Background: an optimization exercise with open tools, aiming at small area and few clock cycles per item. Do not read the settings as production practice. Only simulation tests tie the RTL to the original design; equivalence was not proved. Not every run is shown, and edits may drop behaviour that the tests do not exercise.

### flow/run.sh
#!/bin/bash
# synth_recipe.tcl (not shown) runs the flow's synth.tcl, then flattens the netlist and writes it again
# the make line also repeats each setting of config.mk as NAME=value (left out here)
make -C /OpenROAD-flow-scripts/flow DESIGN_CONFIG=/design/flow/config.mk WORK_HOME=/design/flow/orfs CLKGATE_MAP_FILE= SYNTH_SCRIPT=/design/flow/synth_recipe.tcl finish
### flow/config.mk
export PLATFORM = sky130hd
export DESIGN_NAME = sha256_core
export DESIGN_NICKNAME = sha256_core
export VERILOG_FILES = /design/flow/design.v
export SDC_FILE = /design/flow/constraint.sdc
export NUM_CORES = 4
export LEC_CHECK = 0
export CAP_MARGIN = 20
export CORE_MARGIN = 2
export CORE_UTILIZATION = 40
export PLACE_DENSITY = 0.6
export SLEW_MARGIN = 20
### flow/constraint.sdc
create_clock -name core_clock -period 8.0 [get_ports {clk}]
set_input_delay 1.6000 -clock core_clock [delete_from_list [all_inputs] [get_ports {clk}]]
set_output_delay 1.6000 -clock core_clock [all_outputs]
set_load 0.01 [all_outputs]
### flow/design.v
`timescale 1ns / 1ps
module compression(
    input [31:0] Ki, Wi,
    input [31:0] ain, bin, cin, din, ein, fin, gin, hin,
    output [31:0] aout, bout, cout, dout, eout, fout, gout, hout
    );
    wire [31:0] S0, S1, T1, T2, Ch_efg, Maj_abc;
    assign S0 = ({ain[1:0],ain[31:2]}) ^ ({ain[12:0],ain[31:13]}) ^ ({ain[21:0],ain[31:22]});
    assign S1 = ({ein[5:0],ein[31:6]}) ^ ({ein[10:0],ein[31:11]}) ^ ({ein[24:0],ein[31:25]});
    assign Maj_abc = (ain & bin) ^ (ain & cin) ^ (bin & cin);
    assign Ch_efg = (ein & fin) ^ (~ein & gin);
    assign T1 = hin + S1 + Ch_efg + Ki + Wi;
    assign T2 = S0 + Maj_abc;
    assign aout = T1 + T2;
    assign bout = ain;
    assign cout = bin;
    assign dout = cin;
    assign eout = din + T1;
    assign fout = ein;
    assign gout = fin;
    assign hout = gin;
endmodule
`timescale 1ns / 1ps
module sigma0(
    input [31:0] X,
    output [31:0] Y
    );
    assign Y = {X[6:0], X[31:7]} ^ {X[17:0], X[31:18]} ^ {3'b000, X[31:3]};
endmodule
module sigma1(
    input [31:0] X,
    output [31:0] Y
    );
    assign Y = {X[16:0], X[31:17]} ^ {X[18:0], X[31:19]} ^ {10'b0000000000, X[31:10]};
endmodule
module expander(
    input [31:0] Wm16, Wm15, Wm7, Wm2,
    output [31:0] Wnext
    );
    wire [31:0] sigmaL0Out, sigmaL1Out;
    sigma0 s0(.X(Wm15), .Y(sigmaL0Out));
    sigma1 s1(.X(Wm2), .Y(sigmaL1Out));
    assign Wnext = sigmaL1Out + Wm7 + sigmaL0Out + Wm16;
endmodule
`timescale 1ns / 1ps
module sha256_core(
    input clk, rst_n,
    input start,                
    input init,                 
    input [511:0] block,        
    output reg ready,
    output reg done,
    output [255:0] hash
    );
    localparam
        H01 = 32'h6A09E667,
        H02 = 32'hBB67AE85,
        H03 = 32'h3C6EF372,
        H04 = 32'hA54FF53A,
        H05 = 32'h510E527F,
        H06 = 32'h9B05688C,
        H07 = 32'h1F83D9AB,
        H08 = 32'h5BE0CD19;
    reg [31:0] H0, H1, H2, H3, H4, H5, H6, H7;
    reg [31:0] a, b, c, d, e, f, g, h;
    reg [31:0] W [0:15];
    reg [6:0] counter;
    reg busy;
    reg [31:0] Ki;
    always @(*)
        begin
            case(counter[5:0])
            6'd0:  Ki = 32'h428a2f98; 6'd1:  Ki = 32'h71374491; 6'd2:  Ki = 32'hb5c0fbcf; 6'd3:  Ki = 32'he9b5dba5;
            6'd4:  Ki = 32'h3956c25b; 6'd5:  Ki = 32'h59f111f1; 6'd6:  Ki = 32'h923f82a4; 6'd7:  Ki = 32'hab1c5ed5;
            6'd8:  Ki = 32'hd807aa98; 6'd9:  Ki = 32'h12835b01; 6'd10: Ki = 32'h243185be; 6'd11: Ki = 32'h550c7dc3;
            6'd12: Ki = 32'h72be5d74; 6'd13: Ki = 32'h80deb1fe; 6'd14: Ki = 32'h9bdc06a7; 6'd15: Ki = 32'hc19bf174;
            6'd16: Ki = 32'he49b69c1; 6'd17: Ki = 32'hefbe4786; 6'd18: Ki = 32'h0fc19dc6; 6'd19: Ki = 32'h240ca1cc;
            6'd20: Ki = 32'h2de92c6f; 6'd21: Ki = 32'h4a7484aa; 6'd22: Ki = 32'h5cb0a9dc; 6'd23: Ki = 32'h76f988da;
            6'd24: Ki = 32'h983e5152; 6'd25: Ki = 32'ha831c66d; 6'd26: Ki = 32'hb00327c8; 6'd27: Ki = 32'hbf597fc7;
            6'd28: Ki = 32'hc6e00bf3; 6'd29: Ki = 32'hd5a79147; 6'd30: Ki = 32'h06ca6351; 6'd31: Ki = 32'h14292967;
            6'd32: Ki = 32'h27b70a85; 6'd33: Ki = 32'h2e1b2138; 6'd34: Ki = 32'h4d2c6dfc; 6'd35: Ki = 32'h53380d13;
            6'd36: Ki = 32'h650a7354; 6'd37: Ki = 32'h766a0abb; 6'd38: Ki = 32'h81c2c92e; 6'd39: Ki = 32'h92722c85;
            6'd40: Ki = 32'ha2bfe8a1; 6'd41: Ki = 32'ha81a664b; 6'd42: Ki = 32'hc24b8b70; 6'd43: Ki = 32'hc76c51a3;
            6'd44: Ki = 32'hd192e819; 6'd45: Ki = 32'hd6990624; 6'd46: Ki = 32'hf40e3585; 6'd47: Ki = 32'h106aa070;
            6'd48: Ki = 32'h19a4c116; 6'd49: Ki = 32'h1e376c08; 6'd50: Ki = 32'h2748774c; 6'd51: Ki = 32'h34b0bcb5;
            6'd52: Ki = 32'h391c0cb3; 6'd53: Ki = 32'h4ed8aa4a; 6'd54: Ki = 32'h5b9cca4f; 6'd55: Ki = 32'h682e6ff3;
            6'd56: Ki = 32'h748f82ee; 6'd57: Ki = 32'h78a5636f; 6'd58: Ki = 32'h84c87814; 6'd59: Ki = 32'h8cc70208;
            6'd60: Ki = 32'h90befffa; 6'd61: Ki = 32'ha4506ceb; 6'd62: Ki = 32'hbef9a3f7; default: Ki = 32'hc67178f2;
            endcase
        end
    wire [31:0] an, bn, cn, dn, en, fn, gn, hn;
    wire [31:0] Wnext;
    compression u_compression(
        .Ki(Ki), .Wi(W[0]),
        .ain(a), .bin(b), .cin(c), .din(d), .ein(e), .fin(f), .gin(g), .hin(h),
        .aout(an), .bout(bn), .cout(cn), .dout(dn), .eout(en), .fout(fn), .gout(gn), .hout(hn)
        );
    expander u_expander(
        .Wm16(W[0]), .Wm15(W[1]), .Wm7(W[9]), .Wm2(W[14]),
        .Wnext(Wnext)
        );
    assign hash = {H0, H1, H2, H3, H4, H5, H6, H7};
    integer i;
    always @(posedge clk)
        begin
            if (~rst_n)
                begin
                    H0 <= H01; H1 <= H02; H2 <= H03; H3 <= H04;
                    H4 <= H05; H5 <= H06; H6 <= H07; H7 <= H08;
                    counter <= 0;
                    busy <= 0;
                    ready <= 1;
                    done <= 0;
                end
            else
                begin
                    done <= 0;
                    if (ready && start)
                        begin
                            if (init)
                                begin
                                    H0 <= H01; H1 <= H02; H2 <= H03; H3 <= H04;
                                    H4 <= H05; H5 <= H06; H6 <= H07; H7 <= H08;
                                    a <= H01; b <= H02; c <= H03; d <= H04;
                                    e <= H05; f <= H06; g <= H07; h <= H08;
                                end
                            else
                                begin
                                    a <= H0; b <= H1; c <= H2; d <= H3;
                                    e <= H4; f <= H5; g <= H6; h <= H7;
                                end
                            for (i = 0; i < 16; i = i + 1)
                                W[i] <= block[511-32*i -: 32];
                            counter <= 0;
                            busy <= 1;
                            ready <= 0;
                        end
                    else if (busy)
                        begin
                            if (counter == 64)
                                begin
                                    H0 <= H0 + a; H1 <= H1 + b; H2 <= H2 + c; H3 <= H3 + d;
                                    H4 <= H4 + e; H5 <= H5 + f; H6 <= H6 + g; H7 <= H7 + h;
                                    busy <= 0;
                                    ready <= 1;
                                    done <= 1;
                                end
                            else
                                begin
                                    a <= an; b <= bn; c <= cn; d <= dn;
                                    e <= en; f <= fn; g <= gn; h <= hn;
                                    for (i = 0; i < 15; i = i + 1)
                                        W[i] <= W[i+1];
                                    W[15] <= Wnext;
                                    counter <= counter + 1;
                                end
                        end
                end
        end
endmodule
==> impl_metrics.json, run 1 <==
{
  "status": "timing/DRC/antenna clean",
  "path_class": "reg2reg",
  "cp.depth": 28,
  "synth_fp_nets": 9327,
  "crit_arrival_ns": 8.06,
  "place_area_sq_um": 81600,
  "nets": 9909,
  "cts_tree": "built",
  "yosysUniqueCellTypes": 90,
  "avgSynthCellArea_sq_um": 8.69,
  "yosysSeqAreaShare_pct": 40.6,
  "dp.cells": 11028,
  "whs_ns": 0.504,
  "inv_count": 528,
  "finalCritPeriodShare_pct": 94.3,
  "layout_commonest_cell": "nand2_1",
  "design.die.area_sq_um": 182000,
  "die_w_um": 427,
  "r2r_slack_ns": 0.45,
  "multi_input_area_sq_um": 38900,
  "gr-usage-all-layers_pct": 33.2,
  "use_met3_pct": 6.25,
  "gp_congestion": 0.981,
  "grt.met2_usage_pct": 49.4,
  "cpPeakStageDelay_ns": 0.54,
  "seqCellArea_sq_um": 29000,
  "grt_pass1_wl_um": 436000,
  "cts_max_path_buffers": 3,
  "layout.cells.non_filler": 11289,
  "drive_gt1_share_pct": 4.35,
  "clk_latency_ns": 0.83,
  "synth.mux.area_fraction_pct": 0.611,
  "ys_warn_count": 3,
  "clock-sinks": 1066,
  "ctsResizeCount": 0,
  "critical_path.startpoint": "g[1]",
  "worst_hold_path.endpoint": "W[14][17]",
  "synthFlopType": "edfxtp_1",
  "n_tap_cell": 2355,
  "h-tree-depth": 4,
  "nNonClkBuffers": 890,
  "timing.rr.end": "a[29]",
  "hp-class": "reg2reg",
  "finClkSkew_ns": 0.0437,
  "detail_route.vias_per_cell": 5.70,
  "fin_crit_ns": 7.55,
  "fillCellCount": 17232,
  "r2r_start": "g[1]",
  "slowest_stage": "xor2_1",
  "routed-wl-met3_um": 27400,
  "core_sq_um": 178000,
  "fin_util_pct": 48.3,
  "largest_register": "W",
  "largest_cell_class": "multi-input gates",
  "fp-row-count": 155,
  "n_antenna_cell": 16,
  "synth_edf_count": 768,
  "multi_input_cells": 6191,
  "syn_to_final_growth_pct": 20.4,
  "synth_seq_cells": 1066,
  "clkCellAreaFrac_pct": 5.08,
  "max-cap-violations": 0,
  "yosys.area_share.adder_pct": 12.3,
  "endpoint": "a[29]",
  "worst_pin_slew_ns": 1.21,
  "yosys.cell_count.top_type": "nand2_1",
  "wl_per_cell_um": 27.9,
  "max-slew-margin-rel_pct": 18.2,
  "io_buffers": 773,
  "setup_tns_ns": 0,
  "cts_setup_buffers": 0,
  "routed.top_layer": "met5",
  "setup_viol": 0,
  "cp-start-kind": "flop",
  "hold_depth": 2,
  "async_flop_share_pct": 0,
  "drv_slew": 0,
  "nonClkBufAreaFrac_pct": 10.2,
  "syn_inst": 8226,
  "drtAntennaViolNets": 0,
  "cp_data_required_time_ns": 8.51,
  "path_clk_slew_ns": 0.07,
  "gr-total-overflow": 0,
  "synthTopCellsByCount": "nand2_1 (2107), edfxtp_1 (768), o21ai_0 (589)",
  "hold_viol_final": 0,
  "synth_area_sq_um": 71500,
  "cts_root_buf": "clkbuf_16",
  "grt.busiest_layer": "met2",
  "dp_hpwl_um": 240000,
  "met1_usage_pct": 47.7,
  "grt_max_degree": 247,
  "synth_top_area_share_pct": 32.3,
  "max_freq_mhz": 133,
  "grt_pass1_vias": 59172,
  "final_cell_mix": "nand2_1 (2103), clkdlybuf4s50_1 (771), edfxtp_1 (768)",
  "crit_path_end_kind": "flop",
  "seq_share_pct": 33.7
}
Testbench counts for the RTL of run 1, summed over its fixed seeds: cycles 15,378, blocks 233.
### The metal 1 layer, run 1

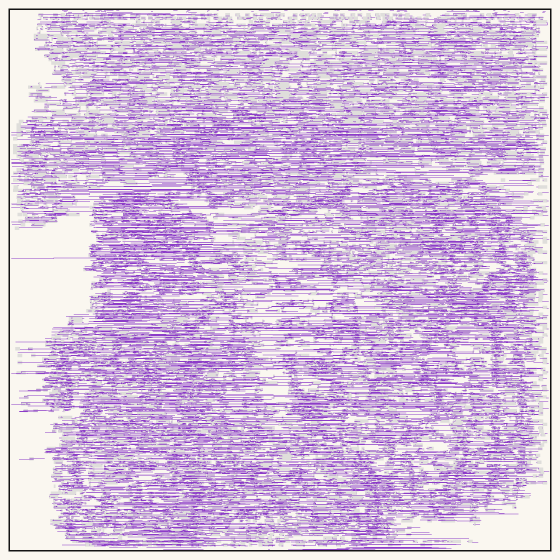
- nets with wire on the layer: 9359
- share of all routed wire: 43%
- main direction: horizontal
- wire length on this layer: 137 mm

### M2 wires, run 1

The bar under the picture is 100 um long.
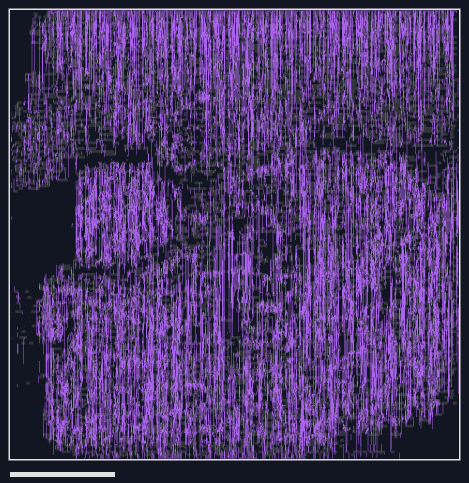
- nets with wire on the layer: 7903
- wire length on this layer: 137 mm
- share of all routed wire: 44%
- main direction: vertical
- longest straight run: 217 um

### Metal 3, run 1

The bar under the picture is 100 um long.
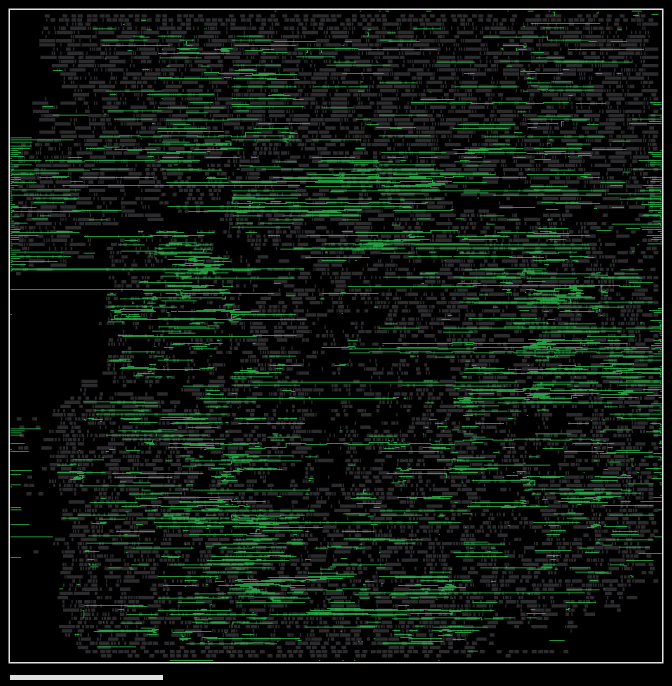
- wire length on this layer: 27.4 mm
- longest straight run: 192 um
- nets with wire on the layer: 1079
- main direction: horizontal
- share of all routed wire: 8.7%

### Signal wires on met4, run 1

The bar under the picture is 100 um long.
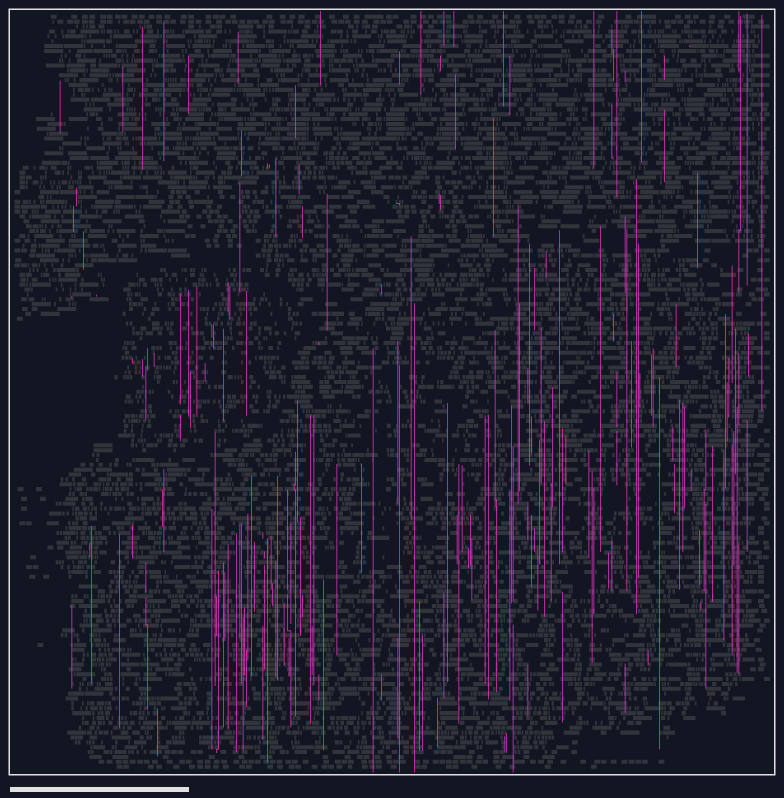
- wire length on this layer: 13100 um
- longest straight run: 262 um
drt total wl: 315000 um
routed via count: 64371

--- run 2 (changed files replaced; the others as in run 1) ---
==> flow/design.v <==
`timescale 1ns / 1ps
module csa32(
    input [31:0] x, y, z,
    input cin,
    output [31:0] s, c
    );
    assign s = x ^ y ^ z;
    assign c = {(x[30:0] & y[30:0]) | (x[30:0] & z[30:0]) | (y[30:0] & z[30:0]), cin};
endmodule
module bsig0(input [31:0] x, output [31:0] y);
    assign y = {x[1:0], x[31:2]} ^ {x[12:0], x[31:13]} ^ {x[21:0], x[31:22]};
endmodule
module bsig1(input [31:0] x, output [31:0] y);
    assign y = {x[5:0], x[31:6]} ^ {x[10:0], x[31:11]} ^ {x[24:0], x[31:25]};
endmodule
module eround(
    input [31:0] p, e, f, g,
    output [31:0] y
    );
    wire [31:0] s1, ch, s, c;
    bsig1 u_s1(.x(e), .y(s1));
    assign ch = (e & f) | (~e & g);
    csa32 u_c(.x(p), .y(ch), .z(s1), .cin(1'b0), .s(s), .c(c));
    assign y = s + c;
endmodule
module around(
    input [31:0] t, a, b, c,
    output [31:0] y
    );
    wire [31:0] s0, mj, s, cy;
    bsig0 u_s0(.x(a), .y(s0));
    assign mj = (a & b) | (a & c) | (b & c);
    csa32 u_c(.x(t), .y(mj), .z(s0), .cin(1'b0), .s(s), .c(cy));
    assign y = s + cy;
endmodule
module around0(
    input [31:0] e, d, a, b, c,
    output [31:0] y
    );
    wire [31:0] s0, mj, s1, c1, s2, c2;
    bsig0 u_s0(.x(a), .y(s0));
    assign mj = (a & b) | (a & c) | (b & c);
    csa32 u_c1(.x(e), .y(~d), .z(mj), .cin(1'b1), .s(s1), .c(c1));
    csa32 u_c2(.x(s1), .y(c1), .z(s0), .cin(1'b0), .s(s2), .c(c2));
    assign y = s2 + c2;
endmodule
module compression(
    input [31:0] ain, bin, cin, din, ein, fin, gin,
    input [31:0] dd, pp, d2,
    input pro,
    input [31:0] x, y, z,
    output [31:0] a1, a2, e2, e3
    );
    wire [31:0] t1;
    around0 u_a1(.e(ein), .d(din), .a(ain), .b(bin), .c(cin), .y(a1));
    eround  u_e2(.p(dd), .e(ein), .f(fin), .g(gin), .y(e2));
    eround  u_t1(.p(pp), .e(ein), .f(fin), .g(gin), .y(t1));
    around  u_a2(.t(t1), .a(a1), .b(ain), .c(bin), .y(a2));
    wire [31:0] ex = pro ? x : e2;
    wire [31:0] ey = pro ? y : ein;
    wire [31:0] ez = pro ? z : fin;
    eround  u_e3(.p(d2), .e(ex), .f(ey), .g(ez), .y(e3));
endmodule
`timescale 1ns / 1ps
module sigma0(
    input [31:0] X,
    output [31:0] Y
    );
    assign Y = {X[6:0], X[31:7]} ^ {X[17:0], X[31:18]} ^ {3'b000, X[31:3]};
endmodule
module sigma1(
    input [31:0] X,
    output [31:0] Y
    );
    assign Y = {X[16:0], X[31:17]} ^ {X[18:0], X[31:19]} ^ {10'b0000000000, X[31:10]};
endmodule
module expander(
    input [31:0] Wm16, Wm15, Wm7, Wm2,
    output [31:0] Wnext
    );
    wire [31:0] sigmaL0Out, sigmaL1Out, s1, c1, s2, c2;
    sigma0 s0(.X(Wm15), .Y(sigmaL0Out));
    sigma1 s1m(.X(Wm2), .Y(sigmaL1Out));
    csa32 ca(.x(sigmaL1Out), .y(Wm7), .z(Wm16), .cin(1'b0), .s(s1), .c(c1));
    csa32 cb(.x(s1), .y(c1), .z(sigmaL0Out), .cin(1'b0), .s(s2), .c(c2));
    assign Wnext = s2 + c2;
endmodule
`timescale 1ns / 1ps
module sha256_core(
    input clk, rst_n,
    input start,                
    input init,                 
    input [511:0] block,        
    output ready,
    output reg done,
    output [255:0] hash
    );
    localparam
        H01 = 32'h6A09E667,
        H02 = 32'hBB67AE85,
        H03 = 32'h3C6EF372,
        H04 = 32'hA54FF53A,
        H05 = 32'h510E527F,
        H06 = 32'h9B05688C,
        H07 = 32'h1F83D9AB,
        H08 = 32'h5BE0CD19,
        K00 = 32'h428a2f98,
        K01 = 32'h71374491,
        C0  = 32'h43baf1eb;    
    reg [31:0] a, b, c, d, e, f, g;
    reg [31:0] dd, pp;
    reg [31:0] hx, hy, hu, hv, gx, gy, gu, gv;
    reg [31:0] W [0:15];
    reg [4:0] cnt;
    reg busy;
    reg hvalid;                 
    reg [31:0] KA, KB;          
    assign ready = ~busy;
    wire accept = start & ~busy;
    wire last = busy & (cnt == 5'd31);
    wire init_eff = init | ~hvalid;
    always @(*)
        case (cnt)
        5'd0: KA = 32'hb5c0fbcf;
        5'd1: KA = 32'h3956c25b;
        5'd2: KA = 32'h923f82a4;
        5'd3: KA = 32'hd807aa98;
        5'd4: KA = 32'h243185be;
        5'd5: KA = 32'h72be5d74;
        5'd6: KA = 32'h9bdc06a7;
        5'd7: KA = 32'he49b69c1;
        5'd8: KA = 32'h0fc19dc6;
        5'd9: KA = 32'h2de92c6f;
        5'd10: KA = 32'h5cb0a9dc;
        5'd11: KA = 32'h983e5152;
        5'd12: KA = 32'hb00327c8;
        5'd13: KA = 32'hc6e00bf3;
        5'd14: KA = 32'h06ca6351;
        5'd15: KA = 32'h27b70a85;
        5'd16: KA = 32'h4d2c6dfc;
        5'd17: KA = 32'h650a7354;
        5'd18: KA = 32'h81c2c92e;
        5'd19: KA = 32'ha2bfe8a1;
        5'd20: KA = 32'hc24b8b70;
        5'd21: KA = 32'hd192e819;
        5'd22: KA = 32'hf40e3585;
        5'd23: KA = 32'h19a4c116;
        5'd24: KA = 32'h2748774c;
        5'd25: KA = 32'h391c0cb3;
        5'd26: KA = 32'h5b9cca4f;
        5'd27: KA = 32'h748f82ee;
        5'd28: KA = 32'h84c87814;
        5'd29: KA = 32'h90befffa;
        5'd30: KA = 32'hbef9a3f7;
        default: KA = 32'hbef9a3f7;
        endcase
    always @(*)
        case (cnt)
        5'd0: KB = 32'he9b5dba5;
        5'd1: KB = 32'h59f111f1;
        5'd2: KB = 32'hab1c5ed5;
        5'd3: KB = 32'h12835b01;
        5'd4: KB = 32'h550c7dc3;
        5'd5: KB = 32'h80deb1fe;
        5'd6: KB = 32'hc19bf174;
        5'd7: KB = 32'hefbe4786;
        5'd8: KB = 32'h240ca1cc;
        5'd9: KB = 32'h4a7484aa;
        5'd10: KB = 32'h76f988da;
        5'd11: KB = 32'ha831c66d;
        5'd12: KB = 32'hbf597fc7;
        5'd13: KB = 32'hd5a79147;
        5'd14: KB = 32'h14292967;
        5'd15: KB = 32'h2e1b2138;
        5'd16: KB = 32'h53380d13;
        5'd17: KB = 32'h766a0abb;
        5'd18: KB = 32'h92722c85;
        5'd19: KB = 32'ha81a664b;
        5'd20: KB = 32'hc76c51a3;
        5'd21: KB = 32'hd6990624;
        5'd22: KB = 32'h106aa070;
        5'd23: KB = 32'h1e376c08;
        5'd24: KB = 32'h34b0bcb5;
        5'd25: KB = 32'h4ed8aa4a;
        5'd26: KB = 32'h682e6ff3;
        5'd27: KB = 32'h78a5636f;
        5'd28: KB = 32'h8cc70208;
        5'd29: KB = 32'ha4506ceb;
        5'd30: KB = 32'hc67178f2;
        default: KB = 32'hc67178f2;
        endcase
    wire [31:0] fa0 = hx + a, fa1 = hy + b, fe0 = gx + f, fe1 = gy + g;
    assign hash = {fa0, fa1, hu, hv, fe0, fe1, gu, gv};
    wire [31:0] n0 = init_eff ? H01 : fa0;
    wire [31:0] n1 = init_eff ? H02 : fa1;
    wire [31:0] n2 = init_eff ? H03 : hu;
    wire [31:0] n3 = init_eff ? H04 : hv;
    wire [31:0] n4 = init_eff ? H05 : fe0;
    wire [31:0] n5 = init_eff ? H06 : fe1;
    wire [31:0] n6 = init_eff ? H07 : gu;
    wire [31:0] w0 = block[511:480], w1 = block[479:448];
    wire [31:0] l1s, l1c, m1s, m1c, l2s, l2c, d2;
    csa32 c_d2a(.x(busy ? b : hv), .y(busy ? g : gv), .z(busy ? KA : K00), .cin(1'b0), .s(l1s), .c(l1c));
    assign m1s = (~busy & init_eff) ? C0 : l1s;
    assign m1c = (~busy & init_eff) ? 32'd0 : l1c;
    csa32 c_d2b(.x(m1s), .y(m1c), .z(busy ? W[2] : w0), .cin(1'b0), .s(l2s), .c(l2c));
    assign d2 = l2s + l2c;
    wire [31:0] q1s, q1c, q2s, q2c, dd_n, pp_n;
    csa32 c_pa(.x(busy ? f : n6), .y(busy ? KB : K01), .z(busy ? W[3] : w1), .cin(1'b0), .s(q1s), .c(q1c));
    csa32 c_pb(.x(q1s), .y(q1c), .z(busy ? a : n2), .cin(1'b0), .s(q2s), .c(q2c));
    assign pp_n = q1s + q1c;
    assign dd_n = q2s + q2c;
    wire [31:0] a1, a2, e2, e3;
    compression u_compression(
        .ain(a), .bin(b), .cin(c), .din(d), .ein(e), .fin(f), .gin(g),
        .dd(dd), .pp(pp), .d2(d2),
        .pro(~busy), .x(n4), .y(n5), .z(n6),
        .a1(a1), .a2(a2), .e2(e2), .e3(e3)
        );
    wire [31:0] Wn0, Wn1;
    expander u_exp0(.Wm16(W[0]), .Wm15(W[1]), .Wm7(W[9]), .Wm2(W[14]), .Wnext(Wn0));
    expander u_exp1(.Wm16(W[1]), .Wm15(W[2]), .Wm7(W[10]), .Wm2(W[15]), .Wnext(Wn1));
    integer i;
    always @(posedge clk)
        begin
            if (~rst_n)
                begin
                    cnt <= 0;
                    busy <= 0;
                    done <= 0;
                    hvalid <= 0;
                end
            else
                begin
                    done <= last;
                    if (accept)
                        begin
                            busy <= 1;
                            hvalid <= 1;
                        end
                    else if (last)
                        busy <= 0;
                    if (accept)
                        cnt <= 0;
                    else
                        cnt <= cnt + 1'b1;
                end
        end
    always @(posedge clk)
        begin
            if (accept)
                begin
                    for (i = 0; i < 16; i = i + 1)
                        W[i] <= block[511-32*i -: 32];
                end
            else
                begin
                    for (i = 0; i < 14; i = i + 1)
                        W[i] <= W[i+2];
                    W[14] <= Wn0;
                    W[15] <= Wn1;
                end
            e <= e3;
            dd <= dd_n;
            pp <= pp_n;
            if (accept)
                begin
                    a <= n0; b <= n1; c <= n2; d <= n3;
                    f <= n4; g <= n5;
                end
            else
                begin
                    c <= a; d <= b;
                    if (busy)
                        begin
                            a <= a2; b <= a1; f <= e2; g <= e;
                        end
                end
            if (accept && init_eff)
                begin
                    hx <= H03; hy <= H04; hu <= H01; hv <= H02;
                    gx <= H07; gy <= H08; gu <= H05; gv <= H06;
                end
            else if (accept || last)
                begin
                    hx <= hu; hy <= hv; hu <= fa0; hv <= fa1;
                    gx <= gu; gy <= gv; gu <= fe0; gv <= fe1;
                end
        end
endmodule
### M2 wires, run 2

The bar under the picture is 100 um long.
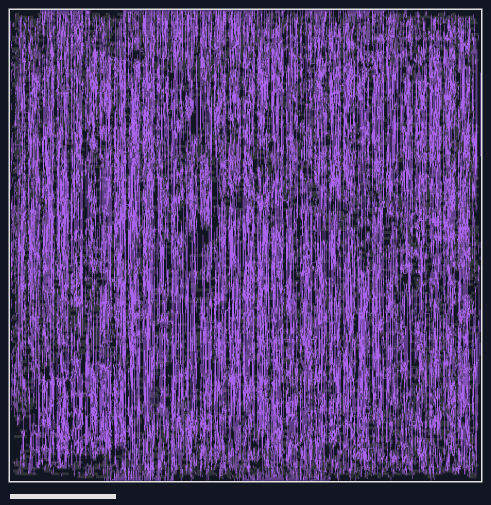
- main direction: vertical
- share of all routed wire: 45%

### The metal 1 layer, run 2

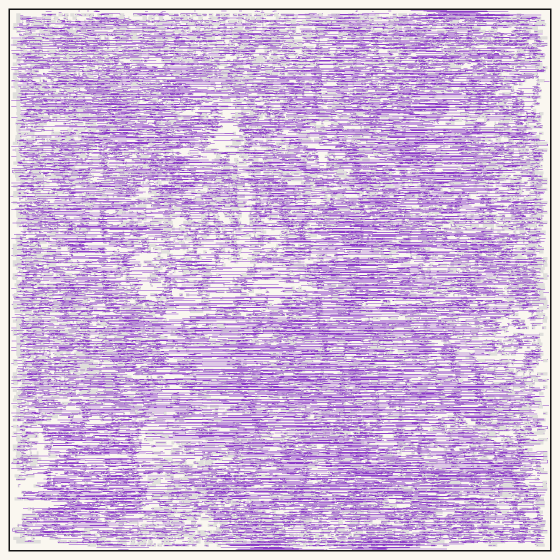
- main direction: horizontal
- share of all routed wire: 39%
- wire length on this layer: 169 mm
met1 Resource Use GR: 51.9%
routed via count: 76256
drt total wl: 431000 um

==> run 2 against run 1 <==
Effect of this change: sequential cell count up 62; utilization is 4.3 points higher; still clean; largest cell class unchanged; design area rose by 19%.
==> impl_metrics.json, run 2 <==
{
  "core_sq_um": 195000,
  "drv_slew": 0,
  "yosys.area_share.adder_pct": 18.9,
  "layout_commonest_cell": "nand2_1",
  "nets": 12419,
  "grt_pass1_wl_um": 582000,
  "synthFlopType": "dfxtp_1",
  "io_buffers": 773,
  "max_freq_mhz": 127,
  "use_met3_pct": 8.50,
  "cpPeakStageDelay_ns": 0.56,
  "fin_crit_ns": 7.86,
  "synth_top_area_share_pct": 25.6,
  "clock-sinks": 1128,
  "worst_pin_slew_ns": 1.18,
  "setup_tns_ns": 0,
  "grt_pass1_vias": 74130,
  "finalCritPeriodShare_pct": 98.3,
  "whs_ns": 0.404,
  "yosysSeqAreaShare_pct": 30.5,
  "r2r_slack_ns": 0.14,
  "clk_latency_ns": 0.84,
  "path_clk_slew_ns": 0.06,
  "drive_gt1_share_pct": 14.9,
  "finClkSkew_ns": 0.0592,
  "async_flop_share_pct": 0,
  "hp-class": "reg2reg",
  "place_area_sq_um": 96600,
  "synth.mux.area_fraction_pct": 2.48,
  "dp.cells": 13389,
  "cp-start-kind": "flop",
  "r2r_start": "a[14]",
  "synth_seq_cells": 1128,
  "slowest_stage": "fa_1",
  "inv_count": 834,
  "layout.cells.non_filler": 13704,
  "path_class": "reg2reg",
  "status": "timing/DRC/antenna clean",
  "max-slew-margin-rel_pct": 20.8,
  "worst_hold_path.endpoint": "W[2][26]",
  "max-cap-violations": 0,
  "largest_cell_class": "multi-input gates",
  "setup_viol": 0,
  "yosys.cell_count.top_type": "nand2_1",
  "n_tap_cell": 2542,
  "cts_tree": "built",
  "cts_root_buf": "clkbuf_16",
  "gp_congestion": 1.09,
  "nNonClkBuffers": 1918,
  "endpoint": "a[27]",
  "synth_area_sq_um": 78100,
  "grt.busiest_layer": "met2",
  "ctsResizeCount": 33,
  "grt_max_degree": 178,
  "cts_max_path_buffers": 3,
  "largest_register": "W",
  "cts_setup_buffers": 4,
  "syn_to_final_growth_pct": 31.2
}
Testbench counts for the RTL of run 2, summed over its fixed seeds: cycles 7,689, blocks 233.
### Signal wires on met4, run 2

The bar under the picture is 100 um long.
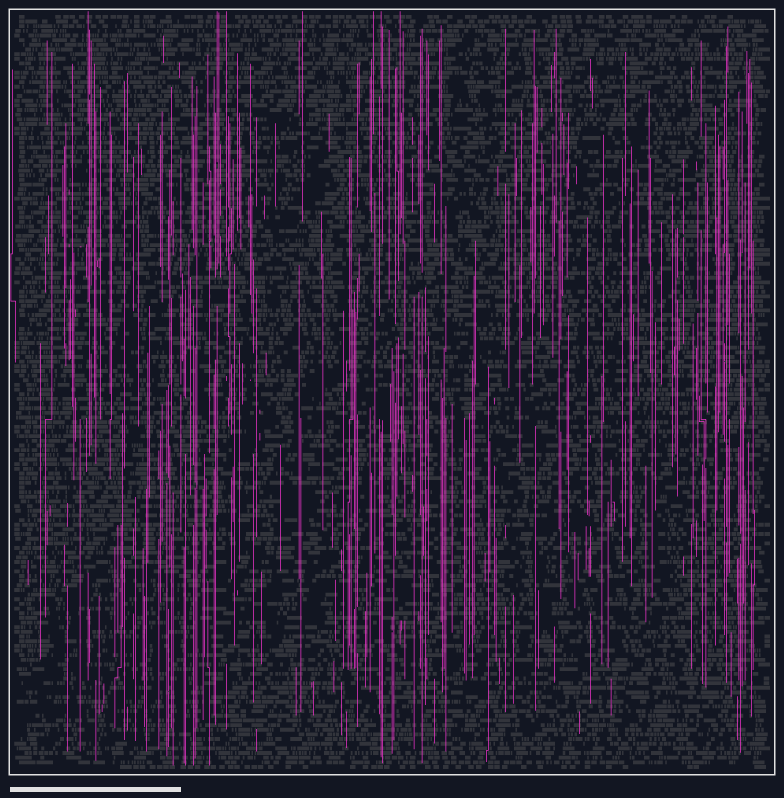
- main direction: vertical
- longest straight run: 272 um
- wire length on this layer: 34.4 mm
- nets with wire on the layer: 336
- share of all routed wire: 8.0%

### Routing view, run 2

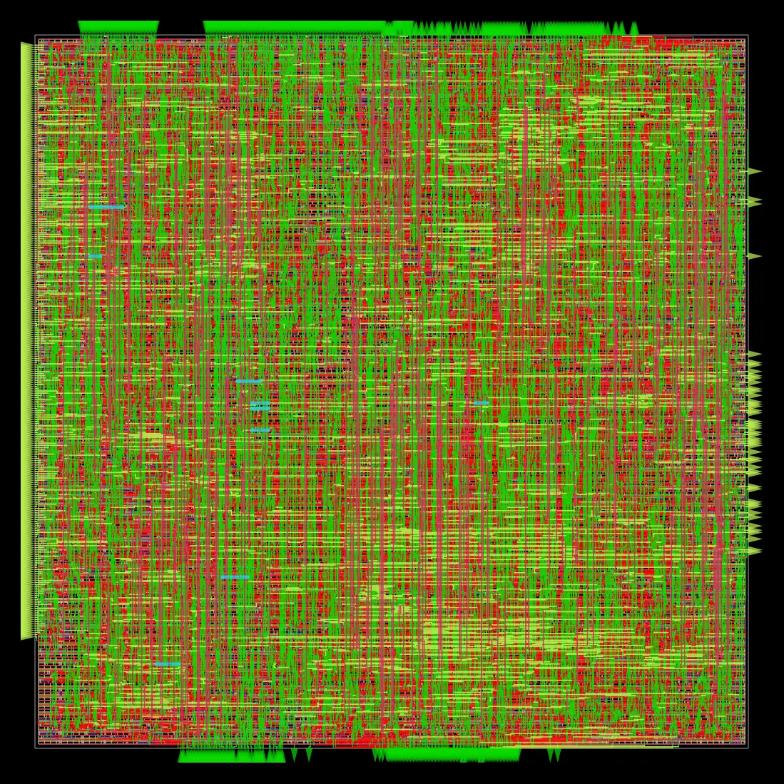
routed len/inst: 31.4 um
Top Metal Used: met5
WL met3: 34600 um
wl on met1: 169000 um

==> inputs of run 3 (changes only) <==
--- a/flow/design.v
+++ b/flow/design.v
@@ -47,5 +47,5 @@
 module compression(
     input [31:0] ain, bin, cin, din, ein, fin, gin,
-    input [31:0] dd, pp, d2,
+    input [31:0] dd, d2,
     input pro,
     input [31:0] x, y, z,
@@ -55,5 +55,10 @@
     around0 u_a1(.e(ein), .d(din), .a(ain), .b(bin), .c(cin), .y(a1));
     eround  u_e2(.p(dd), .e(ein), .f(fin), .g(gin), .y(e2));
-    eround  u_t1(.p(pp), .e(ein), .f(fin), .g(gin), .y(t1));
+    wire [31:0] s1e, che, t1s, t1c, t2s, t2c;
+    bsig1 u_s1e(.x(ein), .y(s1e));
+    assign che = (ein & fin) | (~ein & gin);
+    csa32 u_t1a(.x(dd), .y(che), .z(s1e), .cin(1'b0), .s(t1s), .c(t1c));
+    csa32 u_t1b(.x(t1s), .y(t1c), .z(~cin), .cin(1'b1), .s(t2s), .c(t2c));
+    assign t1 = t2s + t2c;
     around  u_a2(.t(t1), .a(a1), .b(ain), .c(bin), .y(a2));
     wire [31:0] ex = pro ? x : e2;
@@ -62,4 +67,31 @@
     eround  u_e3(.p(d2), .e(ex), .f(ey), .g(ez), .y(e3));
 endmodule
+module add32_bk(
+    input [31:0] x, y,
+    output [31:0] s
+    );
+    wire [31:0] g0 = x & y, p0 = x ^ y;
+    reg [31:0] G, P;
+    integer l, i;
+    always @(*)
+        begin
+            G = g0; P = p0;
+            for (l = 0; l < 5; l = l + 1)
+                for (i = 0; i < 32; i = i + 1)
+                    if ((i % (2 << l)) == (2 << l) - 1)
+                        begin
+                            G[i] = G[i] | (P[i] & G[i - (1 << l)]);
+                            P[i] = P[i] & P[i - (1 << l)];
+                        end
+            for (l = 3; l >= 0; l = l - 1)
+                for (i = 0; i < 32; i = i + 1)
+                    if ((i % (2 << l)) == (1 << l) - 1 && i >= (2 << l))
+                        begin
+                            G[i] = G[i] | (P[i] & G[i - (1 << l)]);
+                            P[i] = P[i] & P[i - (1 << l)];
+                        end
+        end
+    assign s = p0 ^ {G[30:0], 1'b0};
+endmodule
 `timescale 1ns / 1ps
 module sigma0(
@@ -84,5 +116,5 @@
     csa32 ca(.x(sigmaL1Out), .y(Wm7), .z(Wm16), .cin(1'b0), .s(s1), .c(c1));
     csa32 cb(.x(s1), .y(c1), .z(sigmaL0Out), .cin(1'b0), .s(s2), .c(c2));
-    assign Wnext = s2 + c2;
+    add32_bk u_add(.x(s2), .y(c2), .s(Wnext));
 endmodule
 `timescale 1ns / 1ps
@@ -109,9 +141,10 @@
         C0  = 32'h43baf1eb;    
     reg [31:0] a, b, c, d, e, f, g;
-    reg [31:0] dd, pp;
+    reg [31:0] dd;
     reg [31:0] hx, hy, hu, hv, gx, gy, gu, gv;
     reg [31:0] W [0:15];
     reg [4:0] cnt;
     reg busy;
+    reg idle;                   
     reg hvalid;                 
     reg [31:0] KA, KB;          
@@ -190,5 +223,9 @@
         default: KB = 32'hc67178f2;
         endcase
-    wire [31:0] fa0 = hx + a, fa1 = hy + b, fe0 = gx + f, fe1 = gy + g;
+    wire [31:0] fa0, fa1, fe0, fe1;
+    add32_bk u_fa0(.x(hx), .y(a), .s(fa0));
+    add32_bk u_fa1(.x(hy), .y(b), .s(fa1));
+    add32_bk u_fe0(.x(gx), .y(f), .s(fe0));
+    add32_bk u_fe1(.x(gy), .y(g), .s(fe1));
     assign hash = {fa0, fa1, hu, hv, fe0, fe1, gu, gv};
     wire [31:0] n0 = init_eff ? H01 : fa0;
@@ -199,20 +236,20 @@
     wire [31:0] n5 = init_eff ? H06 : fe1;
     wire [31:0] n6 = init_eff ? H07 : gu;
-    wire [31:0] w0 = block[511:480], w1 = block[479:448];
+    wire [31:0] Wd0 = idle ? block[511:480] : W[2];
+    wire [31:0] Wd1 = busy ? W[3] : block[479:448];
     wire [31:0] l1s, l1c, m1s, m1c, l2s, l2c, d2;
-    csa32 c_d2a(.x(busy ? b : hv), .y(busy ? g : gv), .z(busy ? KA : K00), .cin(1'b0), .s(l1s), .c(l1c));
-    assign m1s = (~busy & init_eff) ? C0 : l1s;
-    assign m1c = (~busy & init_eff) ? 32'd0 : l1c;
-    csa32 c_d2b(.x(m1s), .y(m1c), .z(busy ? W[2] : w0), .cin(1'b0), .s(l2s), .c(l2c));
+    csa32 c_d2a(.x(idle ? hv : b), .y(idle ? gv : g), .z(idle ? K00 : KA), .cin(1'b0), .s(l1s), .c(l1c));
+    assign m1s = (idle & init_eff) ? C0 : l1s;
+    assign m1c = (idle & init_eff) ? 32'd0 : l1c;
+    csa32 c_d2b(.x(m1s), .y(m1c), .z(Wd0), .cin(1'b0), .s(l2s), .c(l2c));
     assign d2 = l2s + l2c;
-    wire [31:0] q1s, q1c, q2s, q2c, dd_n, pp_n;
-    csa32 c_pa(.x(busy ? f : n6), .y(busy ? KB : K01), .z(busy ? W[3] : w1), .cin(1'b0), .s(q1s), .c(q1c));
+    wire [31:0] q1s, q1c, q2s, q2c, dd_n;
+    csa32 c_pa(.x(busy ? f : n6), .y(busy ? KB : K01), .z(Wd1), .cin(1'b0), .s(q1s), .c(q1c));
     csa32 c_pb(.x(q1s), .y(q1c), .z(busy ? a : n2), .cin(1'b0), .s(q2s), .c(q2c));
-    assign pp_n = q1s + q1c;
-    assign dd_n = q2s + q2c;
+    add32_bk u_dd(.x(q2s), .y(q2c), .s(dd_n));
     wire [31:0] a1, a2, e2, e3;
     compression u_compression(
         .ain(a), .bin(b), .cin(c), .din(d), .ein(e), .fin(f), .gin(g),
-        .dd(dd), .pp(pp), .d2(d2),
+        .dd(dd), .d2(d2),
         .pro(~busy), .x(n4), .y(n5), .z(n6),
         .a1(a1), .a2(a2), .e2(e2), .e3(e3)
@@ -222,4 +259,12 @@
     expander u_exp1(.Wm16(W[1]), .Wm15(W[2]), .Wm7(W[10]), .Wm2(W[15]), .Wnext(Wn1));
     integer i;
+    reg [31:0] Wn [2:15];     
+    always @(*)
+        begin
+            for (i = 2; i < 14; i = i + 1)
+                Wn[i] = W[i+2];
+            Wn[14] = Wn0;
+            Wn[15] = Wn1;
+        end
     always @(posedge clk)
         begin
@@ -228,4 +273,5 @@
                     cnt <= 0;
                     busy <= 0;
+                    idle <= 1;
                     done <= 0;
                     hvalid <= 0;
@@ -237,8 +283,12 @@
                         begin
                             busy <= 1;
+                            idle <= 0;
                             hvalid <= 1;
                         end
                     else if (last)
-                        busy <= 0;
+                        begin
+                            busy <= 0;
+                            idle <= 1;
+                        end
                     if (accept)
                         cnt <= 0;
@@ -249,19 +299,10 @@
     always @(posedge clk)
         begin
-            if (accept)
-                begin
-                    for (i = 0; i < 16; i = i + 1)
-                        W[i] <= block[511-32*i -: 32];
-                end
-            else
-                begin
-                    for (i = 0; i < 14; i = i + 1)
-                        W[i] <= W[i+2];
-                    W[14] <= Wn0;
-                    W[15] <= Wn1;
-                end
+            W[0] <= Wd0;
+            W[1] <= Wd1;
+            for (i = 2; i < 16; i = i + 1)
+                W[i] <= busy ? Wn[i] : block[511-32*i -: 32];
             e <= e3;
             dd <= dd_n;
-            pp <= pp_n;
             if (accept)
                 begin
--- a/flow/config.mk
+++ b/flow/config.mk
@@ -9,4 +9,5 @@
 export CORE_MARGIN = 2
 export CORE_UTILIZATION = 40
+export CTS_BUF_LIST = sky130_fd_sc_hd__clkbuf_4 sky130_fd_sc_hd__clkbuf_8
 export PLACE_DENSITY = 0.6
 export SLEW_MARGIN = 20
### M2 wires, run 3

The bar under the picture is 100 um long.
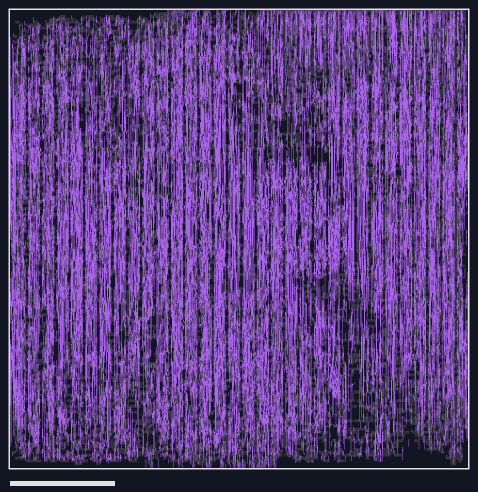
- nets with wire on the layer: 9609
- wire length on this layer: 190 mm
- share of all routed wire: 44%
routed via count: 68745
drt total wl: 430000 um
met2 usage: 69.6%

### Routing view, run 3

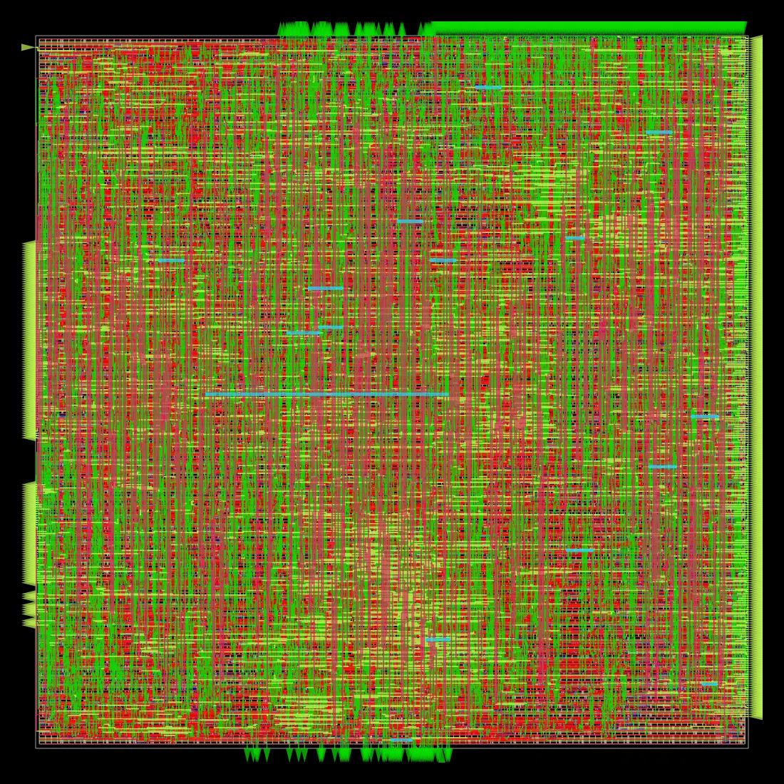
met2 wire len: 190000 um
GRT Resource Usage Total: 44.7%
wl on met1: 149000 um

==> run 3 against run 2 <==
Effect of this change: now fails the layout checks on negative setup slack; via count decreased by 9.8%; utilization increased by 1.5 points; register-to-register slack got worse by 0.14 ns; critical path type unchanged; cell count decreased by 10%.
==> impl_metrics.json, run 3 <==
{
  "status": "failed layout checks",
  "violations": "negative setup slack",
  "largest_cell_class": "multi-input gates",
  "cp_data_required_time_ns": 8.74,
  "cts_root_buf": "clkbuf_8",
  "synthTopCellsByCount": "dfxtp_1 (969), inv_1 (844), nand2_1 (649)",
  "synth_top_area_share_pct": 26.2,
  "synth_edf_count": 128,
  "layout.cells.non_filler": 12315,
  "ys_warn_count": 6,
  "yosysUniqueCellTypes": 87,
  "synth_fp_nets": 9195,
  "hold_viol_final": 0,
  "drive_gt1_share_pct": 24.3,
  "layout_commonest_cell": "buf_4",
  "yosys.area_share.adder_pct": 22.0,
  "slowest_stage": "fa_1",
  "worst_pin_slew_ns": 1.34,
  "cp.depth": 35,
  "whs_ns": 0.442,
  "synth_area_sq_um": 74100,
  "dp_hpwl_um": 358000,
  "crit_arrival_ns": 8.74,
  "n_antenna_cell": 44,
  "fin_util_pct": 54.2,
  "design.die.area_sq_um": 189000,
  "endpoint": "a[31]",
  "setup_viol": 1,
  "synthFlopType": "dfxtp_1",
  "gp_congestion": 1.12,
  "multi_input_area_sq_um": 47700,
  "cts_setup_buffers": 28,
  "worst_hold_path.endpoint": "W[3][27]",
  "critical_path.startpoint": "e[27]",
  "routed-wl-met3_um": 35000,
  "wl_per_cell_um": 34.9,
  "syn_inst": 7732,
  "use_met3_pct": 10.6,
  "fin_crit_ns": 8.00,
  "setup_tns_ns": -0.000208,
  "worst_slack_ns": -0.000208,
  "clkCellAreaFrac_pct": 4.76,
  "path_clk_slew_ns": 0.06,
  "timing.rr.end": "a[31]",
  "r2r_slack_ns": -0.0002,
  "max_freq_mhz": 125,
  "gr-total-overflow": 0,
  "inv_count": 850,
  "grt_pass1_wl_um": 571000,
  "n_tap_cell": 2480,
  "finClkSkew_ns": 0.0817,
  "fillCellCount": 17053,
  "seq_share_pct": 23.2,
  "nonClkBufAreaFrac_pct": 17.9,
  "cpPeakStageDelay_ns": 0.52,
  "clock-sinks": 1097,
  "ctsResizeCount": 105,
  "cts_tree": "built",
  "largest_register": "W",
  "cp-start-kind": "flop",
  "seqCellArea_sq_um": 23300,
  "detail_route.vias_per_cell": 5.58,
  "final_cell_mix": "buf_4 (1209), dfxtp_1 (964), inv_1 (835)",
  "avgSynthCellArea_sq_um": 9.59,
  "multi_input_cells": 5424,
  "path_class": "reg2reg",
  "finalCritPeriodShare_pct": 100,
  "drv_slew": 0
}
Testbench counts for the RTL of run 3, summed over its fixed seeds: cycles 7,689, blocks 233.
### The metal 1 layer, run 3

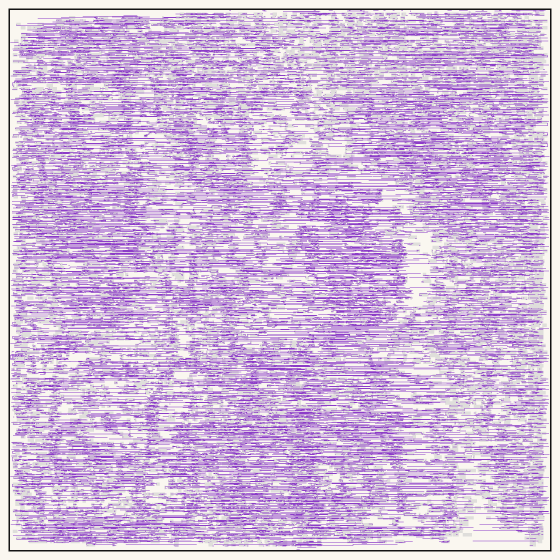
- wire length on this layer: 149 mm
- nets with wire on the layer: 10518
- longest straight run: 141 um
- main direction: horizontal
- share of all routed wire: 35%
met1 Resource Use GR: 48.5%

### Signal wires on met4, run 3

The bar under the picture is 100 um long.
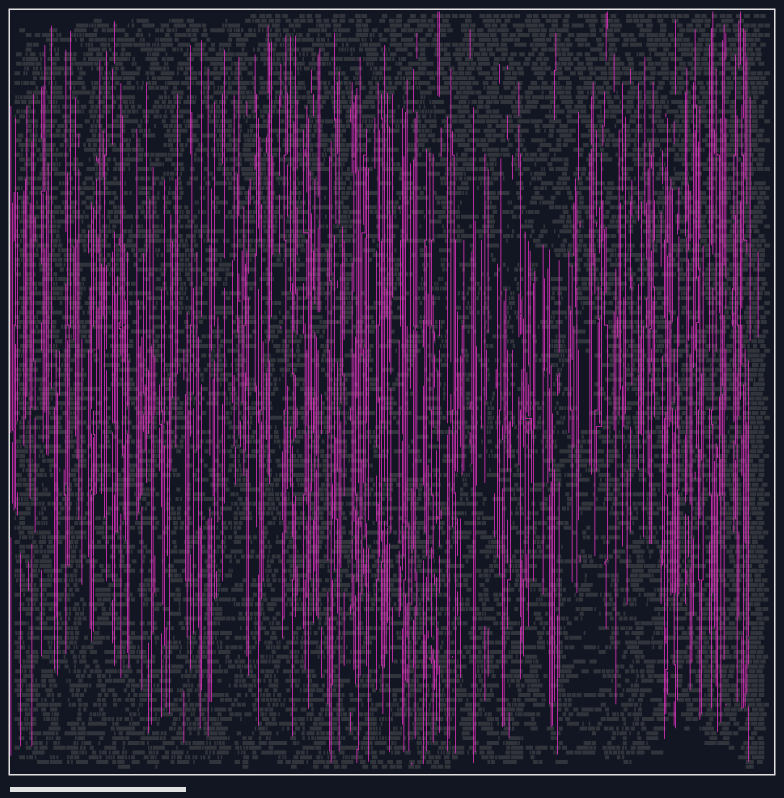
- wire length on this layer: 55.2 mm
- main direction: vertical
- share of all routed wire: 13%

==> inputs of run 4 (changes only) <==
--- a/flow/design.v
+++ b/flow/design.v
@@ -34,24 +34,13 @@
     assign y = s + cy;
 endmodule
-module around0(
-    input [31:0] e, d, a, b, c,
-    output [31:0] y
-    );
-    wire [31:0] s0, mj, s1, c1, s2, c2;
-    bsig0 u_s0(.x(a), .y(s0));
-    assign mj = (a & b) | (a & c) | (b & c);
-    csa32 u_c1(.x(e), .y(~d), .z(mj), .cin(1'b1), .s(s1), .c(c1));
-    csa32 u_c2(.x(s1), .y(c1), .z(s0), .cin(1'b0), .s(s2), .c(c2));
-    assign y = s2 + c2;
-endmodule
 module compression(
-    input [31:0] ain, bin, cin, din, ein, fin, gin,
-    input [31:0] dd, d2,
+    input [31:0] ain, bin, cin, ein, fin, gin, tt,
+    input [31:0] dd, d2, p2,
     input pro,
     input [31:0] x, y, z,
-    output [31:0] a1, a2, e2, e3
+    output [31:0] a1, a2, e2, e3, t3
     );
     wire [31:0] t1;
-    around0 u_a1(.e(ein), .d(din), .a(ain), .b(bin), .c(cin), .y(a1));
+    around  u_a1(.t(tt), .a(ain), .b(bin), .c(cin), .y(a1));
     eround  u_e2(.p(dd), .e(ein), .f(fin), .g(gin), .y(e2));
     wire [31:0] s1e, che, t1s, t1c, t2s, t2c;
@@ -66,4 +55,5 @@
     wire [31:0] ez = pro ? z : fin;
     eround  u_e3(.p(d2), .e(ex), .f(ey), .g(ez), .y(e3));
+    eround  u_t3(.p(p2), .e(ex), .f(ey), .g(ez), .y(t3));
 endmodule
 module add32_bk(
@@ -138,8 +128,8 @@
         H08 = 32'h5BE0CD19,
         K00 = 32'h428a2f98,
-        K01 = 32'h71374491,
-        C0  = 32'h43baf1eb;    
-    reg [31:0] a, b, c, d, e, f, g;
+        K01 = 32'h71374491;
+    reg [31:0] a, b, c, e, f, g;
     reg [31:0] dd;
+    reg [31:0] tt;              
     reg [31:0] hx, hy, hu, hv, gx, gy, gu, gv;
     reg [31:0] W [0:15];
@@ -236,11 +226,11 @@
     wire [31:0] n5 = init_eff ? H06 : fe1;
     wire [31:0] n6 = init_eff ? H07 : gu;
+    wire [31:0] n7 = init_eff ? H08 : gv;
     wire [31:0] Wd0 = idle ? block[511:480] : W[2];
     wire [31:0] Wd1 = busy ? W[3] : block[479:448];
-    wire [31:0] l1s, l1c, m1s, m1c, l2s, l2c, d2;
-    csa32 c_d2a(.x(idle ? hv : b), .y(idle ? gv : g), .z(idle ? K00 : KA), .cin(1'b0), .s(l1s), .c(l1c));
-    assign m1s = (idle & init_eff) ? C0 : l1s;
-    assign m1c = (idle & init_eff) ? 32'd0 : l1c;
-    csa32 c_d2b(.x(m1s), .y(m1c), .z(Wd0), .cin(1'b0), .s(l2s), .c(l2c));
+    wire [31:0] l1s, l1c, l2s, l2c, p2, d2;
+    csa32 c_d2a(.x(idle ? n7 : g), .y(idle ? K00 : KA), .z(Wd0), .cin(1'b0), .s(l1s), .c(l1c));
+    csa32 c_d2b(.x(l1s), .y(l1c), .z(idle ? n3 : b), .cin(1'b0), .s(l2s), .c(l2c));
+    assign p2 = l1s + l1c;
     assign d2 = l2s + l2c;
     wire [31:0] q1s, q1c, q2s, q2c, dd_n;
@@ -248,10 +238,10 @@
     csa32 c_pb(.x(q1s), .y(q1c), .z(busy ? a : n2), .cin(1'b0), .s(q2s), .c(q2c));
     add32_bk u_dd(.x(q2s), .y(q2c), .s(dd_n));
-    wire [31:0] a1, a2, e2, e3;
+    wire [31:0] a1, a2, e2, e3, t3;
     compression u_compression(
-        .ain(a), .bin(b), .cin(c), .din(d), .ein(e), .fin(f), .gin(g),
-        .dd(dd), .d2(d2),
+        .ain(a), .bin(b), .cin(c), .ein(e), .fin(f), .gin(g), .tt(tt),
+        .dd(dd), .d2(d2), .p2(p2),
         .pro(~busy), .x(n4), .y(n5), .z(n6),
-        .a1(a1), .a2(a2), .e2(e2), .e3(e3)
+        .a1(a1), .a2(a2), .e2(e2), .e3(e3), .t3(t3)
         );
     wire [31:0] Wn0, Wn1;
@@ -304,13 +294,14 @@
                 W[i] <= busy ? Wn[i] : block[511-32*i -: 32];
             e <= e3;
+            tt <= t3;
             dd <= dd_n;
             if (accept)
                 begin
-                    a <= n0; b <= n1; c <= n2; d <= n3;
+                    a <= n0; b <= n1; c <= n2;
                     f <= n4; g <= n5;
                 end
             else
                 begin
-                    c <= a; d <= b;
+                    c <= a;
                     if (busy)
                         begin
==> flow/flow/run.sh (new file) <==
#!/bin/bash
# The standard layout (standard.sh), with plain buf_1 cells as the port buffers
# instead of the delay buffers buffer_ports picks by default.
set -euo pipefail
bash standard.sh "BUFFER_PORTS_ARGS=-buffer_cell sky130_fd_sc_hd__buf_1" finish > flow_make.log 2>&1
==> flow/standard.sh (new file) <==
#!/bin/bash
# synth_recipe.tcl (not shown) runs the flow's synth.tcl, then flattens the netlist and writes it again
# the make line also repeats each setting of config.mk as NAME=value (left out here)
make -C /OpenROAD-flow-scripts/flow DESIGN_CONFIG=/design/flow/config.mk WORK_HOME=/design/flow/orfs CLKGATE_MAP_FILE= SYNTH_SCRIPT=/design/flow/synth_recipe.tcl "${@:-finish}"
--- a/flow/config.mk
+++ b/flow/config.mk
@@ -11,3 +11,4 @@
 export CTS_BUF_LIST = sky130_fd_sc_hd__clkbuf_4 sky130_fd_sc_hd__clkbuf_8
 export PLACE_DENSITY = 0.6
+export SETUP_SLACK_MARGIN = 0.1
 export SLEW_MARGIN = 20
removed: flow/run.sh
### Metal 3, run 4

The bar under the picture is 100 um long.
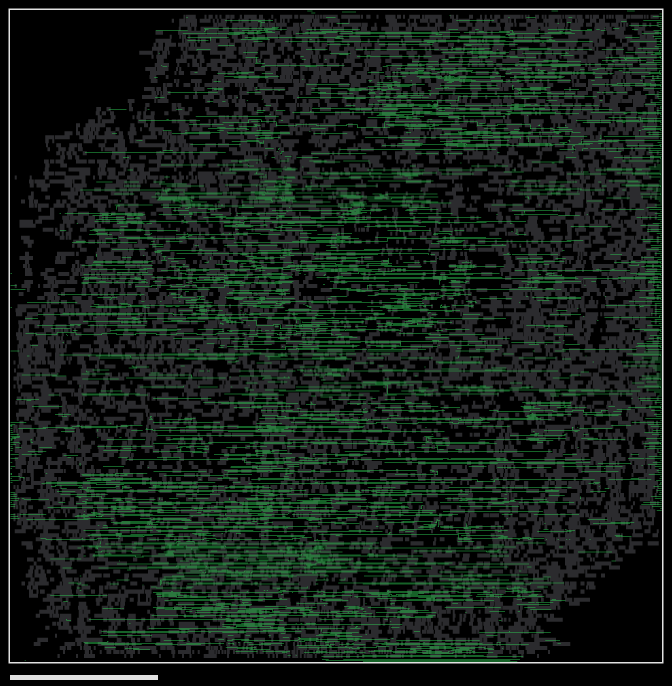
- nets with wire on the layer: 1608
- share of all routed wire: 11%
- main direction: horizontal
- longest straight run: 235 um

### The metal 1 layer, run 4

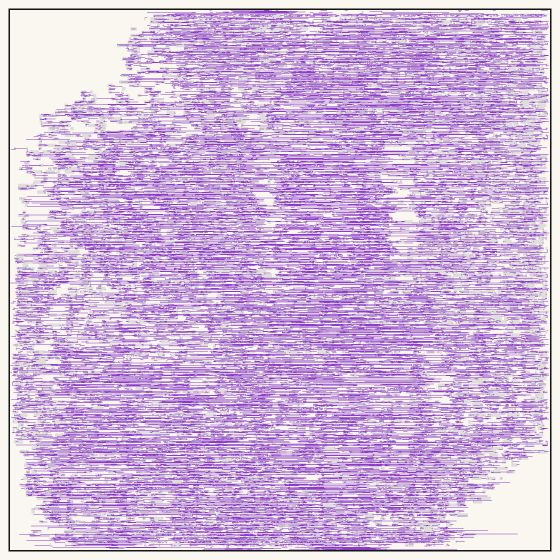
- longest straight run: 176 um
- share of all routed wire: 40%
- nets with wire on the layer: 10742
- main direction: horizontal

==> run 4 against run 3 <==
Effect of this change: now clean on timing, DRC and antenna; via count rose by 4.2%; clock skew up 0.041 ns; worst setup slack improved by 0.14 ns; design area decreased by 4.0%; synthesized area grew 3.1%; cell count rose by 1.7%; routed wire length shrank 2.2%; critical path type unchanged; highest routed layer unchanged.
==> impl_metrics.json, run 4 <==
{
  "status": "timing/DRC/antenna clean",
  "io_buffers": 773,
  "ctsResizeCount": 41,
  "syn_to_final_growth_pct": 25.8,
  "first_iter_violations": 8992,
  "cpLargestDelayFamily": "compound AO/OA/AOI/OAI gates",
  "cp_data_required_time_ns": 8.89,
  "layout.cells.non_filler": 12524,
  "drtAntennaViolNets": 0,
  "path_buf_inv": 5,
  "yosys.cell_count.top_type": "dfxtp_1",
  "drt_first_pass_iters": 6,
  "seqCellArea_sq_um": 23300,
  "wl_met2_um": 178000,
  "fin_util_pct": 50.6,
  "synth_top_family_by_area": "adder cells",
  "gp_congestion": 1.10,
  "use_met3_pct": 12.0,
  "path_class": "reg2reg",
  "slowest_stage": "fa_1",
  "worst_slack_ns": 0.144,
  "drv_slew": 0,
  "n_antenna_cell": 31,
  "wl_met1_um": 167000,
  "synth_area_sq_um": 76400,
  "hold_viol_final": 0,
  "clock-sinks": 1097,
  "hold_buffers": 0,
  "ys_warn_count": 6,
  "ff2ff_path_depth": 38,
  "critPathMaxFanout": 3,
  "core_sq_um": 190000,
  "largest_reg_flops": 512,
  "fin_crit_ns": 7.86,
  "max-cap-violations": 0,
  "routed.top_layer": "met5",
  "gr-usage-all-layers_pct": 41.9,
  "max-slew-margin-rel_pct": 11.8,
  "yosys.area_share.adder_pct": 22.4,
  "grt_pass1_vias": 67916,
  "cpPeakStageDelay_ns": 0.52,
  "finClkSkew_ns": 0.123,
  "rsz0062_at_grt": "yes",
  "largest_cell_class": "multi-input gates",
  "syn_inst": 8096,
  "multi_input_area_share_pct": 52.0,
  "fillCellCount": 18070,
  "whs_ns": 0.432,
  "synth_edf_count": 128,
  "wl_um": 421000,
  "cp-start-kind": "flop",
  "grt_max_degree": 172,
  "n_tap_cell": 2511,
  "seq_share_pct": 24.2,
  "cts_setup_buffers": 11,
  "synth_top_area_share_pct": 25.4,
  "clkCellAreaFrac_pct": 4.70,
  "grt.met2_usage_pct": 61.5,
  "cts_buffers": 197,
  "synth_fp_nets": 9621,
  "design.seq.count": 1097,
  "n_clock_buffer": 308,
  "antenna_found_initial": 63,
  "cpMostUsedCell": "a21oi_2",
  "nets": 11342,
  "synthTopCellsByCount": "dfxtp_1 (969), inv_1 (798), nand2_1 (638)",
  "largest_register": "W",
  "drive_gt1_share_pct": 21.9,
  "met1_usage_pct": 54.7,
  "finalCritPeriodShare_pct": 98.2,
  "dp_hpwl_um": 352000,
  "gr-total-overflow": 0,
  "hp-class": "reg2reg",
  "start_util_pct": 40.2,
  "setup_tns_ns": 0,
  "nonClkBufAreaFrac_pct": 12.7,
  "synth_compound_area_share_pct": 14.2,
  "drc": 0,
  "synth_simple_gate_area_share_pct": 9.61,
  "cp.depth": 38,
  "multi_input_cells": 5825,
  "crit_arrival_ns": 8.75,
  "synthFlopType": "dfxtp_1",
  "synth.mux.area_fraction_pct": 7.84,
  "avgSynthCellArea_sq_um": 9.44,
  "yosysUniqueCellTypes": 84,
  "synth_xor_area_share_pct": 9.76,
  "preCtsSetupSlack_ns": -0.708,
  "layout_commonest_cell": "buf_4",
  "worst_pin_slew_ns": 1.31,
  "yosysSeqAreaShare_pct": 30.4,
  "inv_count": 800,
  "worst_hold_path.endpoint": "W[5][9]",
  "die_w_um": 441,
  "design.die.area_sq_um": 195000,
  "critical_path.startpoint": "f[0]",
  "synth_seq_cells": 1097,
  "grt.busiest_layer": "met2",
  "path_clk_slew_ns": 0.07,
  "h-tree-depth": 4,
  "fp-row-count": 160,
  "clk_latency_ns": 1.06,
  "synth.area.top_cells": "dfxtp_1 (25%), fa_1 (14%), ha_1 (7.6%)",
  "hold_depth": 1,
  "synth_top_area_cell": "dfxtp_1",
  "async_flop_share_pct": 0,
  "cts_root_buf": "clkbuf_8",
  "crit_path_end_kind": "flop",
  "detail_route.vias_per_cell": 5.72,
  "final_cell_mix": "buf_4 (1051), dfxtp_1 (965), inv_1 (794)",
  "place_area_sq_um": 90300,
  "multi_input_area_sq_um": 50000,
  "endpoint": "e[31]",
  "min_from": "W[7][9]",
  "r2r_slack_ns": 0.14,
  "fin_area_sq_um": 96100,
  "setup_viol": 0,
  "r2r_start": "f[0]",
  "fp.dieH_um": 441,
  "nNonClkBuffers": 1896,
  "cts_tree": "built",
  "timing.rr.end": "e[31]",
  "dp.cells": 12090,
  "grt_pass1_wl_um": 559000,
  "cts_max_path_buffers": 3,
  "max_freq_mhz": 127,
  "routed-wl-met3_um": 46400,
  "ios": 774
}
Testbench counts for the RTL of run 4, summed over its fixed seeds: cycles 7,689, blocks 233.
### M2 wires, run 4

The bar under the picture is 100 um long.
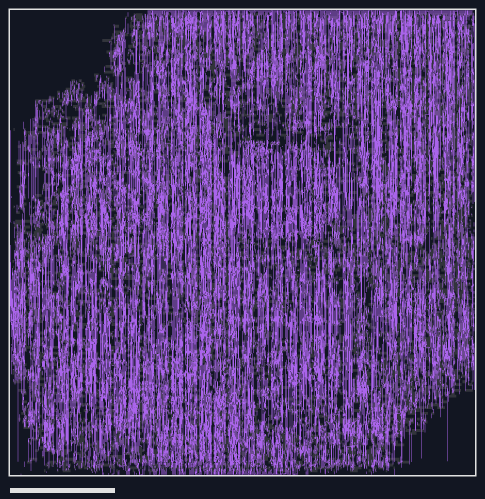
- longest straight run: 160 um
- wire length on this layer: 178 mm
- share of all routed wire: 42%
- main direction: vertical

### Routing view, run 4

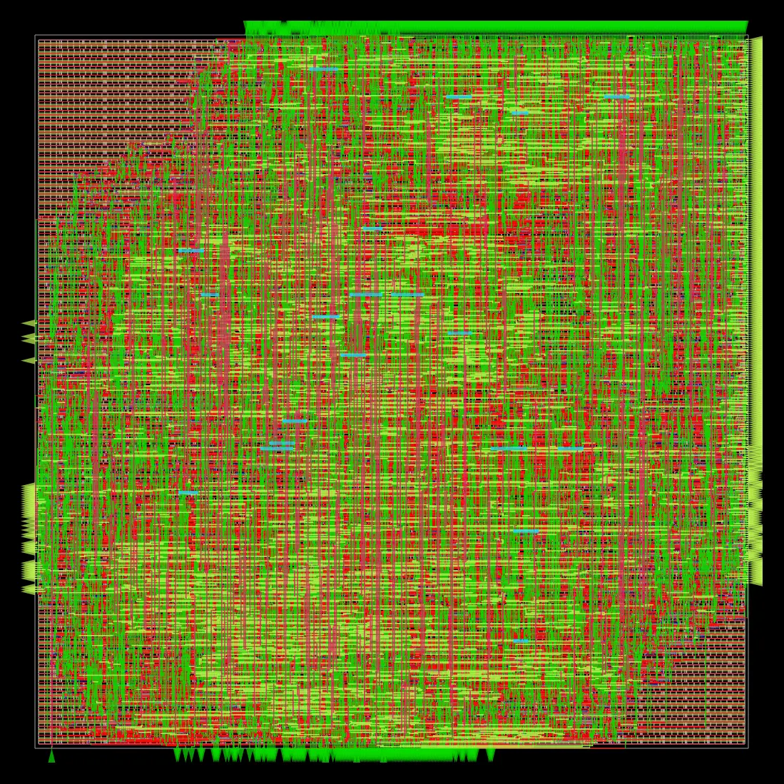
routed via count: 71598
routed len/inst: 33.6 um

==> inputs of run 5 (changes only) <==
--- a/flow/config.mk
+++ b/flow/config.mk
@@ -11,4 +11,4 @@
 export CTS_BUF_LIST = sky130_fd_sc_hd__clkbuf_4 sky130_fd_sc_hd__clkbuf_8
 export PLACE_DENSITY = 0.6
-export SETUP_SLACK_MARGIN = 0.1
+export SETUP_SLACK_MARGIN = 0.3
 export SLEW_MARGIN = 20
### Metal 3, run 5

The bar under the picture is 100 um long.
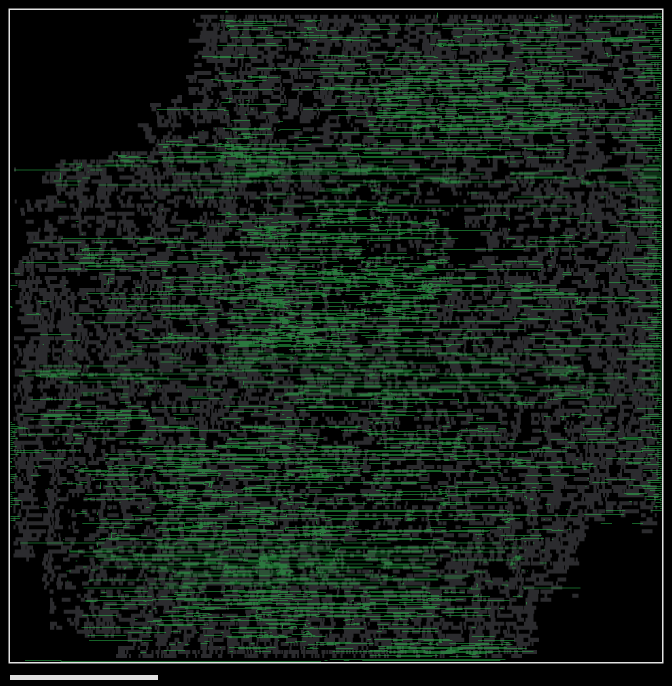
- wire length on this layer: 47.4 mm
- longest straight run: 241 um
- share of all routed wire: 12%
routed via count: 71743
GR Util met3: 12.1%
drt total wl: 411000 um

### Signal wires on met4, run 5

The bar under the picture is 100 um long.
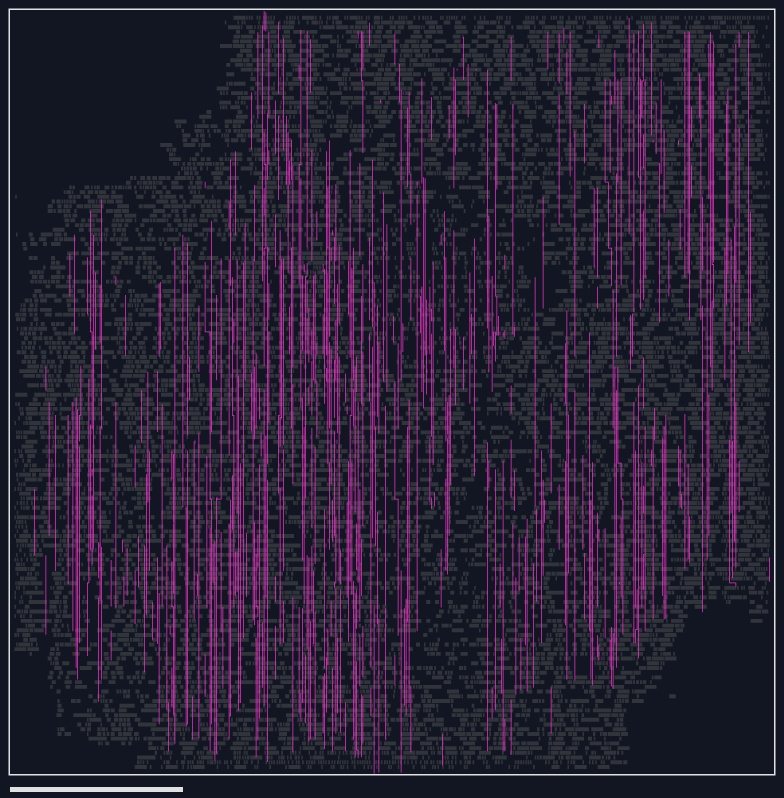
- main direction: vertical
- longest straight run: 286 um
- share of all routed wire: 7.8%

==> run 5 against run 4 <==
Effect of this change: design area is 0.24% lower; worst setup slack better by 0.11 ns; sequential share of layout area is 0.067 points higher; non-clock buffer count is 79 lower; critical path depth is 7 lower; hold slack worse by 0.012 ns; global-route usage is 1.0 points lower.
==> impl_metrics.json, run 5 <==
{
  "synth_simple_gate_area_share_pct": 9.61,
  "path_class": "reg2reg",
  "synth_compound_area_share_pct": 14.2,
  "largest_cell_class": "multi-input gates",
  "critical_path.startpoint": "e[31]",
  "r2r_slack_ns": 0.25,
  "max-cap-violations": 0,
  "cp-start-kind": "flop",
  "fillCellCount": 17991,
  "synth.area.top_cells": "dfxtp_1 (25%), fa_1 (14%), ha_1 (7.6%)",
  "setup_tns_ns": 0,
  "layout.cells.non_filler": 12446,
  "multi_input_area_sq_um": 50400,
  "clk_latency_ns": 1.06,
  "n_tap_cell": 2511,
  "drive_gt1_share_pct": 22.0,
  "place_area_sq_um": 89300,
  "yosysSeqAreaShare_pct": 30.4,
  "n_clock_buffer": 292,
  "first_iter_violations": 8882,
  "detail_route.vias_per_cell": 5.76,
  "crit_arrival_ns": 8.64,
  "drv_slew": 0,
  "grt_pass1_vias": 67989,
  "synth_top_area_share_pct": 25.4,
  "clkCellAreaFrac_pct": 4.91,
  "synth_top_area_cell": "dfxtp_1",
  "hold_viol_final": 0,
  "synth_area_sq_um": 76400,
  "setup_viol": 0,
  "synthTopCellsByCount": "dfxtp_1 (969), inv_1 (798), nand2_1 (638)",
  "dp.cells": 12001,
  "grt_pass1_wl_um": 547000,
  "core_sq_um": 190000,
  "max-slew-margin-rel_pct": 15.7,
  "final_cell_mix": "buf_4 (988), dfxtp_1 (959), inv_1 (791)",
  "fp-row-count": 160,
  "endpoint": "e[31]",
  "fin_area_sq_um": 95900,
  "slowest_stage": "dfxtp_1",
  "design.seq.count": 1097,
  "cp.depth": 31,
  "io_buffers": 773,
  "whs_ns": 0.420,
  "cts_setup_buffers": 13,
  "synth_top_family_by_area": "adder cells",
  "synth_xor_area_share_pct": 9.76,
  "start_util_pct": 40.2,
  "critPathMaxFanout": 4,
  "worst_hold_path.endpoint": "W[4][16]",
  "yosys.area_share.adder_pct": 22.4,
  "grt.met2_usage_pct": 58.4,
  "wl_per_cell_um": 33.0,
  "nonClkBufAreaFrac_pct": 11.8,
  "multi_input_area_share_pct": 52.5,
  "ctsResizeCount": 75,
  "met1_usage_pct": 53.5,
  "grt_max_degree": 126,
  "dp_hpwl_um": 340000,
  "fp.dieH_um": 441,
  "cp_data_required_time_ns": 8.89,
  "fin_crit_ns": 7.75,
  "antenna_found_initial": 39,
  "yosysUniqueCellTypes": 84,
  "fin_util_pct": 50.5,
  "layout_commonest_cell": "buf_4",
  "cts_tree": "built",
  "hold_depth": 1,
  "seqCellArea_sq_um": 23300,
  "seq_share_pct": 24.3,
  "finClkSkew_ns": 0.0910,
  "hp-class": "reg2reg",
  "yosys.cell_count.top_type": "dfxtp_1",
  "ff2ff_path_depth": 31,
  "inv_count": 800,
  "syn_inst": 8096,
  "timing.rr.end": "e[31]",
  "cpLargestDelayFamily": "compound AO/OA/AOI/OAI gates",
  "synth.mux.area_fraction_pct": 7.84,
  "nNonClkBuffers": 1817,
  "preCtsSetupSlack_ns": -0.271,
  "cts_root_buf": "clkbuf_8",
  "drt_first_pass_iters": 10,
  "avgSynthCellArea_sq_um": 9.44,
  "rsz0062_at_grt": "yes",
  "worst_pin_slew_ns": 1.25,
  "nets": 11263,
  "status": "timing/DRC/antenna clean",
  "grt.busiest_layer": "met2",
  "synth_edf_count": 128,
  "clock-sinks": 1097,
  "synthFlopType": "dfxtp_1",
  "path_buf_inv": 4,
  "design.die.area_sq_um": 195000,
  "synth_seq_cells": 1097,
  "gp_congestion": 1.10,
  "die_w_um": 441,
  "largest_reg_flops": 512,
  "multi_input_cells": 5825,
  "ys_warn_count": 6,
  "r2r_start": "e[31]",
  "finalCritPeriodShare_pct": 96.8,
  "gr-total-overflow": 0,
  "drtAntennaViolNets": 0,
  "syn_to_final_growth_pct": 25.5,
  "cts_buffers": 197,
  "hold_buffers": 0,
  "drc": 0,
  "n_antenna_cell": 26,
  "ios": 774,
  "min_from": "W[6][16]",
  "largest_register": "W",
  "cpPeakStageDelay_ns": 0.67,
  "cts_max_path_buffers": 3,
  "h-tree-depth": 4,
  "worst_slack_ns": 0.252,
  "synth_fp_nets": 9621,
  "max_freq_mhz": 129,
  "async_flop_share_pct": 0,
  "path_clk_slew_ns": 0.06,
  "crit_path_end_kind": "flop",
  "routed.top_layer": "met5"
}
### M2 wires, run 5

The bar under the picture is 100 um long.
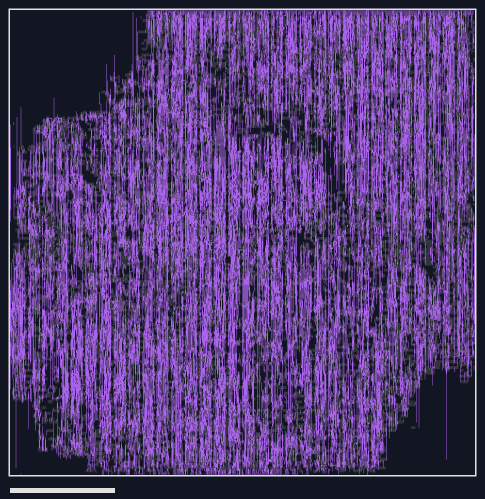
- nets with wire on the layer: 9751
- wire length on this layer: 170 mm
- longest straight run: 157 um
- main direction: vertical
- share of all routed wire: 41%

### Routing view, run 5

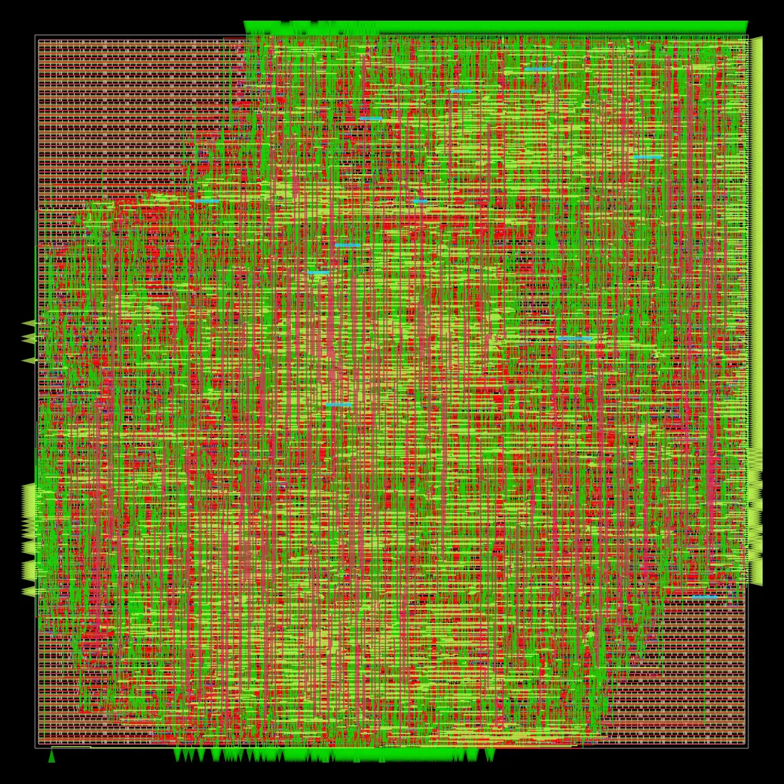
wl on met1: 161000 um
met2 wire len: 170000 um
GRT Resource Usage Total: 40.9%
WL met3: 47400 um

==> inputs of run 6 (changes only) <==
==> flow/flow/run.sh (replaced) <==
#!/bin/bash
# The standard layout (standard.sh) with two placement changes:
#  - plain buf_1 cells as the port buffers instead of the delay buffers
#    buffer_ports picks by default;
#  - timing-driven global placement keeps its net weights but not the buffers
#    its trial repair_design runs insert (GPL_KEEP_OVERFLOW=0); the regular
#    repair steps after placement still run.
set -euo pipefail
bash standard.sh "BUFFER_PORTS_ARGS=-buffer_cell sky130_fd_sc_hd__buf_1" GPL_KEEP_OVERFLOW=0 finish > flow_make.log 2>&1
--- a/flow/config.mk
+++ b/flow/config.mk
@@ -11,4 +11,4 @@
 export CTS_BUF_LIST = sky130_fd_sc_hd__clkbuf_4 sky130_fd_sc_hd__clkbuf_8
 export PLACE_DENSITY = 0.6
-export SETUP_SLACK_MARGIN = 0.3
+export SETUP_SLACK_MARGIN = 0.2
 export SLEW_MARGIN = 20
### Signal wires on met4, run 6

The bar under the picture is 100 um long.
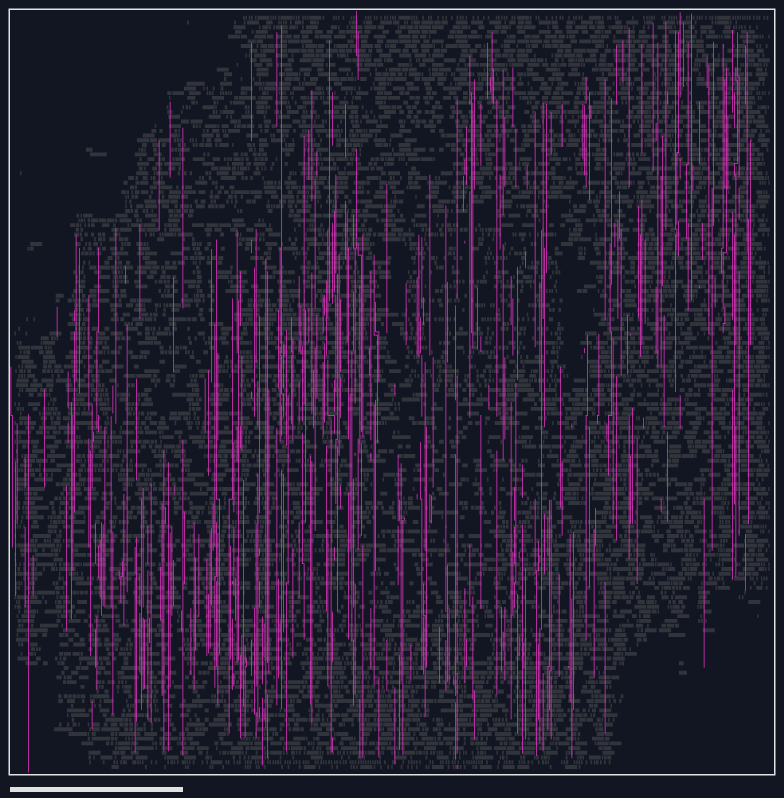
- share of all routed wire: 7.1%
- main direction: vertical

### The metal 1 layer, run 6

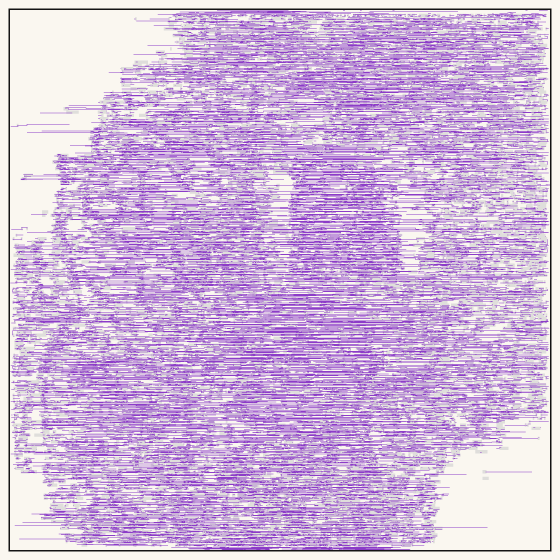
- share of all routed wire: 40%
- longest straight run: 209 um
- wire length on this layer: 161 mm
- nets with wire on the layer: 9933
- main direction: horizontal

==> run 6 against run 5 <==
Effect of this change: synthesized area is the same; global-route usage decreased by 0.72 points; sequential cell count stayed put; register-to-register slack got worse by 0.02 ns; count of clock-buffer cells in the layout up 16; worst setup slack got worse by 0.022 ns; clock skew grew 0.0020 ns; cell count is 6.1% lower; first-iteration DRC count rose by 1.8%; critical path depth decreased by 7; critical endpoint is now a[15]; highest routed layer unchanged.
==> impl_metrics.json, run 6 <==
{
  "status": "timing/DRC/antenna clean",
  "nets": 10499,
  "multi_input_area_sq_um": 51000,
  "fin_crit_ns": 7.77,
  "synth_top_family_by_area": "adder cells",
  "met1_usage_pct": 53.1,
  "design.seq.count": 1097,
  "synth_simple_gate_area_share_pct": 9.61,
  "gp_congestion": 1.07,
  "hold_depth": 1,
  "grt_pass1_vias": 64001,
  "rsz0062_at_grt": "yes",
  "gr-total-overflow": 0,
  "yosys.area_share.adder_pct": 22.4,
  "wl_met2_um": 171000,
  "endpoint": "a[15]",
  "dp.cells": 11087,
  "whs_ns": 0.421,
  "drt_first_pass_iters": 8,
  "grt_max_degree": 65,
  "nonClkBufAreaFrac_pct": 7.09,
  "largest_reg_flops": 512,
  "synth_compound_area_share_pct": 14.2,
  "use_met3_pct": 11.1,
  "max-slew-margin-rel_pct": 16.1,
  "finClkSkew_ns": 0.0930,
  "fin_area_sq_um": 91700,
  "cp_data_required_time_ns": 8.80,
  "synthFlopType": "dfxtp_1",
  "worst_pin_slew_ns": 1.25,
  "hp-class": "reg2reg",
  "synth_xor_area_share_pct": 9.76,
  "r2r_start": "a[8]",
  "design.die.area_sq_um": 195000,
  "cts_setup_buffers": 101,
  "place_area_sq_um": 83400,
  "n_clock_buffer": 308,
  "ios": 774,
  "synth_top_area_share_pct": 25.4,
  "hold_buffers": 0,
  "nNonClkBuffers": 1051,
  "cts_tree": "built",
  "async_flop_share_pct": 0,
  "hold_viol_final": 0,
  "cp-start-kind": "flop",
  "inv_count": 800,
  "synth_area_sq_um": 76400,
  "drtAntennaViolNets": 0,
  "worst_slack_ns": 0.230,
  "cpLargestDelayFamily": "compound AO/OA/AOI/OAI gates",
  "synthTopCellsByCount": "dfxtp_1 (969), inv_1 (798), nand2_1 (638)",
  "slowest_stage": "fa_1",
  "yosysUniqueCellTypes": 84,
  "synth_top_area_cell": "dfxtp_1",
  "ctsResizeCount": 169
}
### Routing view, run 6

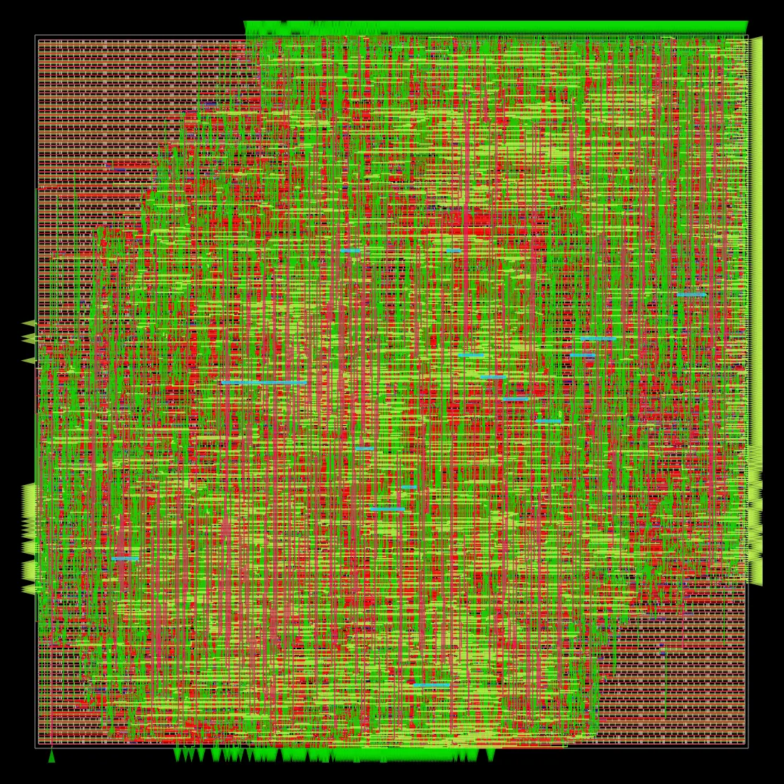
routed len/inst: 34.8 um
drt total wl: 407000 um
WL met3: 46100 um

### Metal 3, run 6

The bar under the picture is 100 um long.
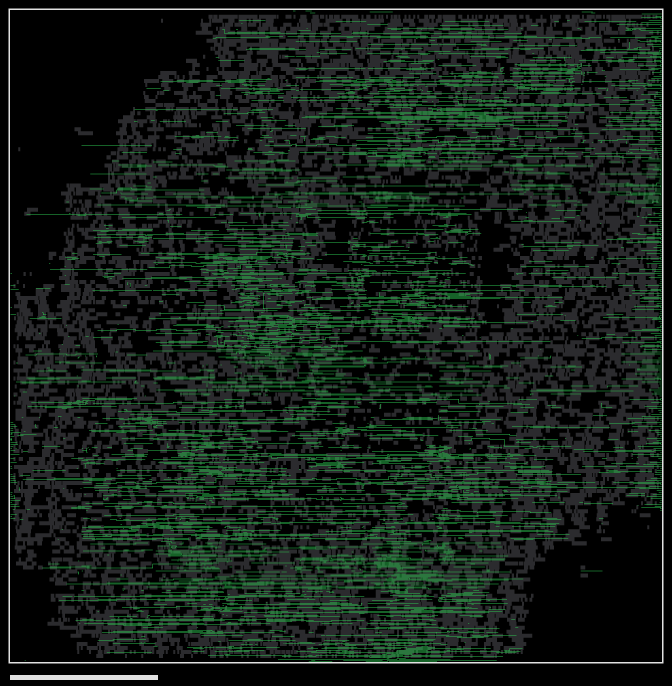
- nets with wire on the layer: 1615
- share of all routed wire: 11%
- longest straight run: 196 um

==> inputs of run 7 (changes only) <==
--- a/flow/config.mk
+++ b/flow/config.mk
@@ -11,4 +11,4 @@
 export CTS_BUF_LIST = sky130_fd_sc_hd__clkbuf_4 sky130_fd_sc_hd__clkbuf_8
 export PLACE_DENSITY = 0.6
-export SETUP_SLACK_MARGIN = 0.2
+export SETUP_SLACK_MARGIN = 0.1
 export SLEW_MARGIN = 20
### Signal wires on met4, run 7

The bar under the picture is 100 um long.
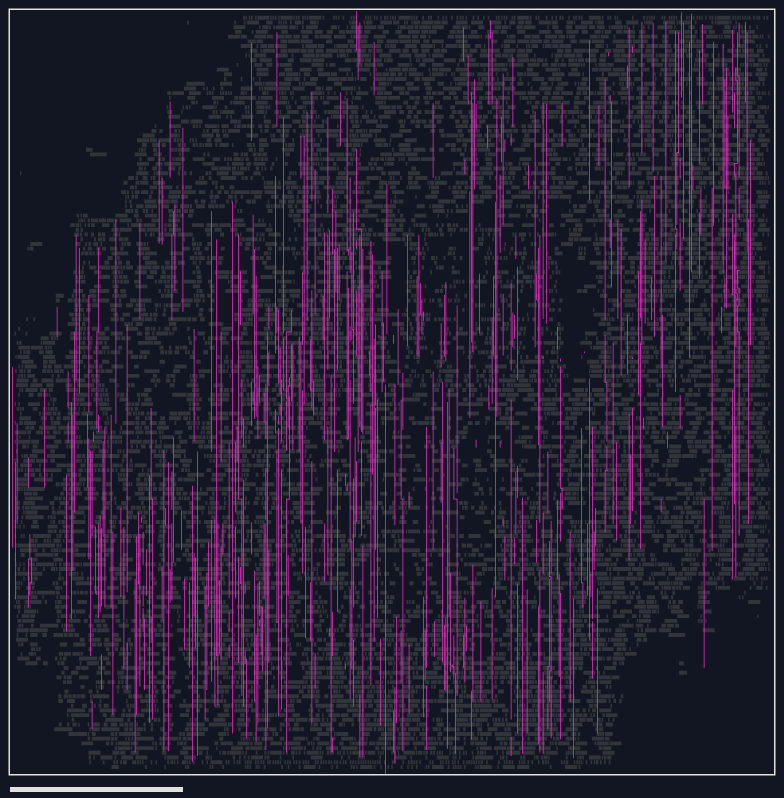
- longest straight run: 307 um
- wire length on this layer: 27.6 mm
- share of all routed wire: 6.8%

### M2 wires, run 7

The bar under the picture is 100 um long.
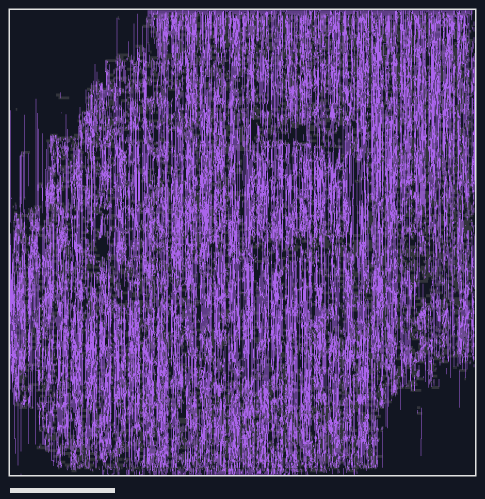
- nets with wire on the layer: 9039
- wire length on this layer: 171 mm
- longest straight run: 157 um
- share of all routed wire: 42%
drt total wl: 405000 um
met2 usage: 58.7%
routed via count: 68725

==> run 7 against run 6 <==
Effect of this change: largest cell class unchanged; highest routed layer unchanged; critical endpoint is now e[31]; routed wire length shrank 0.51%.
==> impl_metrics.json, run 7 <==
{
  "status": "timing/DRC/antenna clean",
  "worst_hold_path.endpoint": "W[4][4]",
  "drtAntennaViolNets": 0,
  "crit_path_end_kind": "flop",
  "max-cap-violations": 0,
  "timing.rr.end": "e[31]",
  "syn_inst": 8096,
  "drt_first_pass_iters": 8,
  "gp_congestion": 1.07,
  "finClkSkew_ns": 0.0960,
  "n_clock_buffer": 308,
  "max_freq_mhz": 127,
  "cpPeakStageDelay_ns": 0.93,
  "ios": 774,
  "hold_viol_final": 0,
  "cts_max_path_buffers": 3,
  "max-slew-margin-rel_pct": 9.54,
  "use_met3_pct": 10.8,
  "hp-class": "reg2reg",
  "drive_gt1_share_pct": 15.5,
  "dp.cells": 11087,
  "hold_buffers": 0,
  "clkCellAreaFrac_pct": 5.17,
  "first_iter_violations": 8836,
  "n_tap_cell": 2511,
  "inv_count": 800,
  "nNonClkBuffers": 1003,
  "syn_to_final_growth_pct": 19.1,
  "final_cell_mix": "dfxtp_1 (935), inv_1 (784), buf_1 (773)",
  "cp.depth": 26,
  "nonClkBufAreaFrac_pct": 6.68,
  "setup_viol": 0,
  "nets": 10451,
  "met1_usage_pct": 53.2,
  "setup_tns_ns": 0,
  "path_clk_slew_ns": 0.07,
  "yosys.cell_count.top_type": "dfxtp_1",
  "async_flop_share_pct": 0,
  "cpLargestDelayFamily": "compound AO/OA/AOI/OAI gates",
  "cp-start-kind": "flop",
  "synthTopCellsByCount": "dfxtp_1 (969), inv_1 (798), nand2_1 (638)",
  "gr-total-overflow": 0,
  "antenna_found_initial": 42,
  "largest_cell_class": "multi-input gates",
  "synth_seq_cells": 1097,
  "multi_input_area_sq_um": 50600,
  "hold_depth": 1,
  "ctsResizeCount": 133,
  "clock-sinks": 1097,
  "multi_input_area_share_pct": 55.6,
  "synth_top_area_share_pct": 25.4,
  "routed.top_layer": "met5",
  "rsz0062_at_grt": "yes",
  "synth_compound_area_share_pct": 14.2,
  "worst_pin_slew_ns": 1.34,
  "critPathMaxFanout": 5,
  "synth_simple_gate_area_share_pct": 9.61,
  "path_buf_inv": 1,
  "io_buffers": 773,
  "cts_setup_buffers": 84,
  "synth_edf_count": 128,
  "yosys.area_share.adder_pct": 22.4,
  "start_util_pct": 40.2,
  "min_from": "W[6][4]",
  "seq_share_pct": 25.7,
  "gr-usage-all-layers_pct": 40.0,
  "n_antenna_cell": 35,
  "design.die.area_sq_um": 195000,
  "grt_pass1_wl_um": 531000,
  "synth.area.top_cells": "dfxtp_1 (25%), fa_1 (14%), ha_1 (7.6%)",
  "cts_root_buf": "clkbuf_8",
  "fin_area_sq_um": 91000,
  "yosysSeqAreaShare_pct": 30.4,
  "die_w_um": 441,
  "worst_slack_ns": 0.117,
  "avgSynthCellArea_sq_um": 9.44,
  "grt_max_degree": 65,
  "cts_buffers": 198,
  "synth_area_sq_um": 76400,
  "synthFlopType": "dfxtp_1",
  "layout.cells.non_filler": 11641,
  "synth_xor_area_share_pct": 9.76,
  "ff2ff_path_depth": 26,
  "path_class": "reg2reg",
  "slowest_stage": "xnor2_1",
  "fp-row-count": 160,
  "grt.busiest_layer": "met2",
  "synth_top_area_cell": "dfxtp_1",
  "fp.dieH_um": 441,
  "dp_hpwl_um": 330000,
  "place_area_sq_um": 83400,
  "endpoint": "e[31]",
  "design.seq.count": 1097,
  "drc": 0,
  "detail_route.vias_per_cell": 5.90,
  "yosysUniqueCellTypes": 84,
  "core_sq_um": 190000,
  "clk_latency_ns": 1.06,
  "ys_warn_count": 6,
  "fin_util_pct": 47.9,
  "layout_commonest_cell": "dfxtp_1",
  "drv_slew": 0,
  "fin_crit_ns": 7.88,
  "cp_data_required_time_ns": 8.90,
  "largest_reg_flops": 512,
  "grt_pass1_vias": 63891,
  "synth.mux.area_fraction_pct": 7.84,
  "r2r_slack_ns": 0.12,
  "multi_input_cells": 5826,
  "r2r_start": "g[1]",
  "synth_top_family_by_area": "adder cells",
  "critical_path.startpoint": "g[1]",
  "finalCritPeriodShare_pct": 98.5
}
### The metal 1 layer, run 7

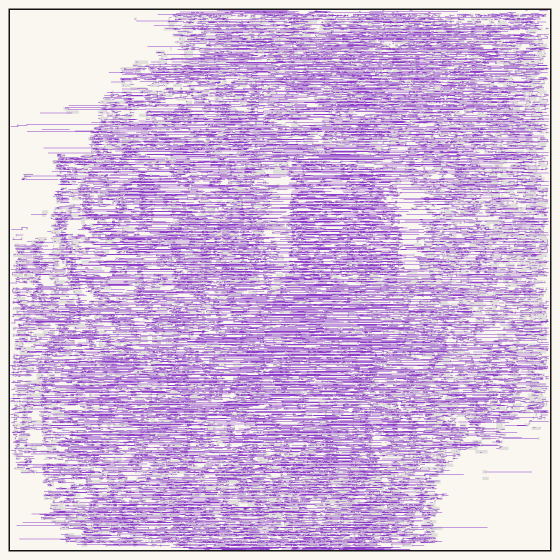
- wire length on this layer: 161 mm
- main direction: horizontal
- share of all routed wire: 40%
- longest straight run: 151 um

### Routing view, run 7

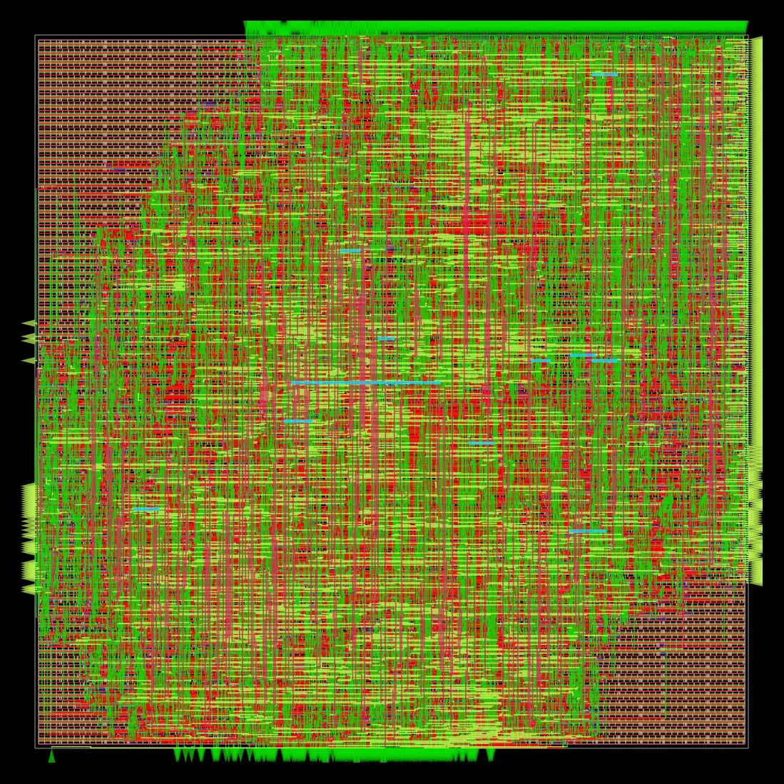
wl on met1: 161000 um
routed len/inst: 34.8 um
WL met3: 44900 um
met2 wire len: 171000 um

==> inputs of run 8 (changes only) <==
--- a/flow/config.mk
+++ b/flow/config.mk
@@ -11,4 +11,4 @@
 export CTS_BUF_LIST = sky130_fd_sc_hd__clkbuf_4 sky130_fd_sc_hd__clkbuf_8
 export PLACE_DENSITY = 0.6
-export SETUP_SLACK_MARGIN = 0.1
+export SETUP_SLACK_MARGIN = 0.15
 export SLEW_MARGIN = 20
### Signal wires on met4, run 8

The bar under the picture is 100 um long.
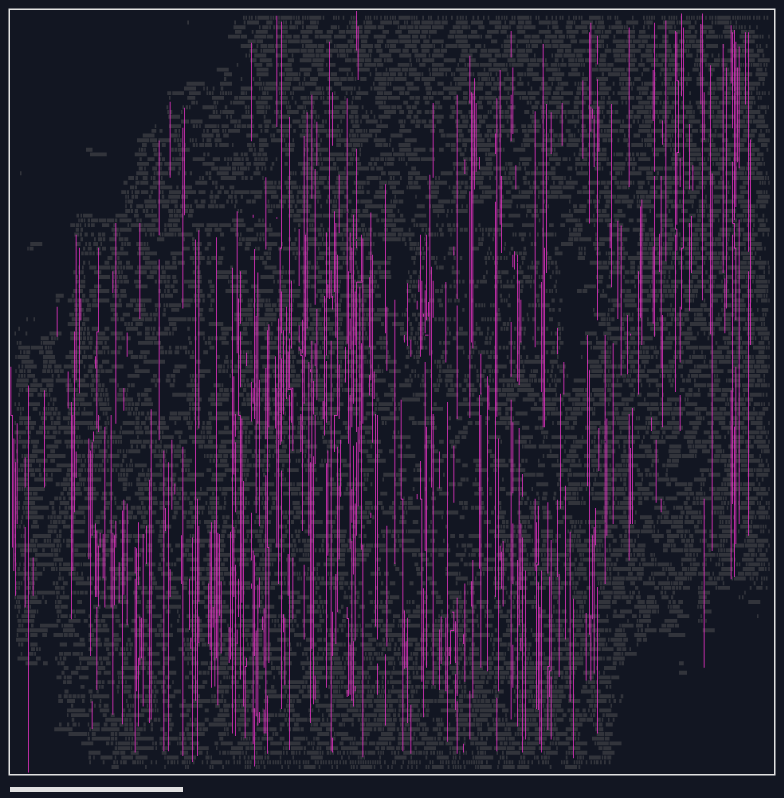
- nets with wire on the layer: 354
- wire length on this layer: 28.9 mm
drt total wl: 406000 um
routed via count: 69159

### The metal 1 layer, run 8

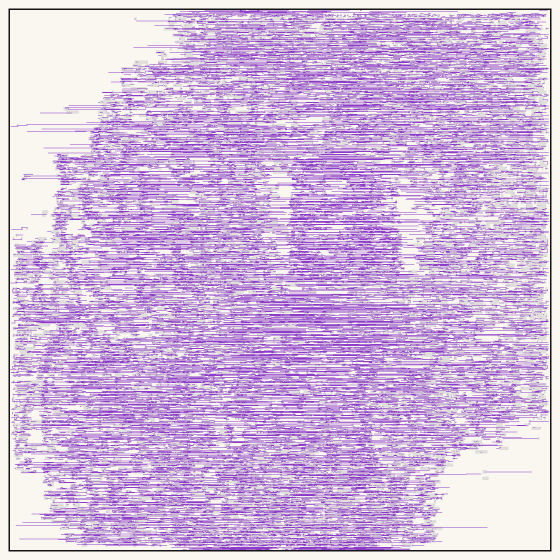
- nets with wire on the layer: 9905
- longest straight run: 186 um
- share of all routed wire: 40%
- wire length on this layer: 160 mm

==> run 8 against run 7 <==
Effect of this change: synthesized area did not move; global-route usage barely moved; die area did not move; critical path depth did not move; register-to-register slack improved by 0.03 ns; sequential share of layout area fell by 0.12 points; utilization rose by 0.23 points; first-iteration DRC count rose by 4.3%; highest routed layer unchanged; still clean on timing, DRC and antenna; sequential cell count did not move.
==> impl_metrics.json, run 8 <==
{
  "largest_reg_flops": 512,
  "design.die.area_sq_um": 195000,
  "r2r_start": "a[8]",
  "synth_seq_cells": 1097,
  "cp-start-kind": "flop",
  "cp_data_required_time_ns": 8.75,
  "synthTopCellsByCount": "dfxtp_1 (969), inv_1 (798), nand2_1 (638)",
  "grt_pass1_vias": 63935,
  "synthFlopType": "dfxtp_1",
  "layout_commonest_cell": "dfxtp_1",
  "timing.rr.end": "a[25]",
  "yosys.cell_count.top_type": "dfxtp_1",
  "gr-total-overflow": 0,
  "inv_count": 800,
  "fin_area_sq_um": 91400,
  "whs_ns": 0.418,
  "status": "timing/DRC/antenna clean",
  "n_clock_buffer": 308,
  "syn_to_final_growth_pct": 19.6,
  "cts_tree": "built",
  "synth_fp_nets": 9621,
  "worst_hold_path.endpoint": "W[4][4]",
  "multi_input_area_share_pct": 55.6,
  "ctsResizeCount": 154,
  "async_flop_share_pct": 0,
  "fp-row-count": 160,
  "synth.mux.area_fraction_pct": 7.84,
  "start_util_pct": 40.2,
  "cts_max_path_buffers": 3,
  "clk_latency_ns": 1.06,
  "setup_viol": 0,
  "place_area_sq_um": 83400,
  "cts_root_buf": "clkbuf_8",
  "largest_register": "W",
  "nets": 10478,
  "endpoint": "a[25]",
  "layout.cells.non_filler": 11672,
  "path_clk_slew_ns": 0.06,
  "ys_warn_count": 6,
  "synth.area.top_cells": "dfxtp_1 (25%), fa_1 (14%), ha_1 (7.6%)",
  "drc": 0,
  "path_class": "reg2reg",
  "ff2ff_path_depth": 26,
  "finClkSkew_ns": 0.0967,
  "seqCellArea_sq_um": 23300,
  "dp.cells": 11087,
  "n_antenna_cell": 39,
  "grt_pass1_wl_um": 531000,
  "final_cell_mix": "dfxtp_1 (935), inv_1 (782), buf_1 (772)",
  "max-cap-violations": 0,
  "synth_xor_area_share_pct": 9.76,
  "worst_pin_slew_ns": 1.32,
  "clock-sinks": 1097,
  "hold_buffers": 0,
  "synth_top_family_by_area": "adder cells",
  "avgSynthCellArea_sq_um": 9.44,
  "grt.met2_usage_pct": 58.0,
  "drtAntennaViolNets": 0,
  "slowest_stage": "fa_1",
  "yosysSeqAreaShare_pct": 30.4,
  "grt_max_degree": 65,
  "yosysUniqueCellTypes": 84,
  "syn_inst": 8096,
  "hold_viol_final": 0,
  "core_sq_um": 190000,
  "nNonClkBuffers": 1030,
  "detail_route.vias_per_cell": 5.93,
  "synth_edf_count": 128,
  "routed.top_layer": "met5",
  "drv_slew": 0,
  "antenna_found_initial": 50,
  "use_met3_pct": 10.7,
  "h-tree-depth": 4,
  "io_buffers": 773,
  "crit_path_end_kind": "flop",
  "crit_arrival_ns": 8.61,
  "seq_share_pct": 25.5,
  "ios": 774,
  "rsz0062_at_grt": "yes",
  "drt_first_pass_iters": 6,
  "synth_simple_gate_area_share_pct": 9.61,
  "synth_compound_area_share_pct": 14.2,
  "max-slew-margin-rel_pct": 10.8,
  "cpLargestDelayFamily": "compound AO/OA/AOI/OAI gates",
  "fp.dieH_um": 441,
  "max_freq_mhz": 127,
  "path_buf_inv": 2,
  "grt.busiest_layer": "met2",
  "cts_buffers": 198,
  "first_iter_violations": 9216,
  "met1_usage_pct": 53.2,
  "drive_gt1_share_pct": 16.1,
  "finalCritPeriodShare_pct": 98.1,
  "preCtsSetupSlack_ns": -1.20,
  "largest_cell_class": "multi-input gates",
  "setup_tns_ns": 0,
  "min_from": "W[6][4]",
  "hp-class": "reg2reg",
  "hold_depth": 1,
  "nonClkBufAreaFrac_pct": 6.91,
  "gp_congestion": 1.07,
  "synth_top_area_share_pct": 25.4,
  "synth_area_sq_um": 76400,
  "design.seq.count": 1097,
  "fin_util_pct": 48.1,
  "die_w_um": 441,
  "critPathMaxFanout": 5,
  "r2r_slack_ns": 0.15,
  "yosys.area_share.adder_pct": 22.4,
  "dp_hpwl_um": 330000,
  "multi_input_cells": 5826,
  "fillCellCount": 18078,
  "fin_crit_ns": 7.85,
  "clkCellAreaFrac_pct": 5.15,
  "n_tap_cell": 2511,
  "cpPeakStageDelay_ns": 0.52,
  "critical_path.startpoint": "a[8]",
  "cp.depth": 26,
  "synth_top_area_cell": "dfxtp_1",
  "cts_setup_buffers": 89,
  "worst_slack_ns": 0.149,
  "multi_input_area_sq_um": 50800
}
### Routing view, run 8

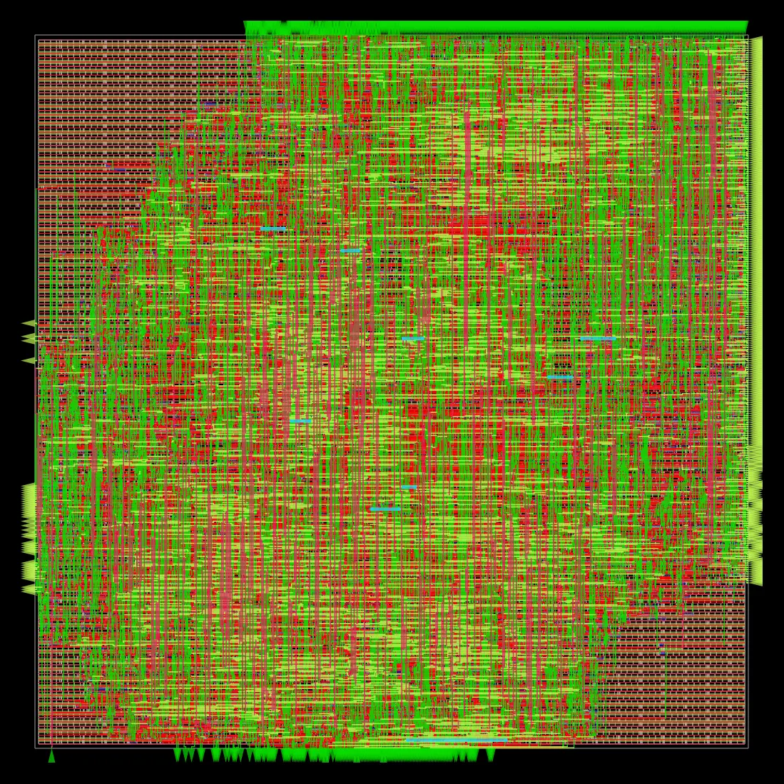
met2 wire len: 170000 um
WL met3: 46400 um
GRT Resource Usage Total: 40.0%
routed len/inst: 34.8 um
wl on met1: 160000 um

### M2 wires, run 8

The bar under the picture is 100 um long.
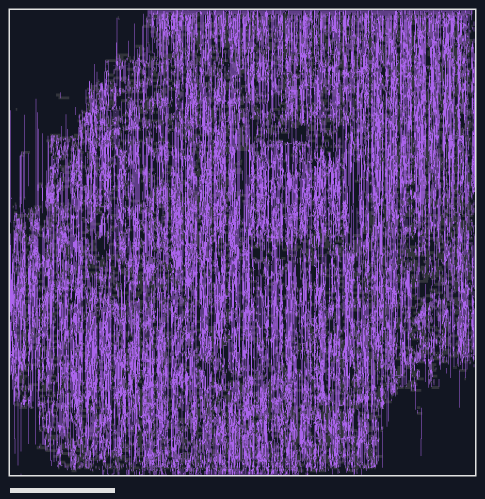
- longest straight run: 174 um
- wire length on this layer: 170 mm
- main direction: vertical

==> what the ideal ports hide <==
The flow's constraints put no driver on any port. The routed layouts listed below were extracted and timed again, unchanged, in two steps.
Step 1, drivers: a clkbuf_16 drives clk and a buf_2 each remaining input, both assumed.
Step 2 times the ports against the registers' clock, not the clock port: input delays grow and output delays shrink by t, the midpoint of the rising clock arrivals with the driver on.
a / b / c = ideal / step 1 / step 2; a / b = the first two.
| run | shift t [ns] | slack for setup (ns) | worst setup path after step 2 | cell pins on the clock port's net |
|---|---|---|---|---|
| run 1 | 0.907 | 0.455 / 0.455 / 0.455 | register to register | 1 |
| run 2 | 0.907 | 0.136 / 0.136 / -0.499 | input to register | 1 |
| run 3 | 1.078 | 0.000 / 0.000 / -0.607 | input to register | 1 |
| run 4 | 1.101 | 0.144 / 0.115 / -0.771 | input to register | 1 |
| run 5 | 1.098 | 0.252 / 0.252 / -0.376 | input to register | 1 |
| run 6 | 1.131 | 0.230 / 0.203 / -0.614 | input to register | 1 |
| run 7 | 1.101 | 0.117 / 0.117 / -0.821 | input to register | 1 |
| run 8 | 1.107 | 0.149 / 0.149 / -0.686 | input to register | 1 |
The setup slack of run 7, which loses most, moves by 0.000 ns with the drivers and by -0.938 ns with both steps.
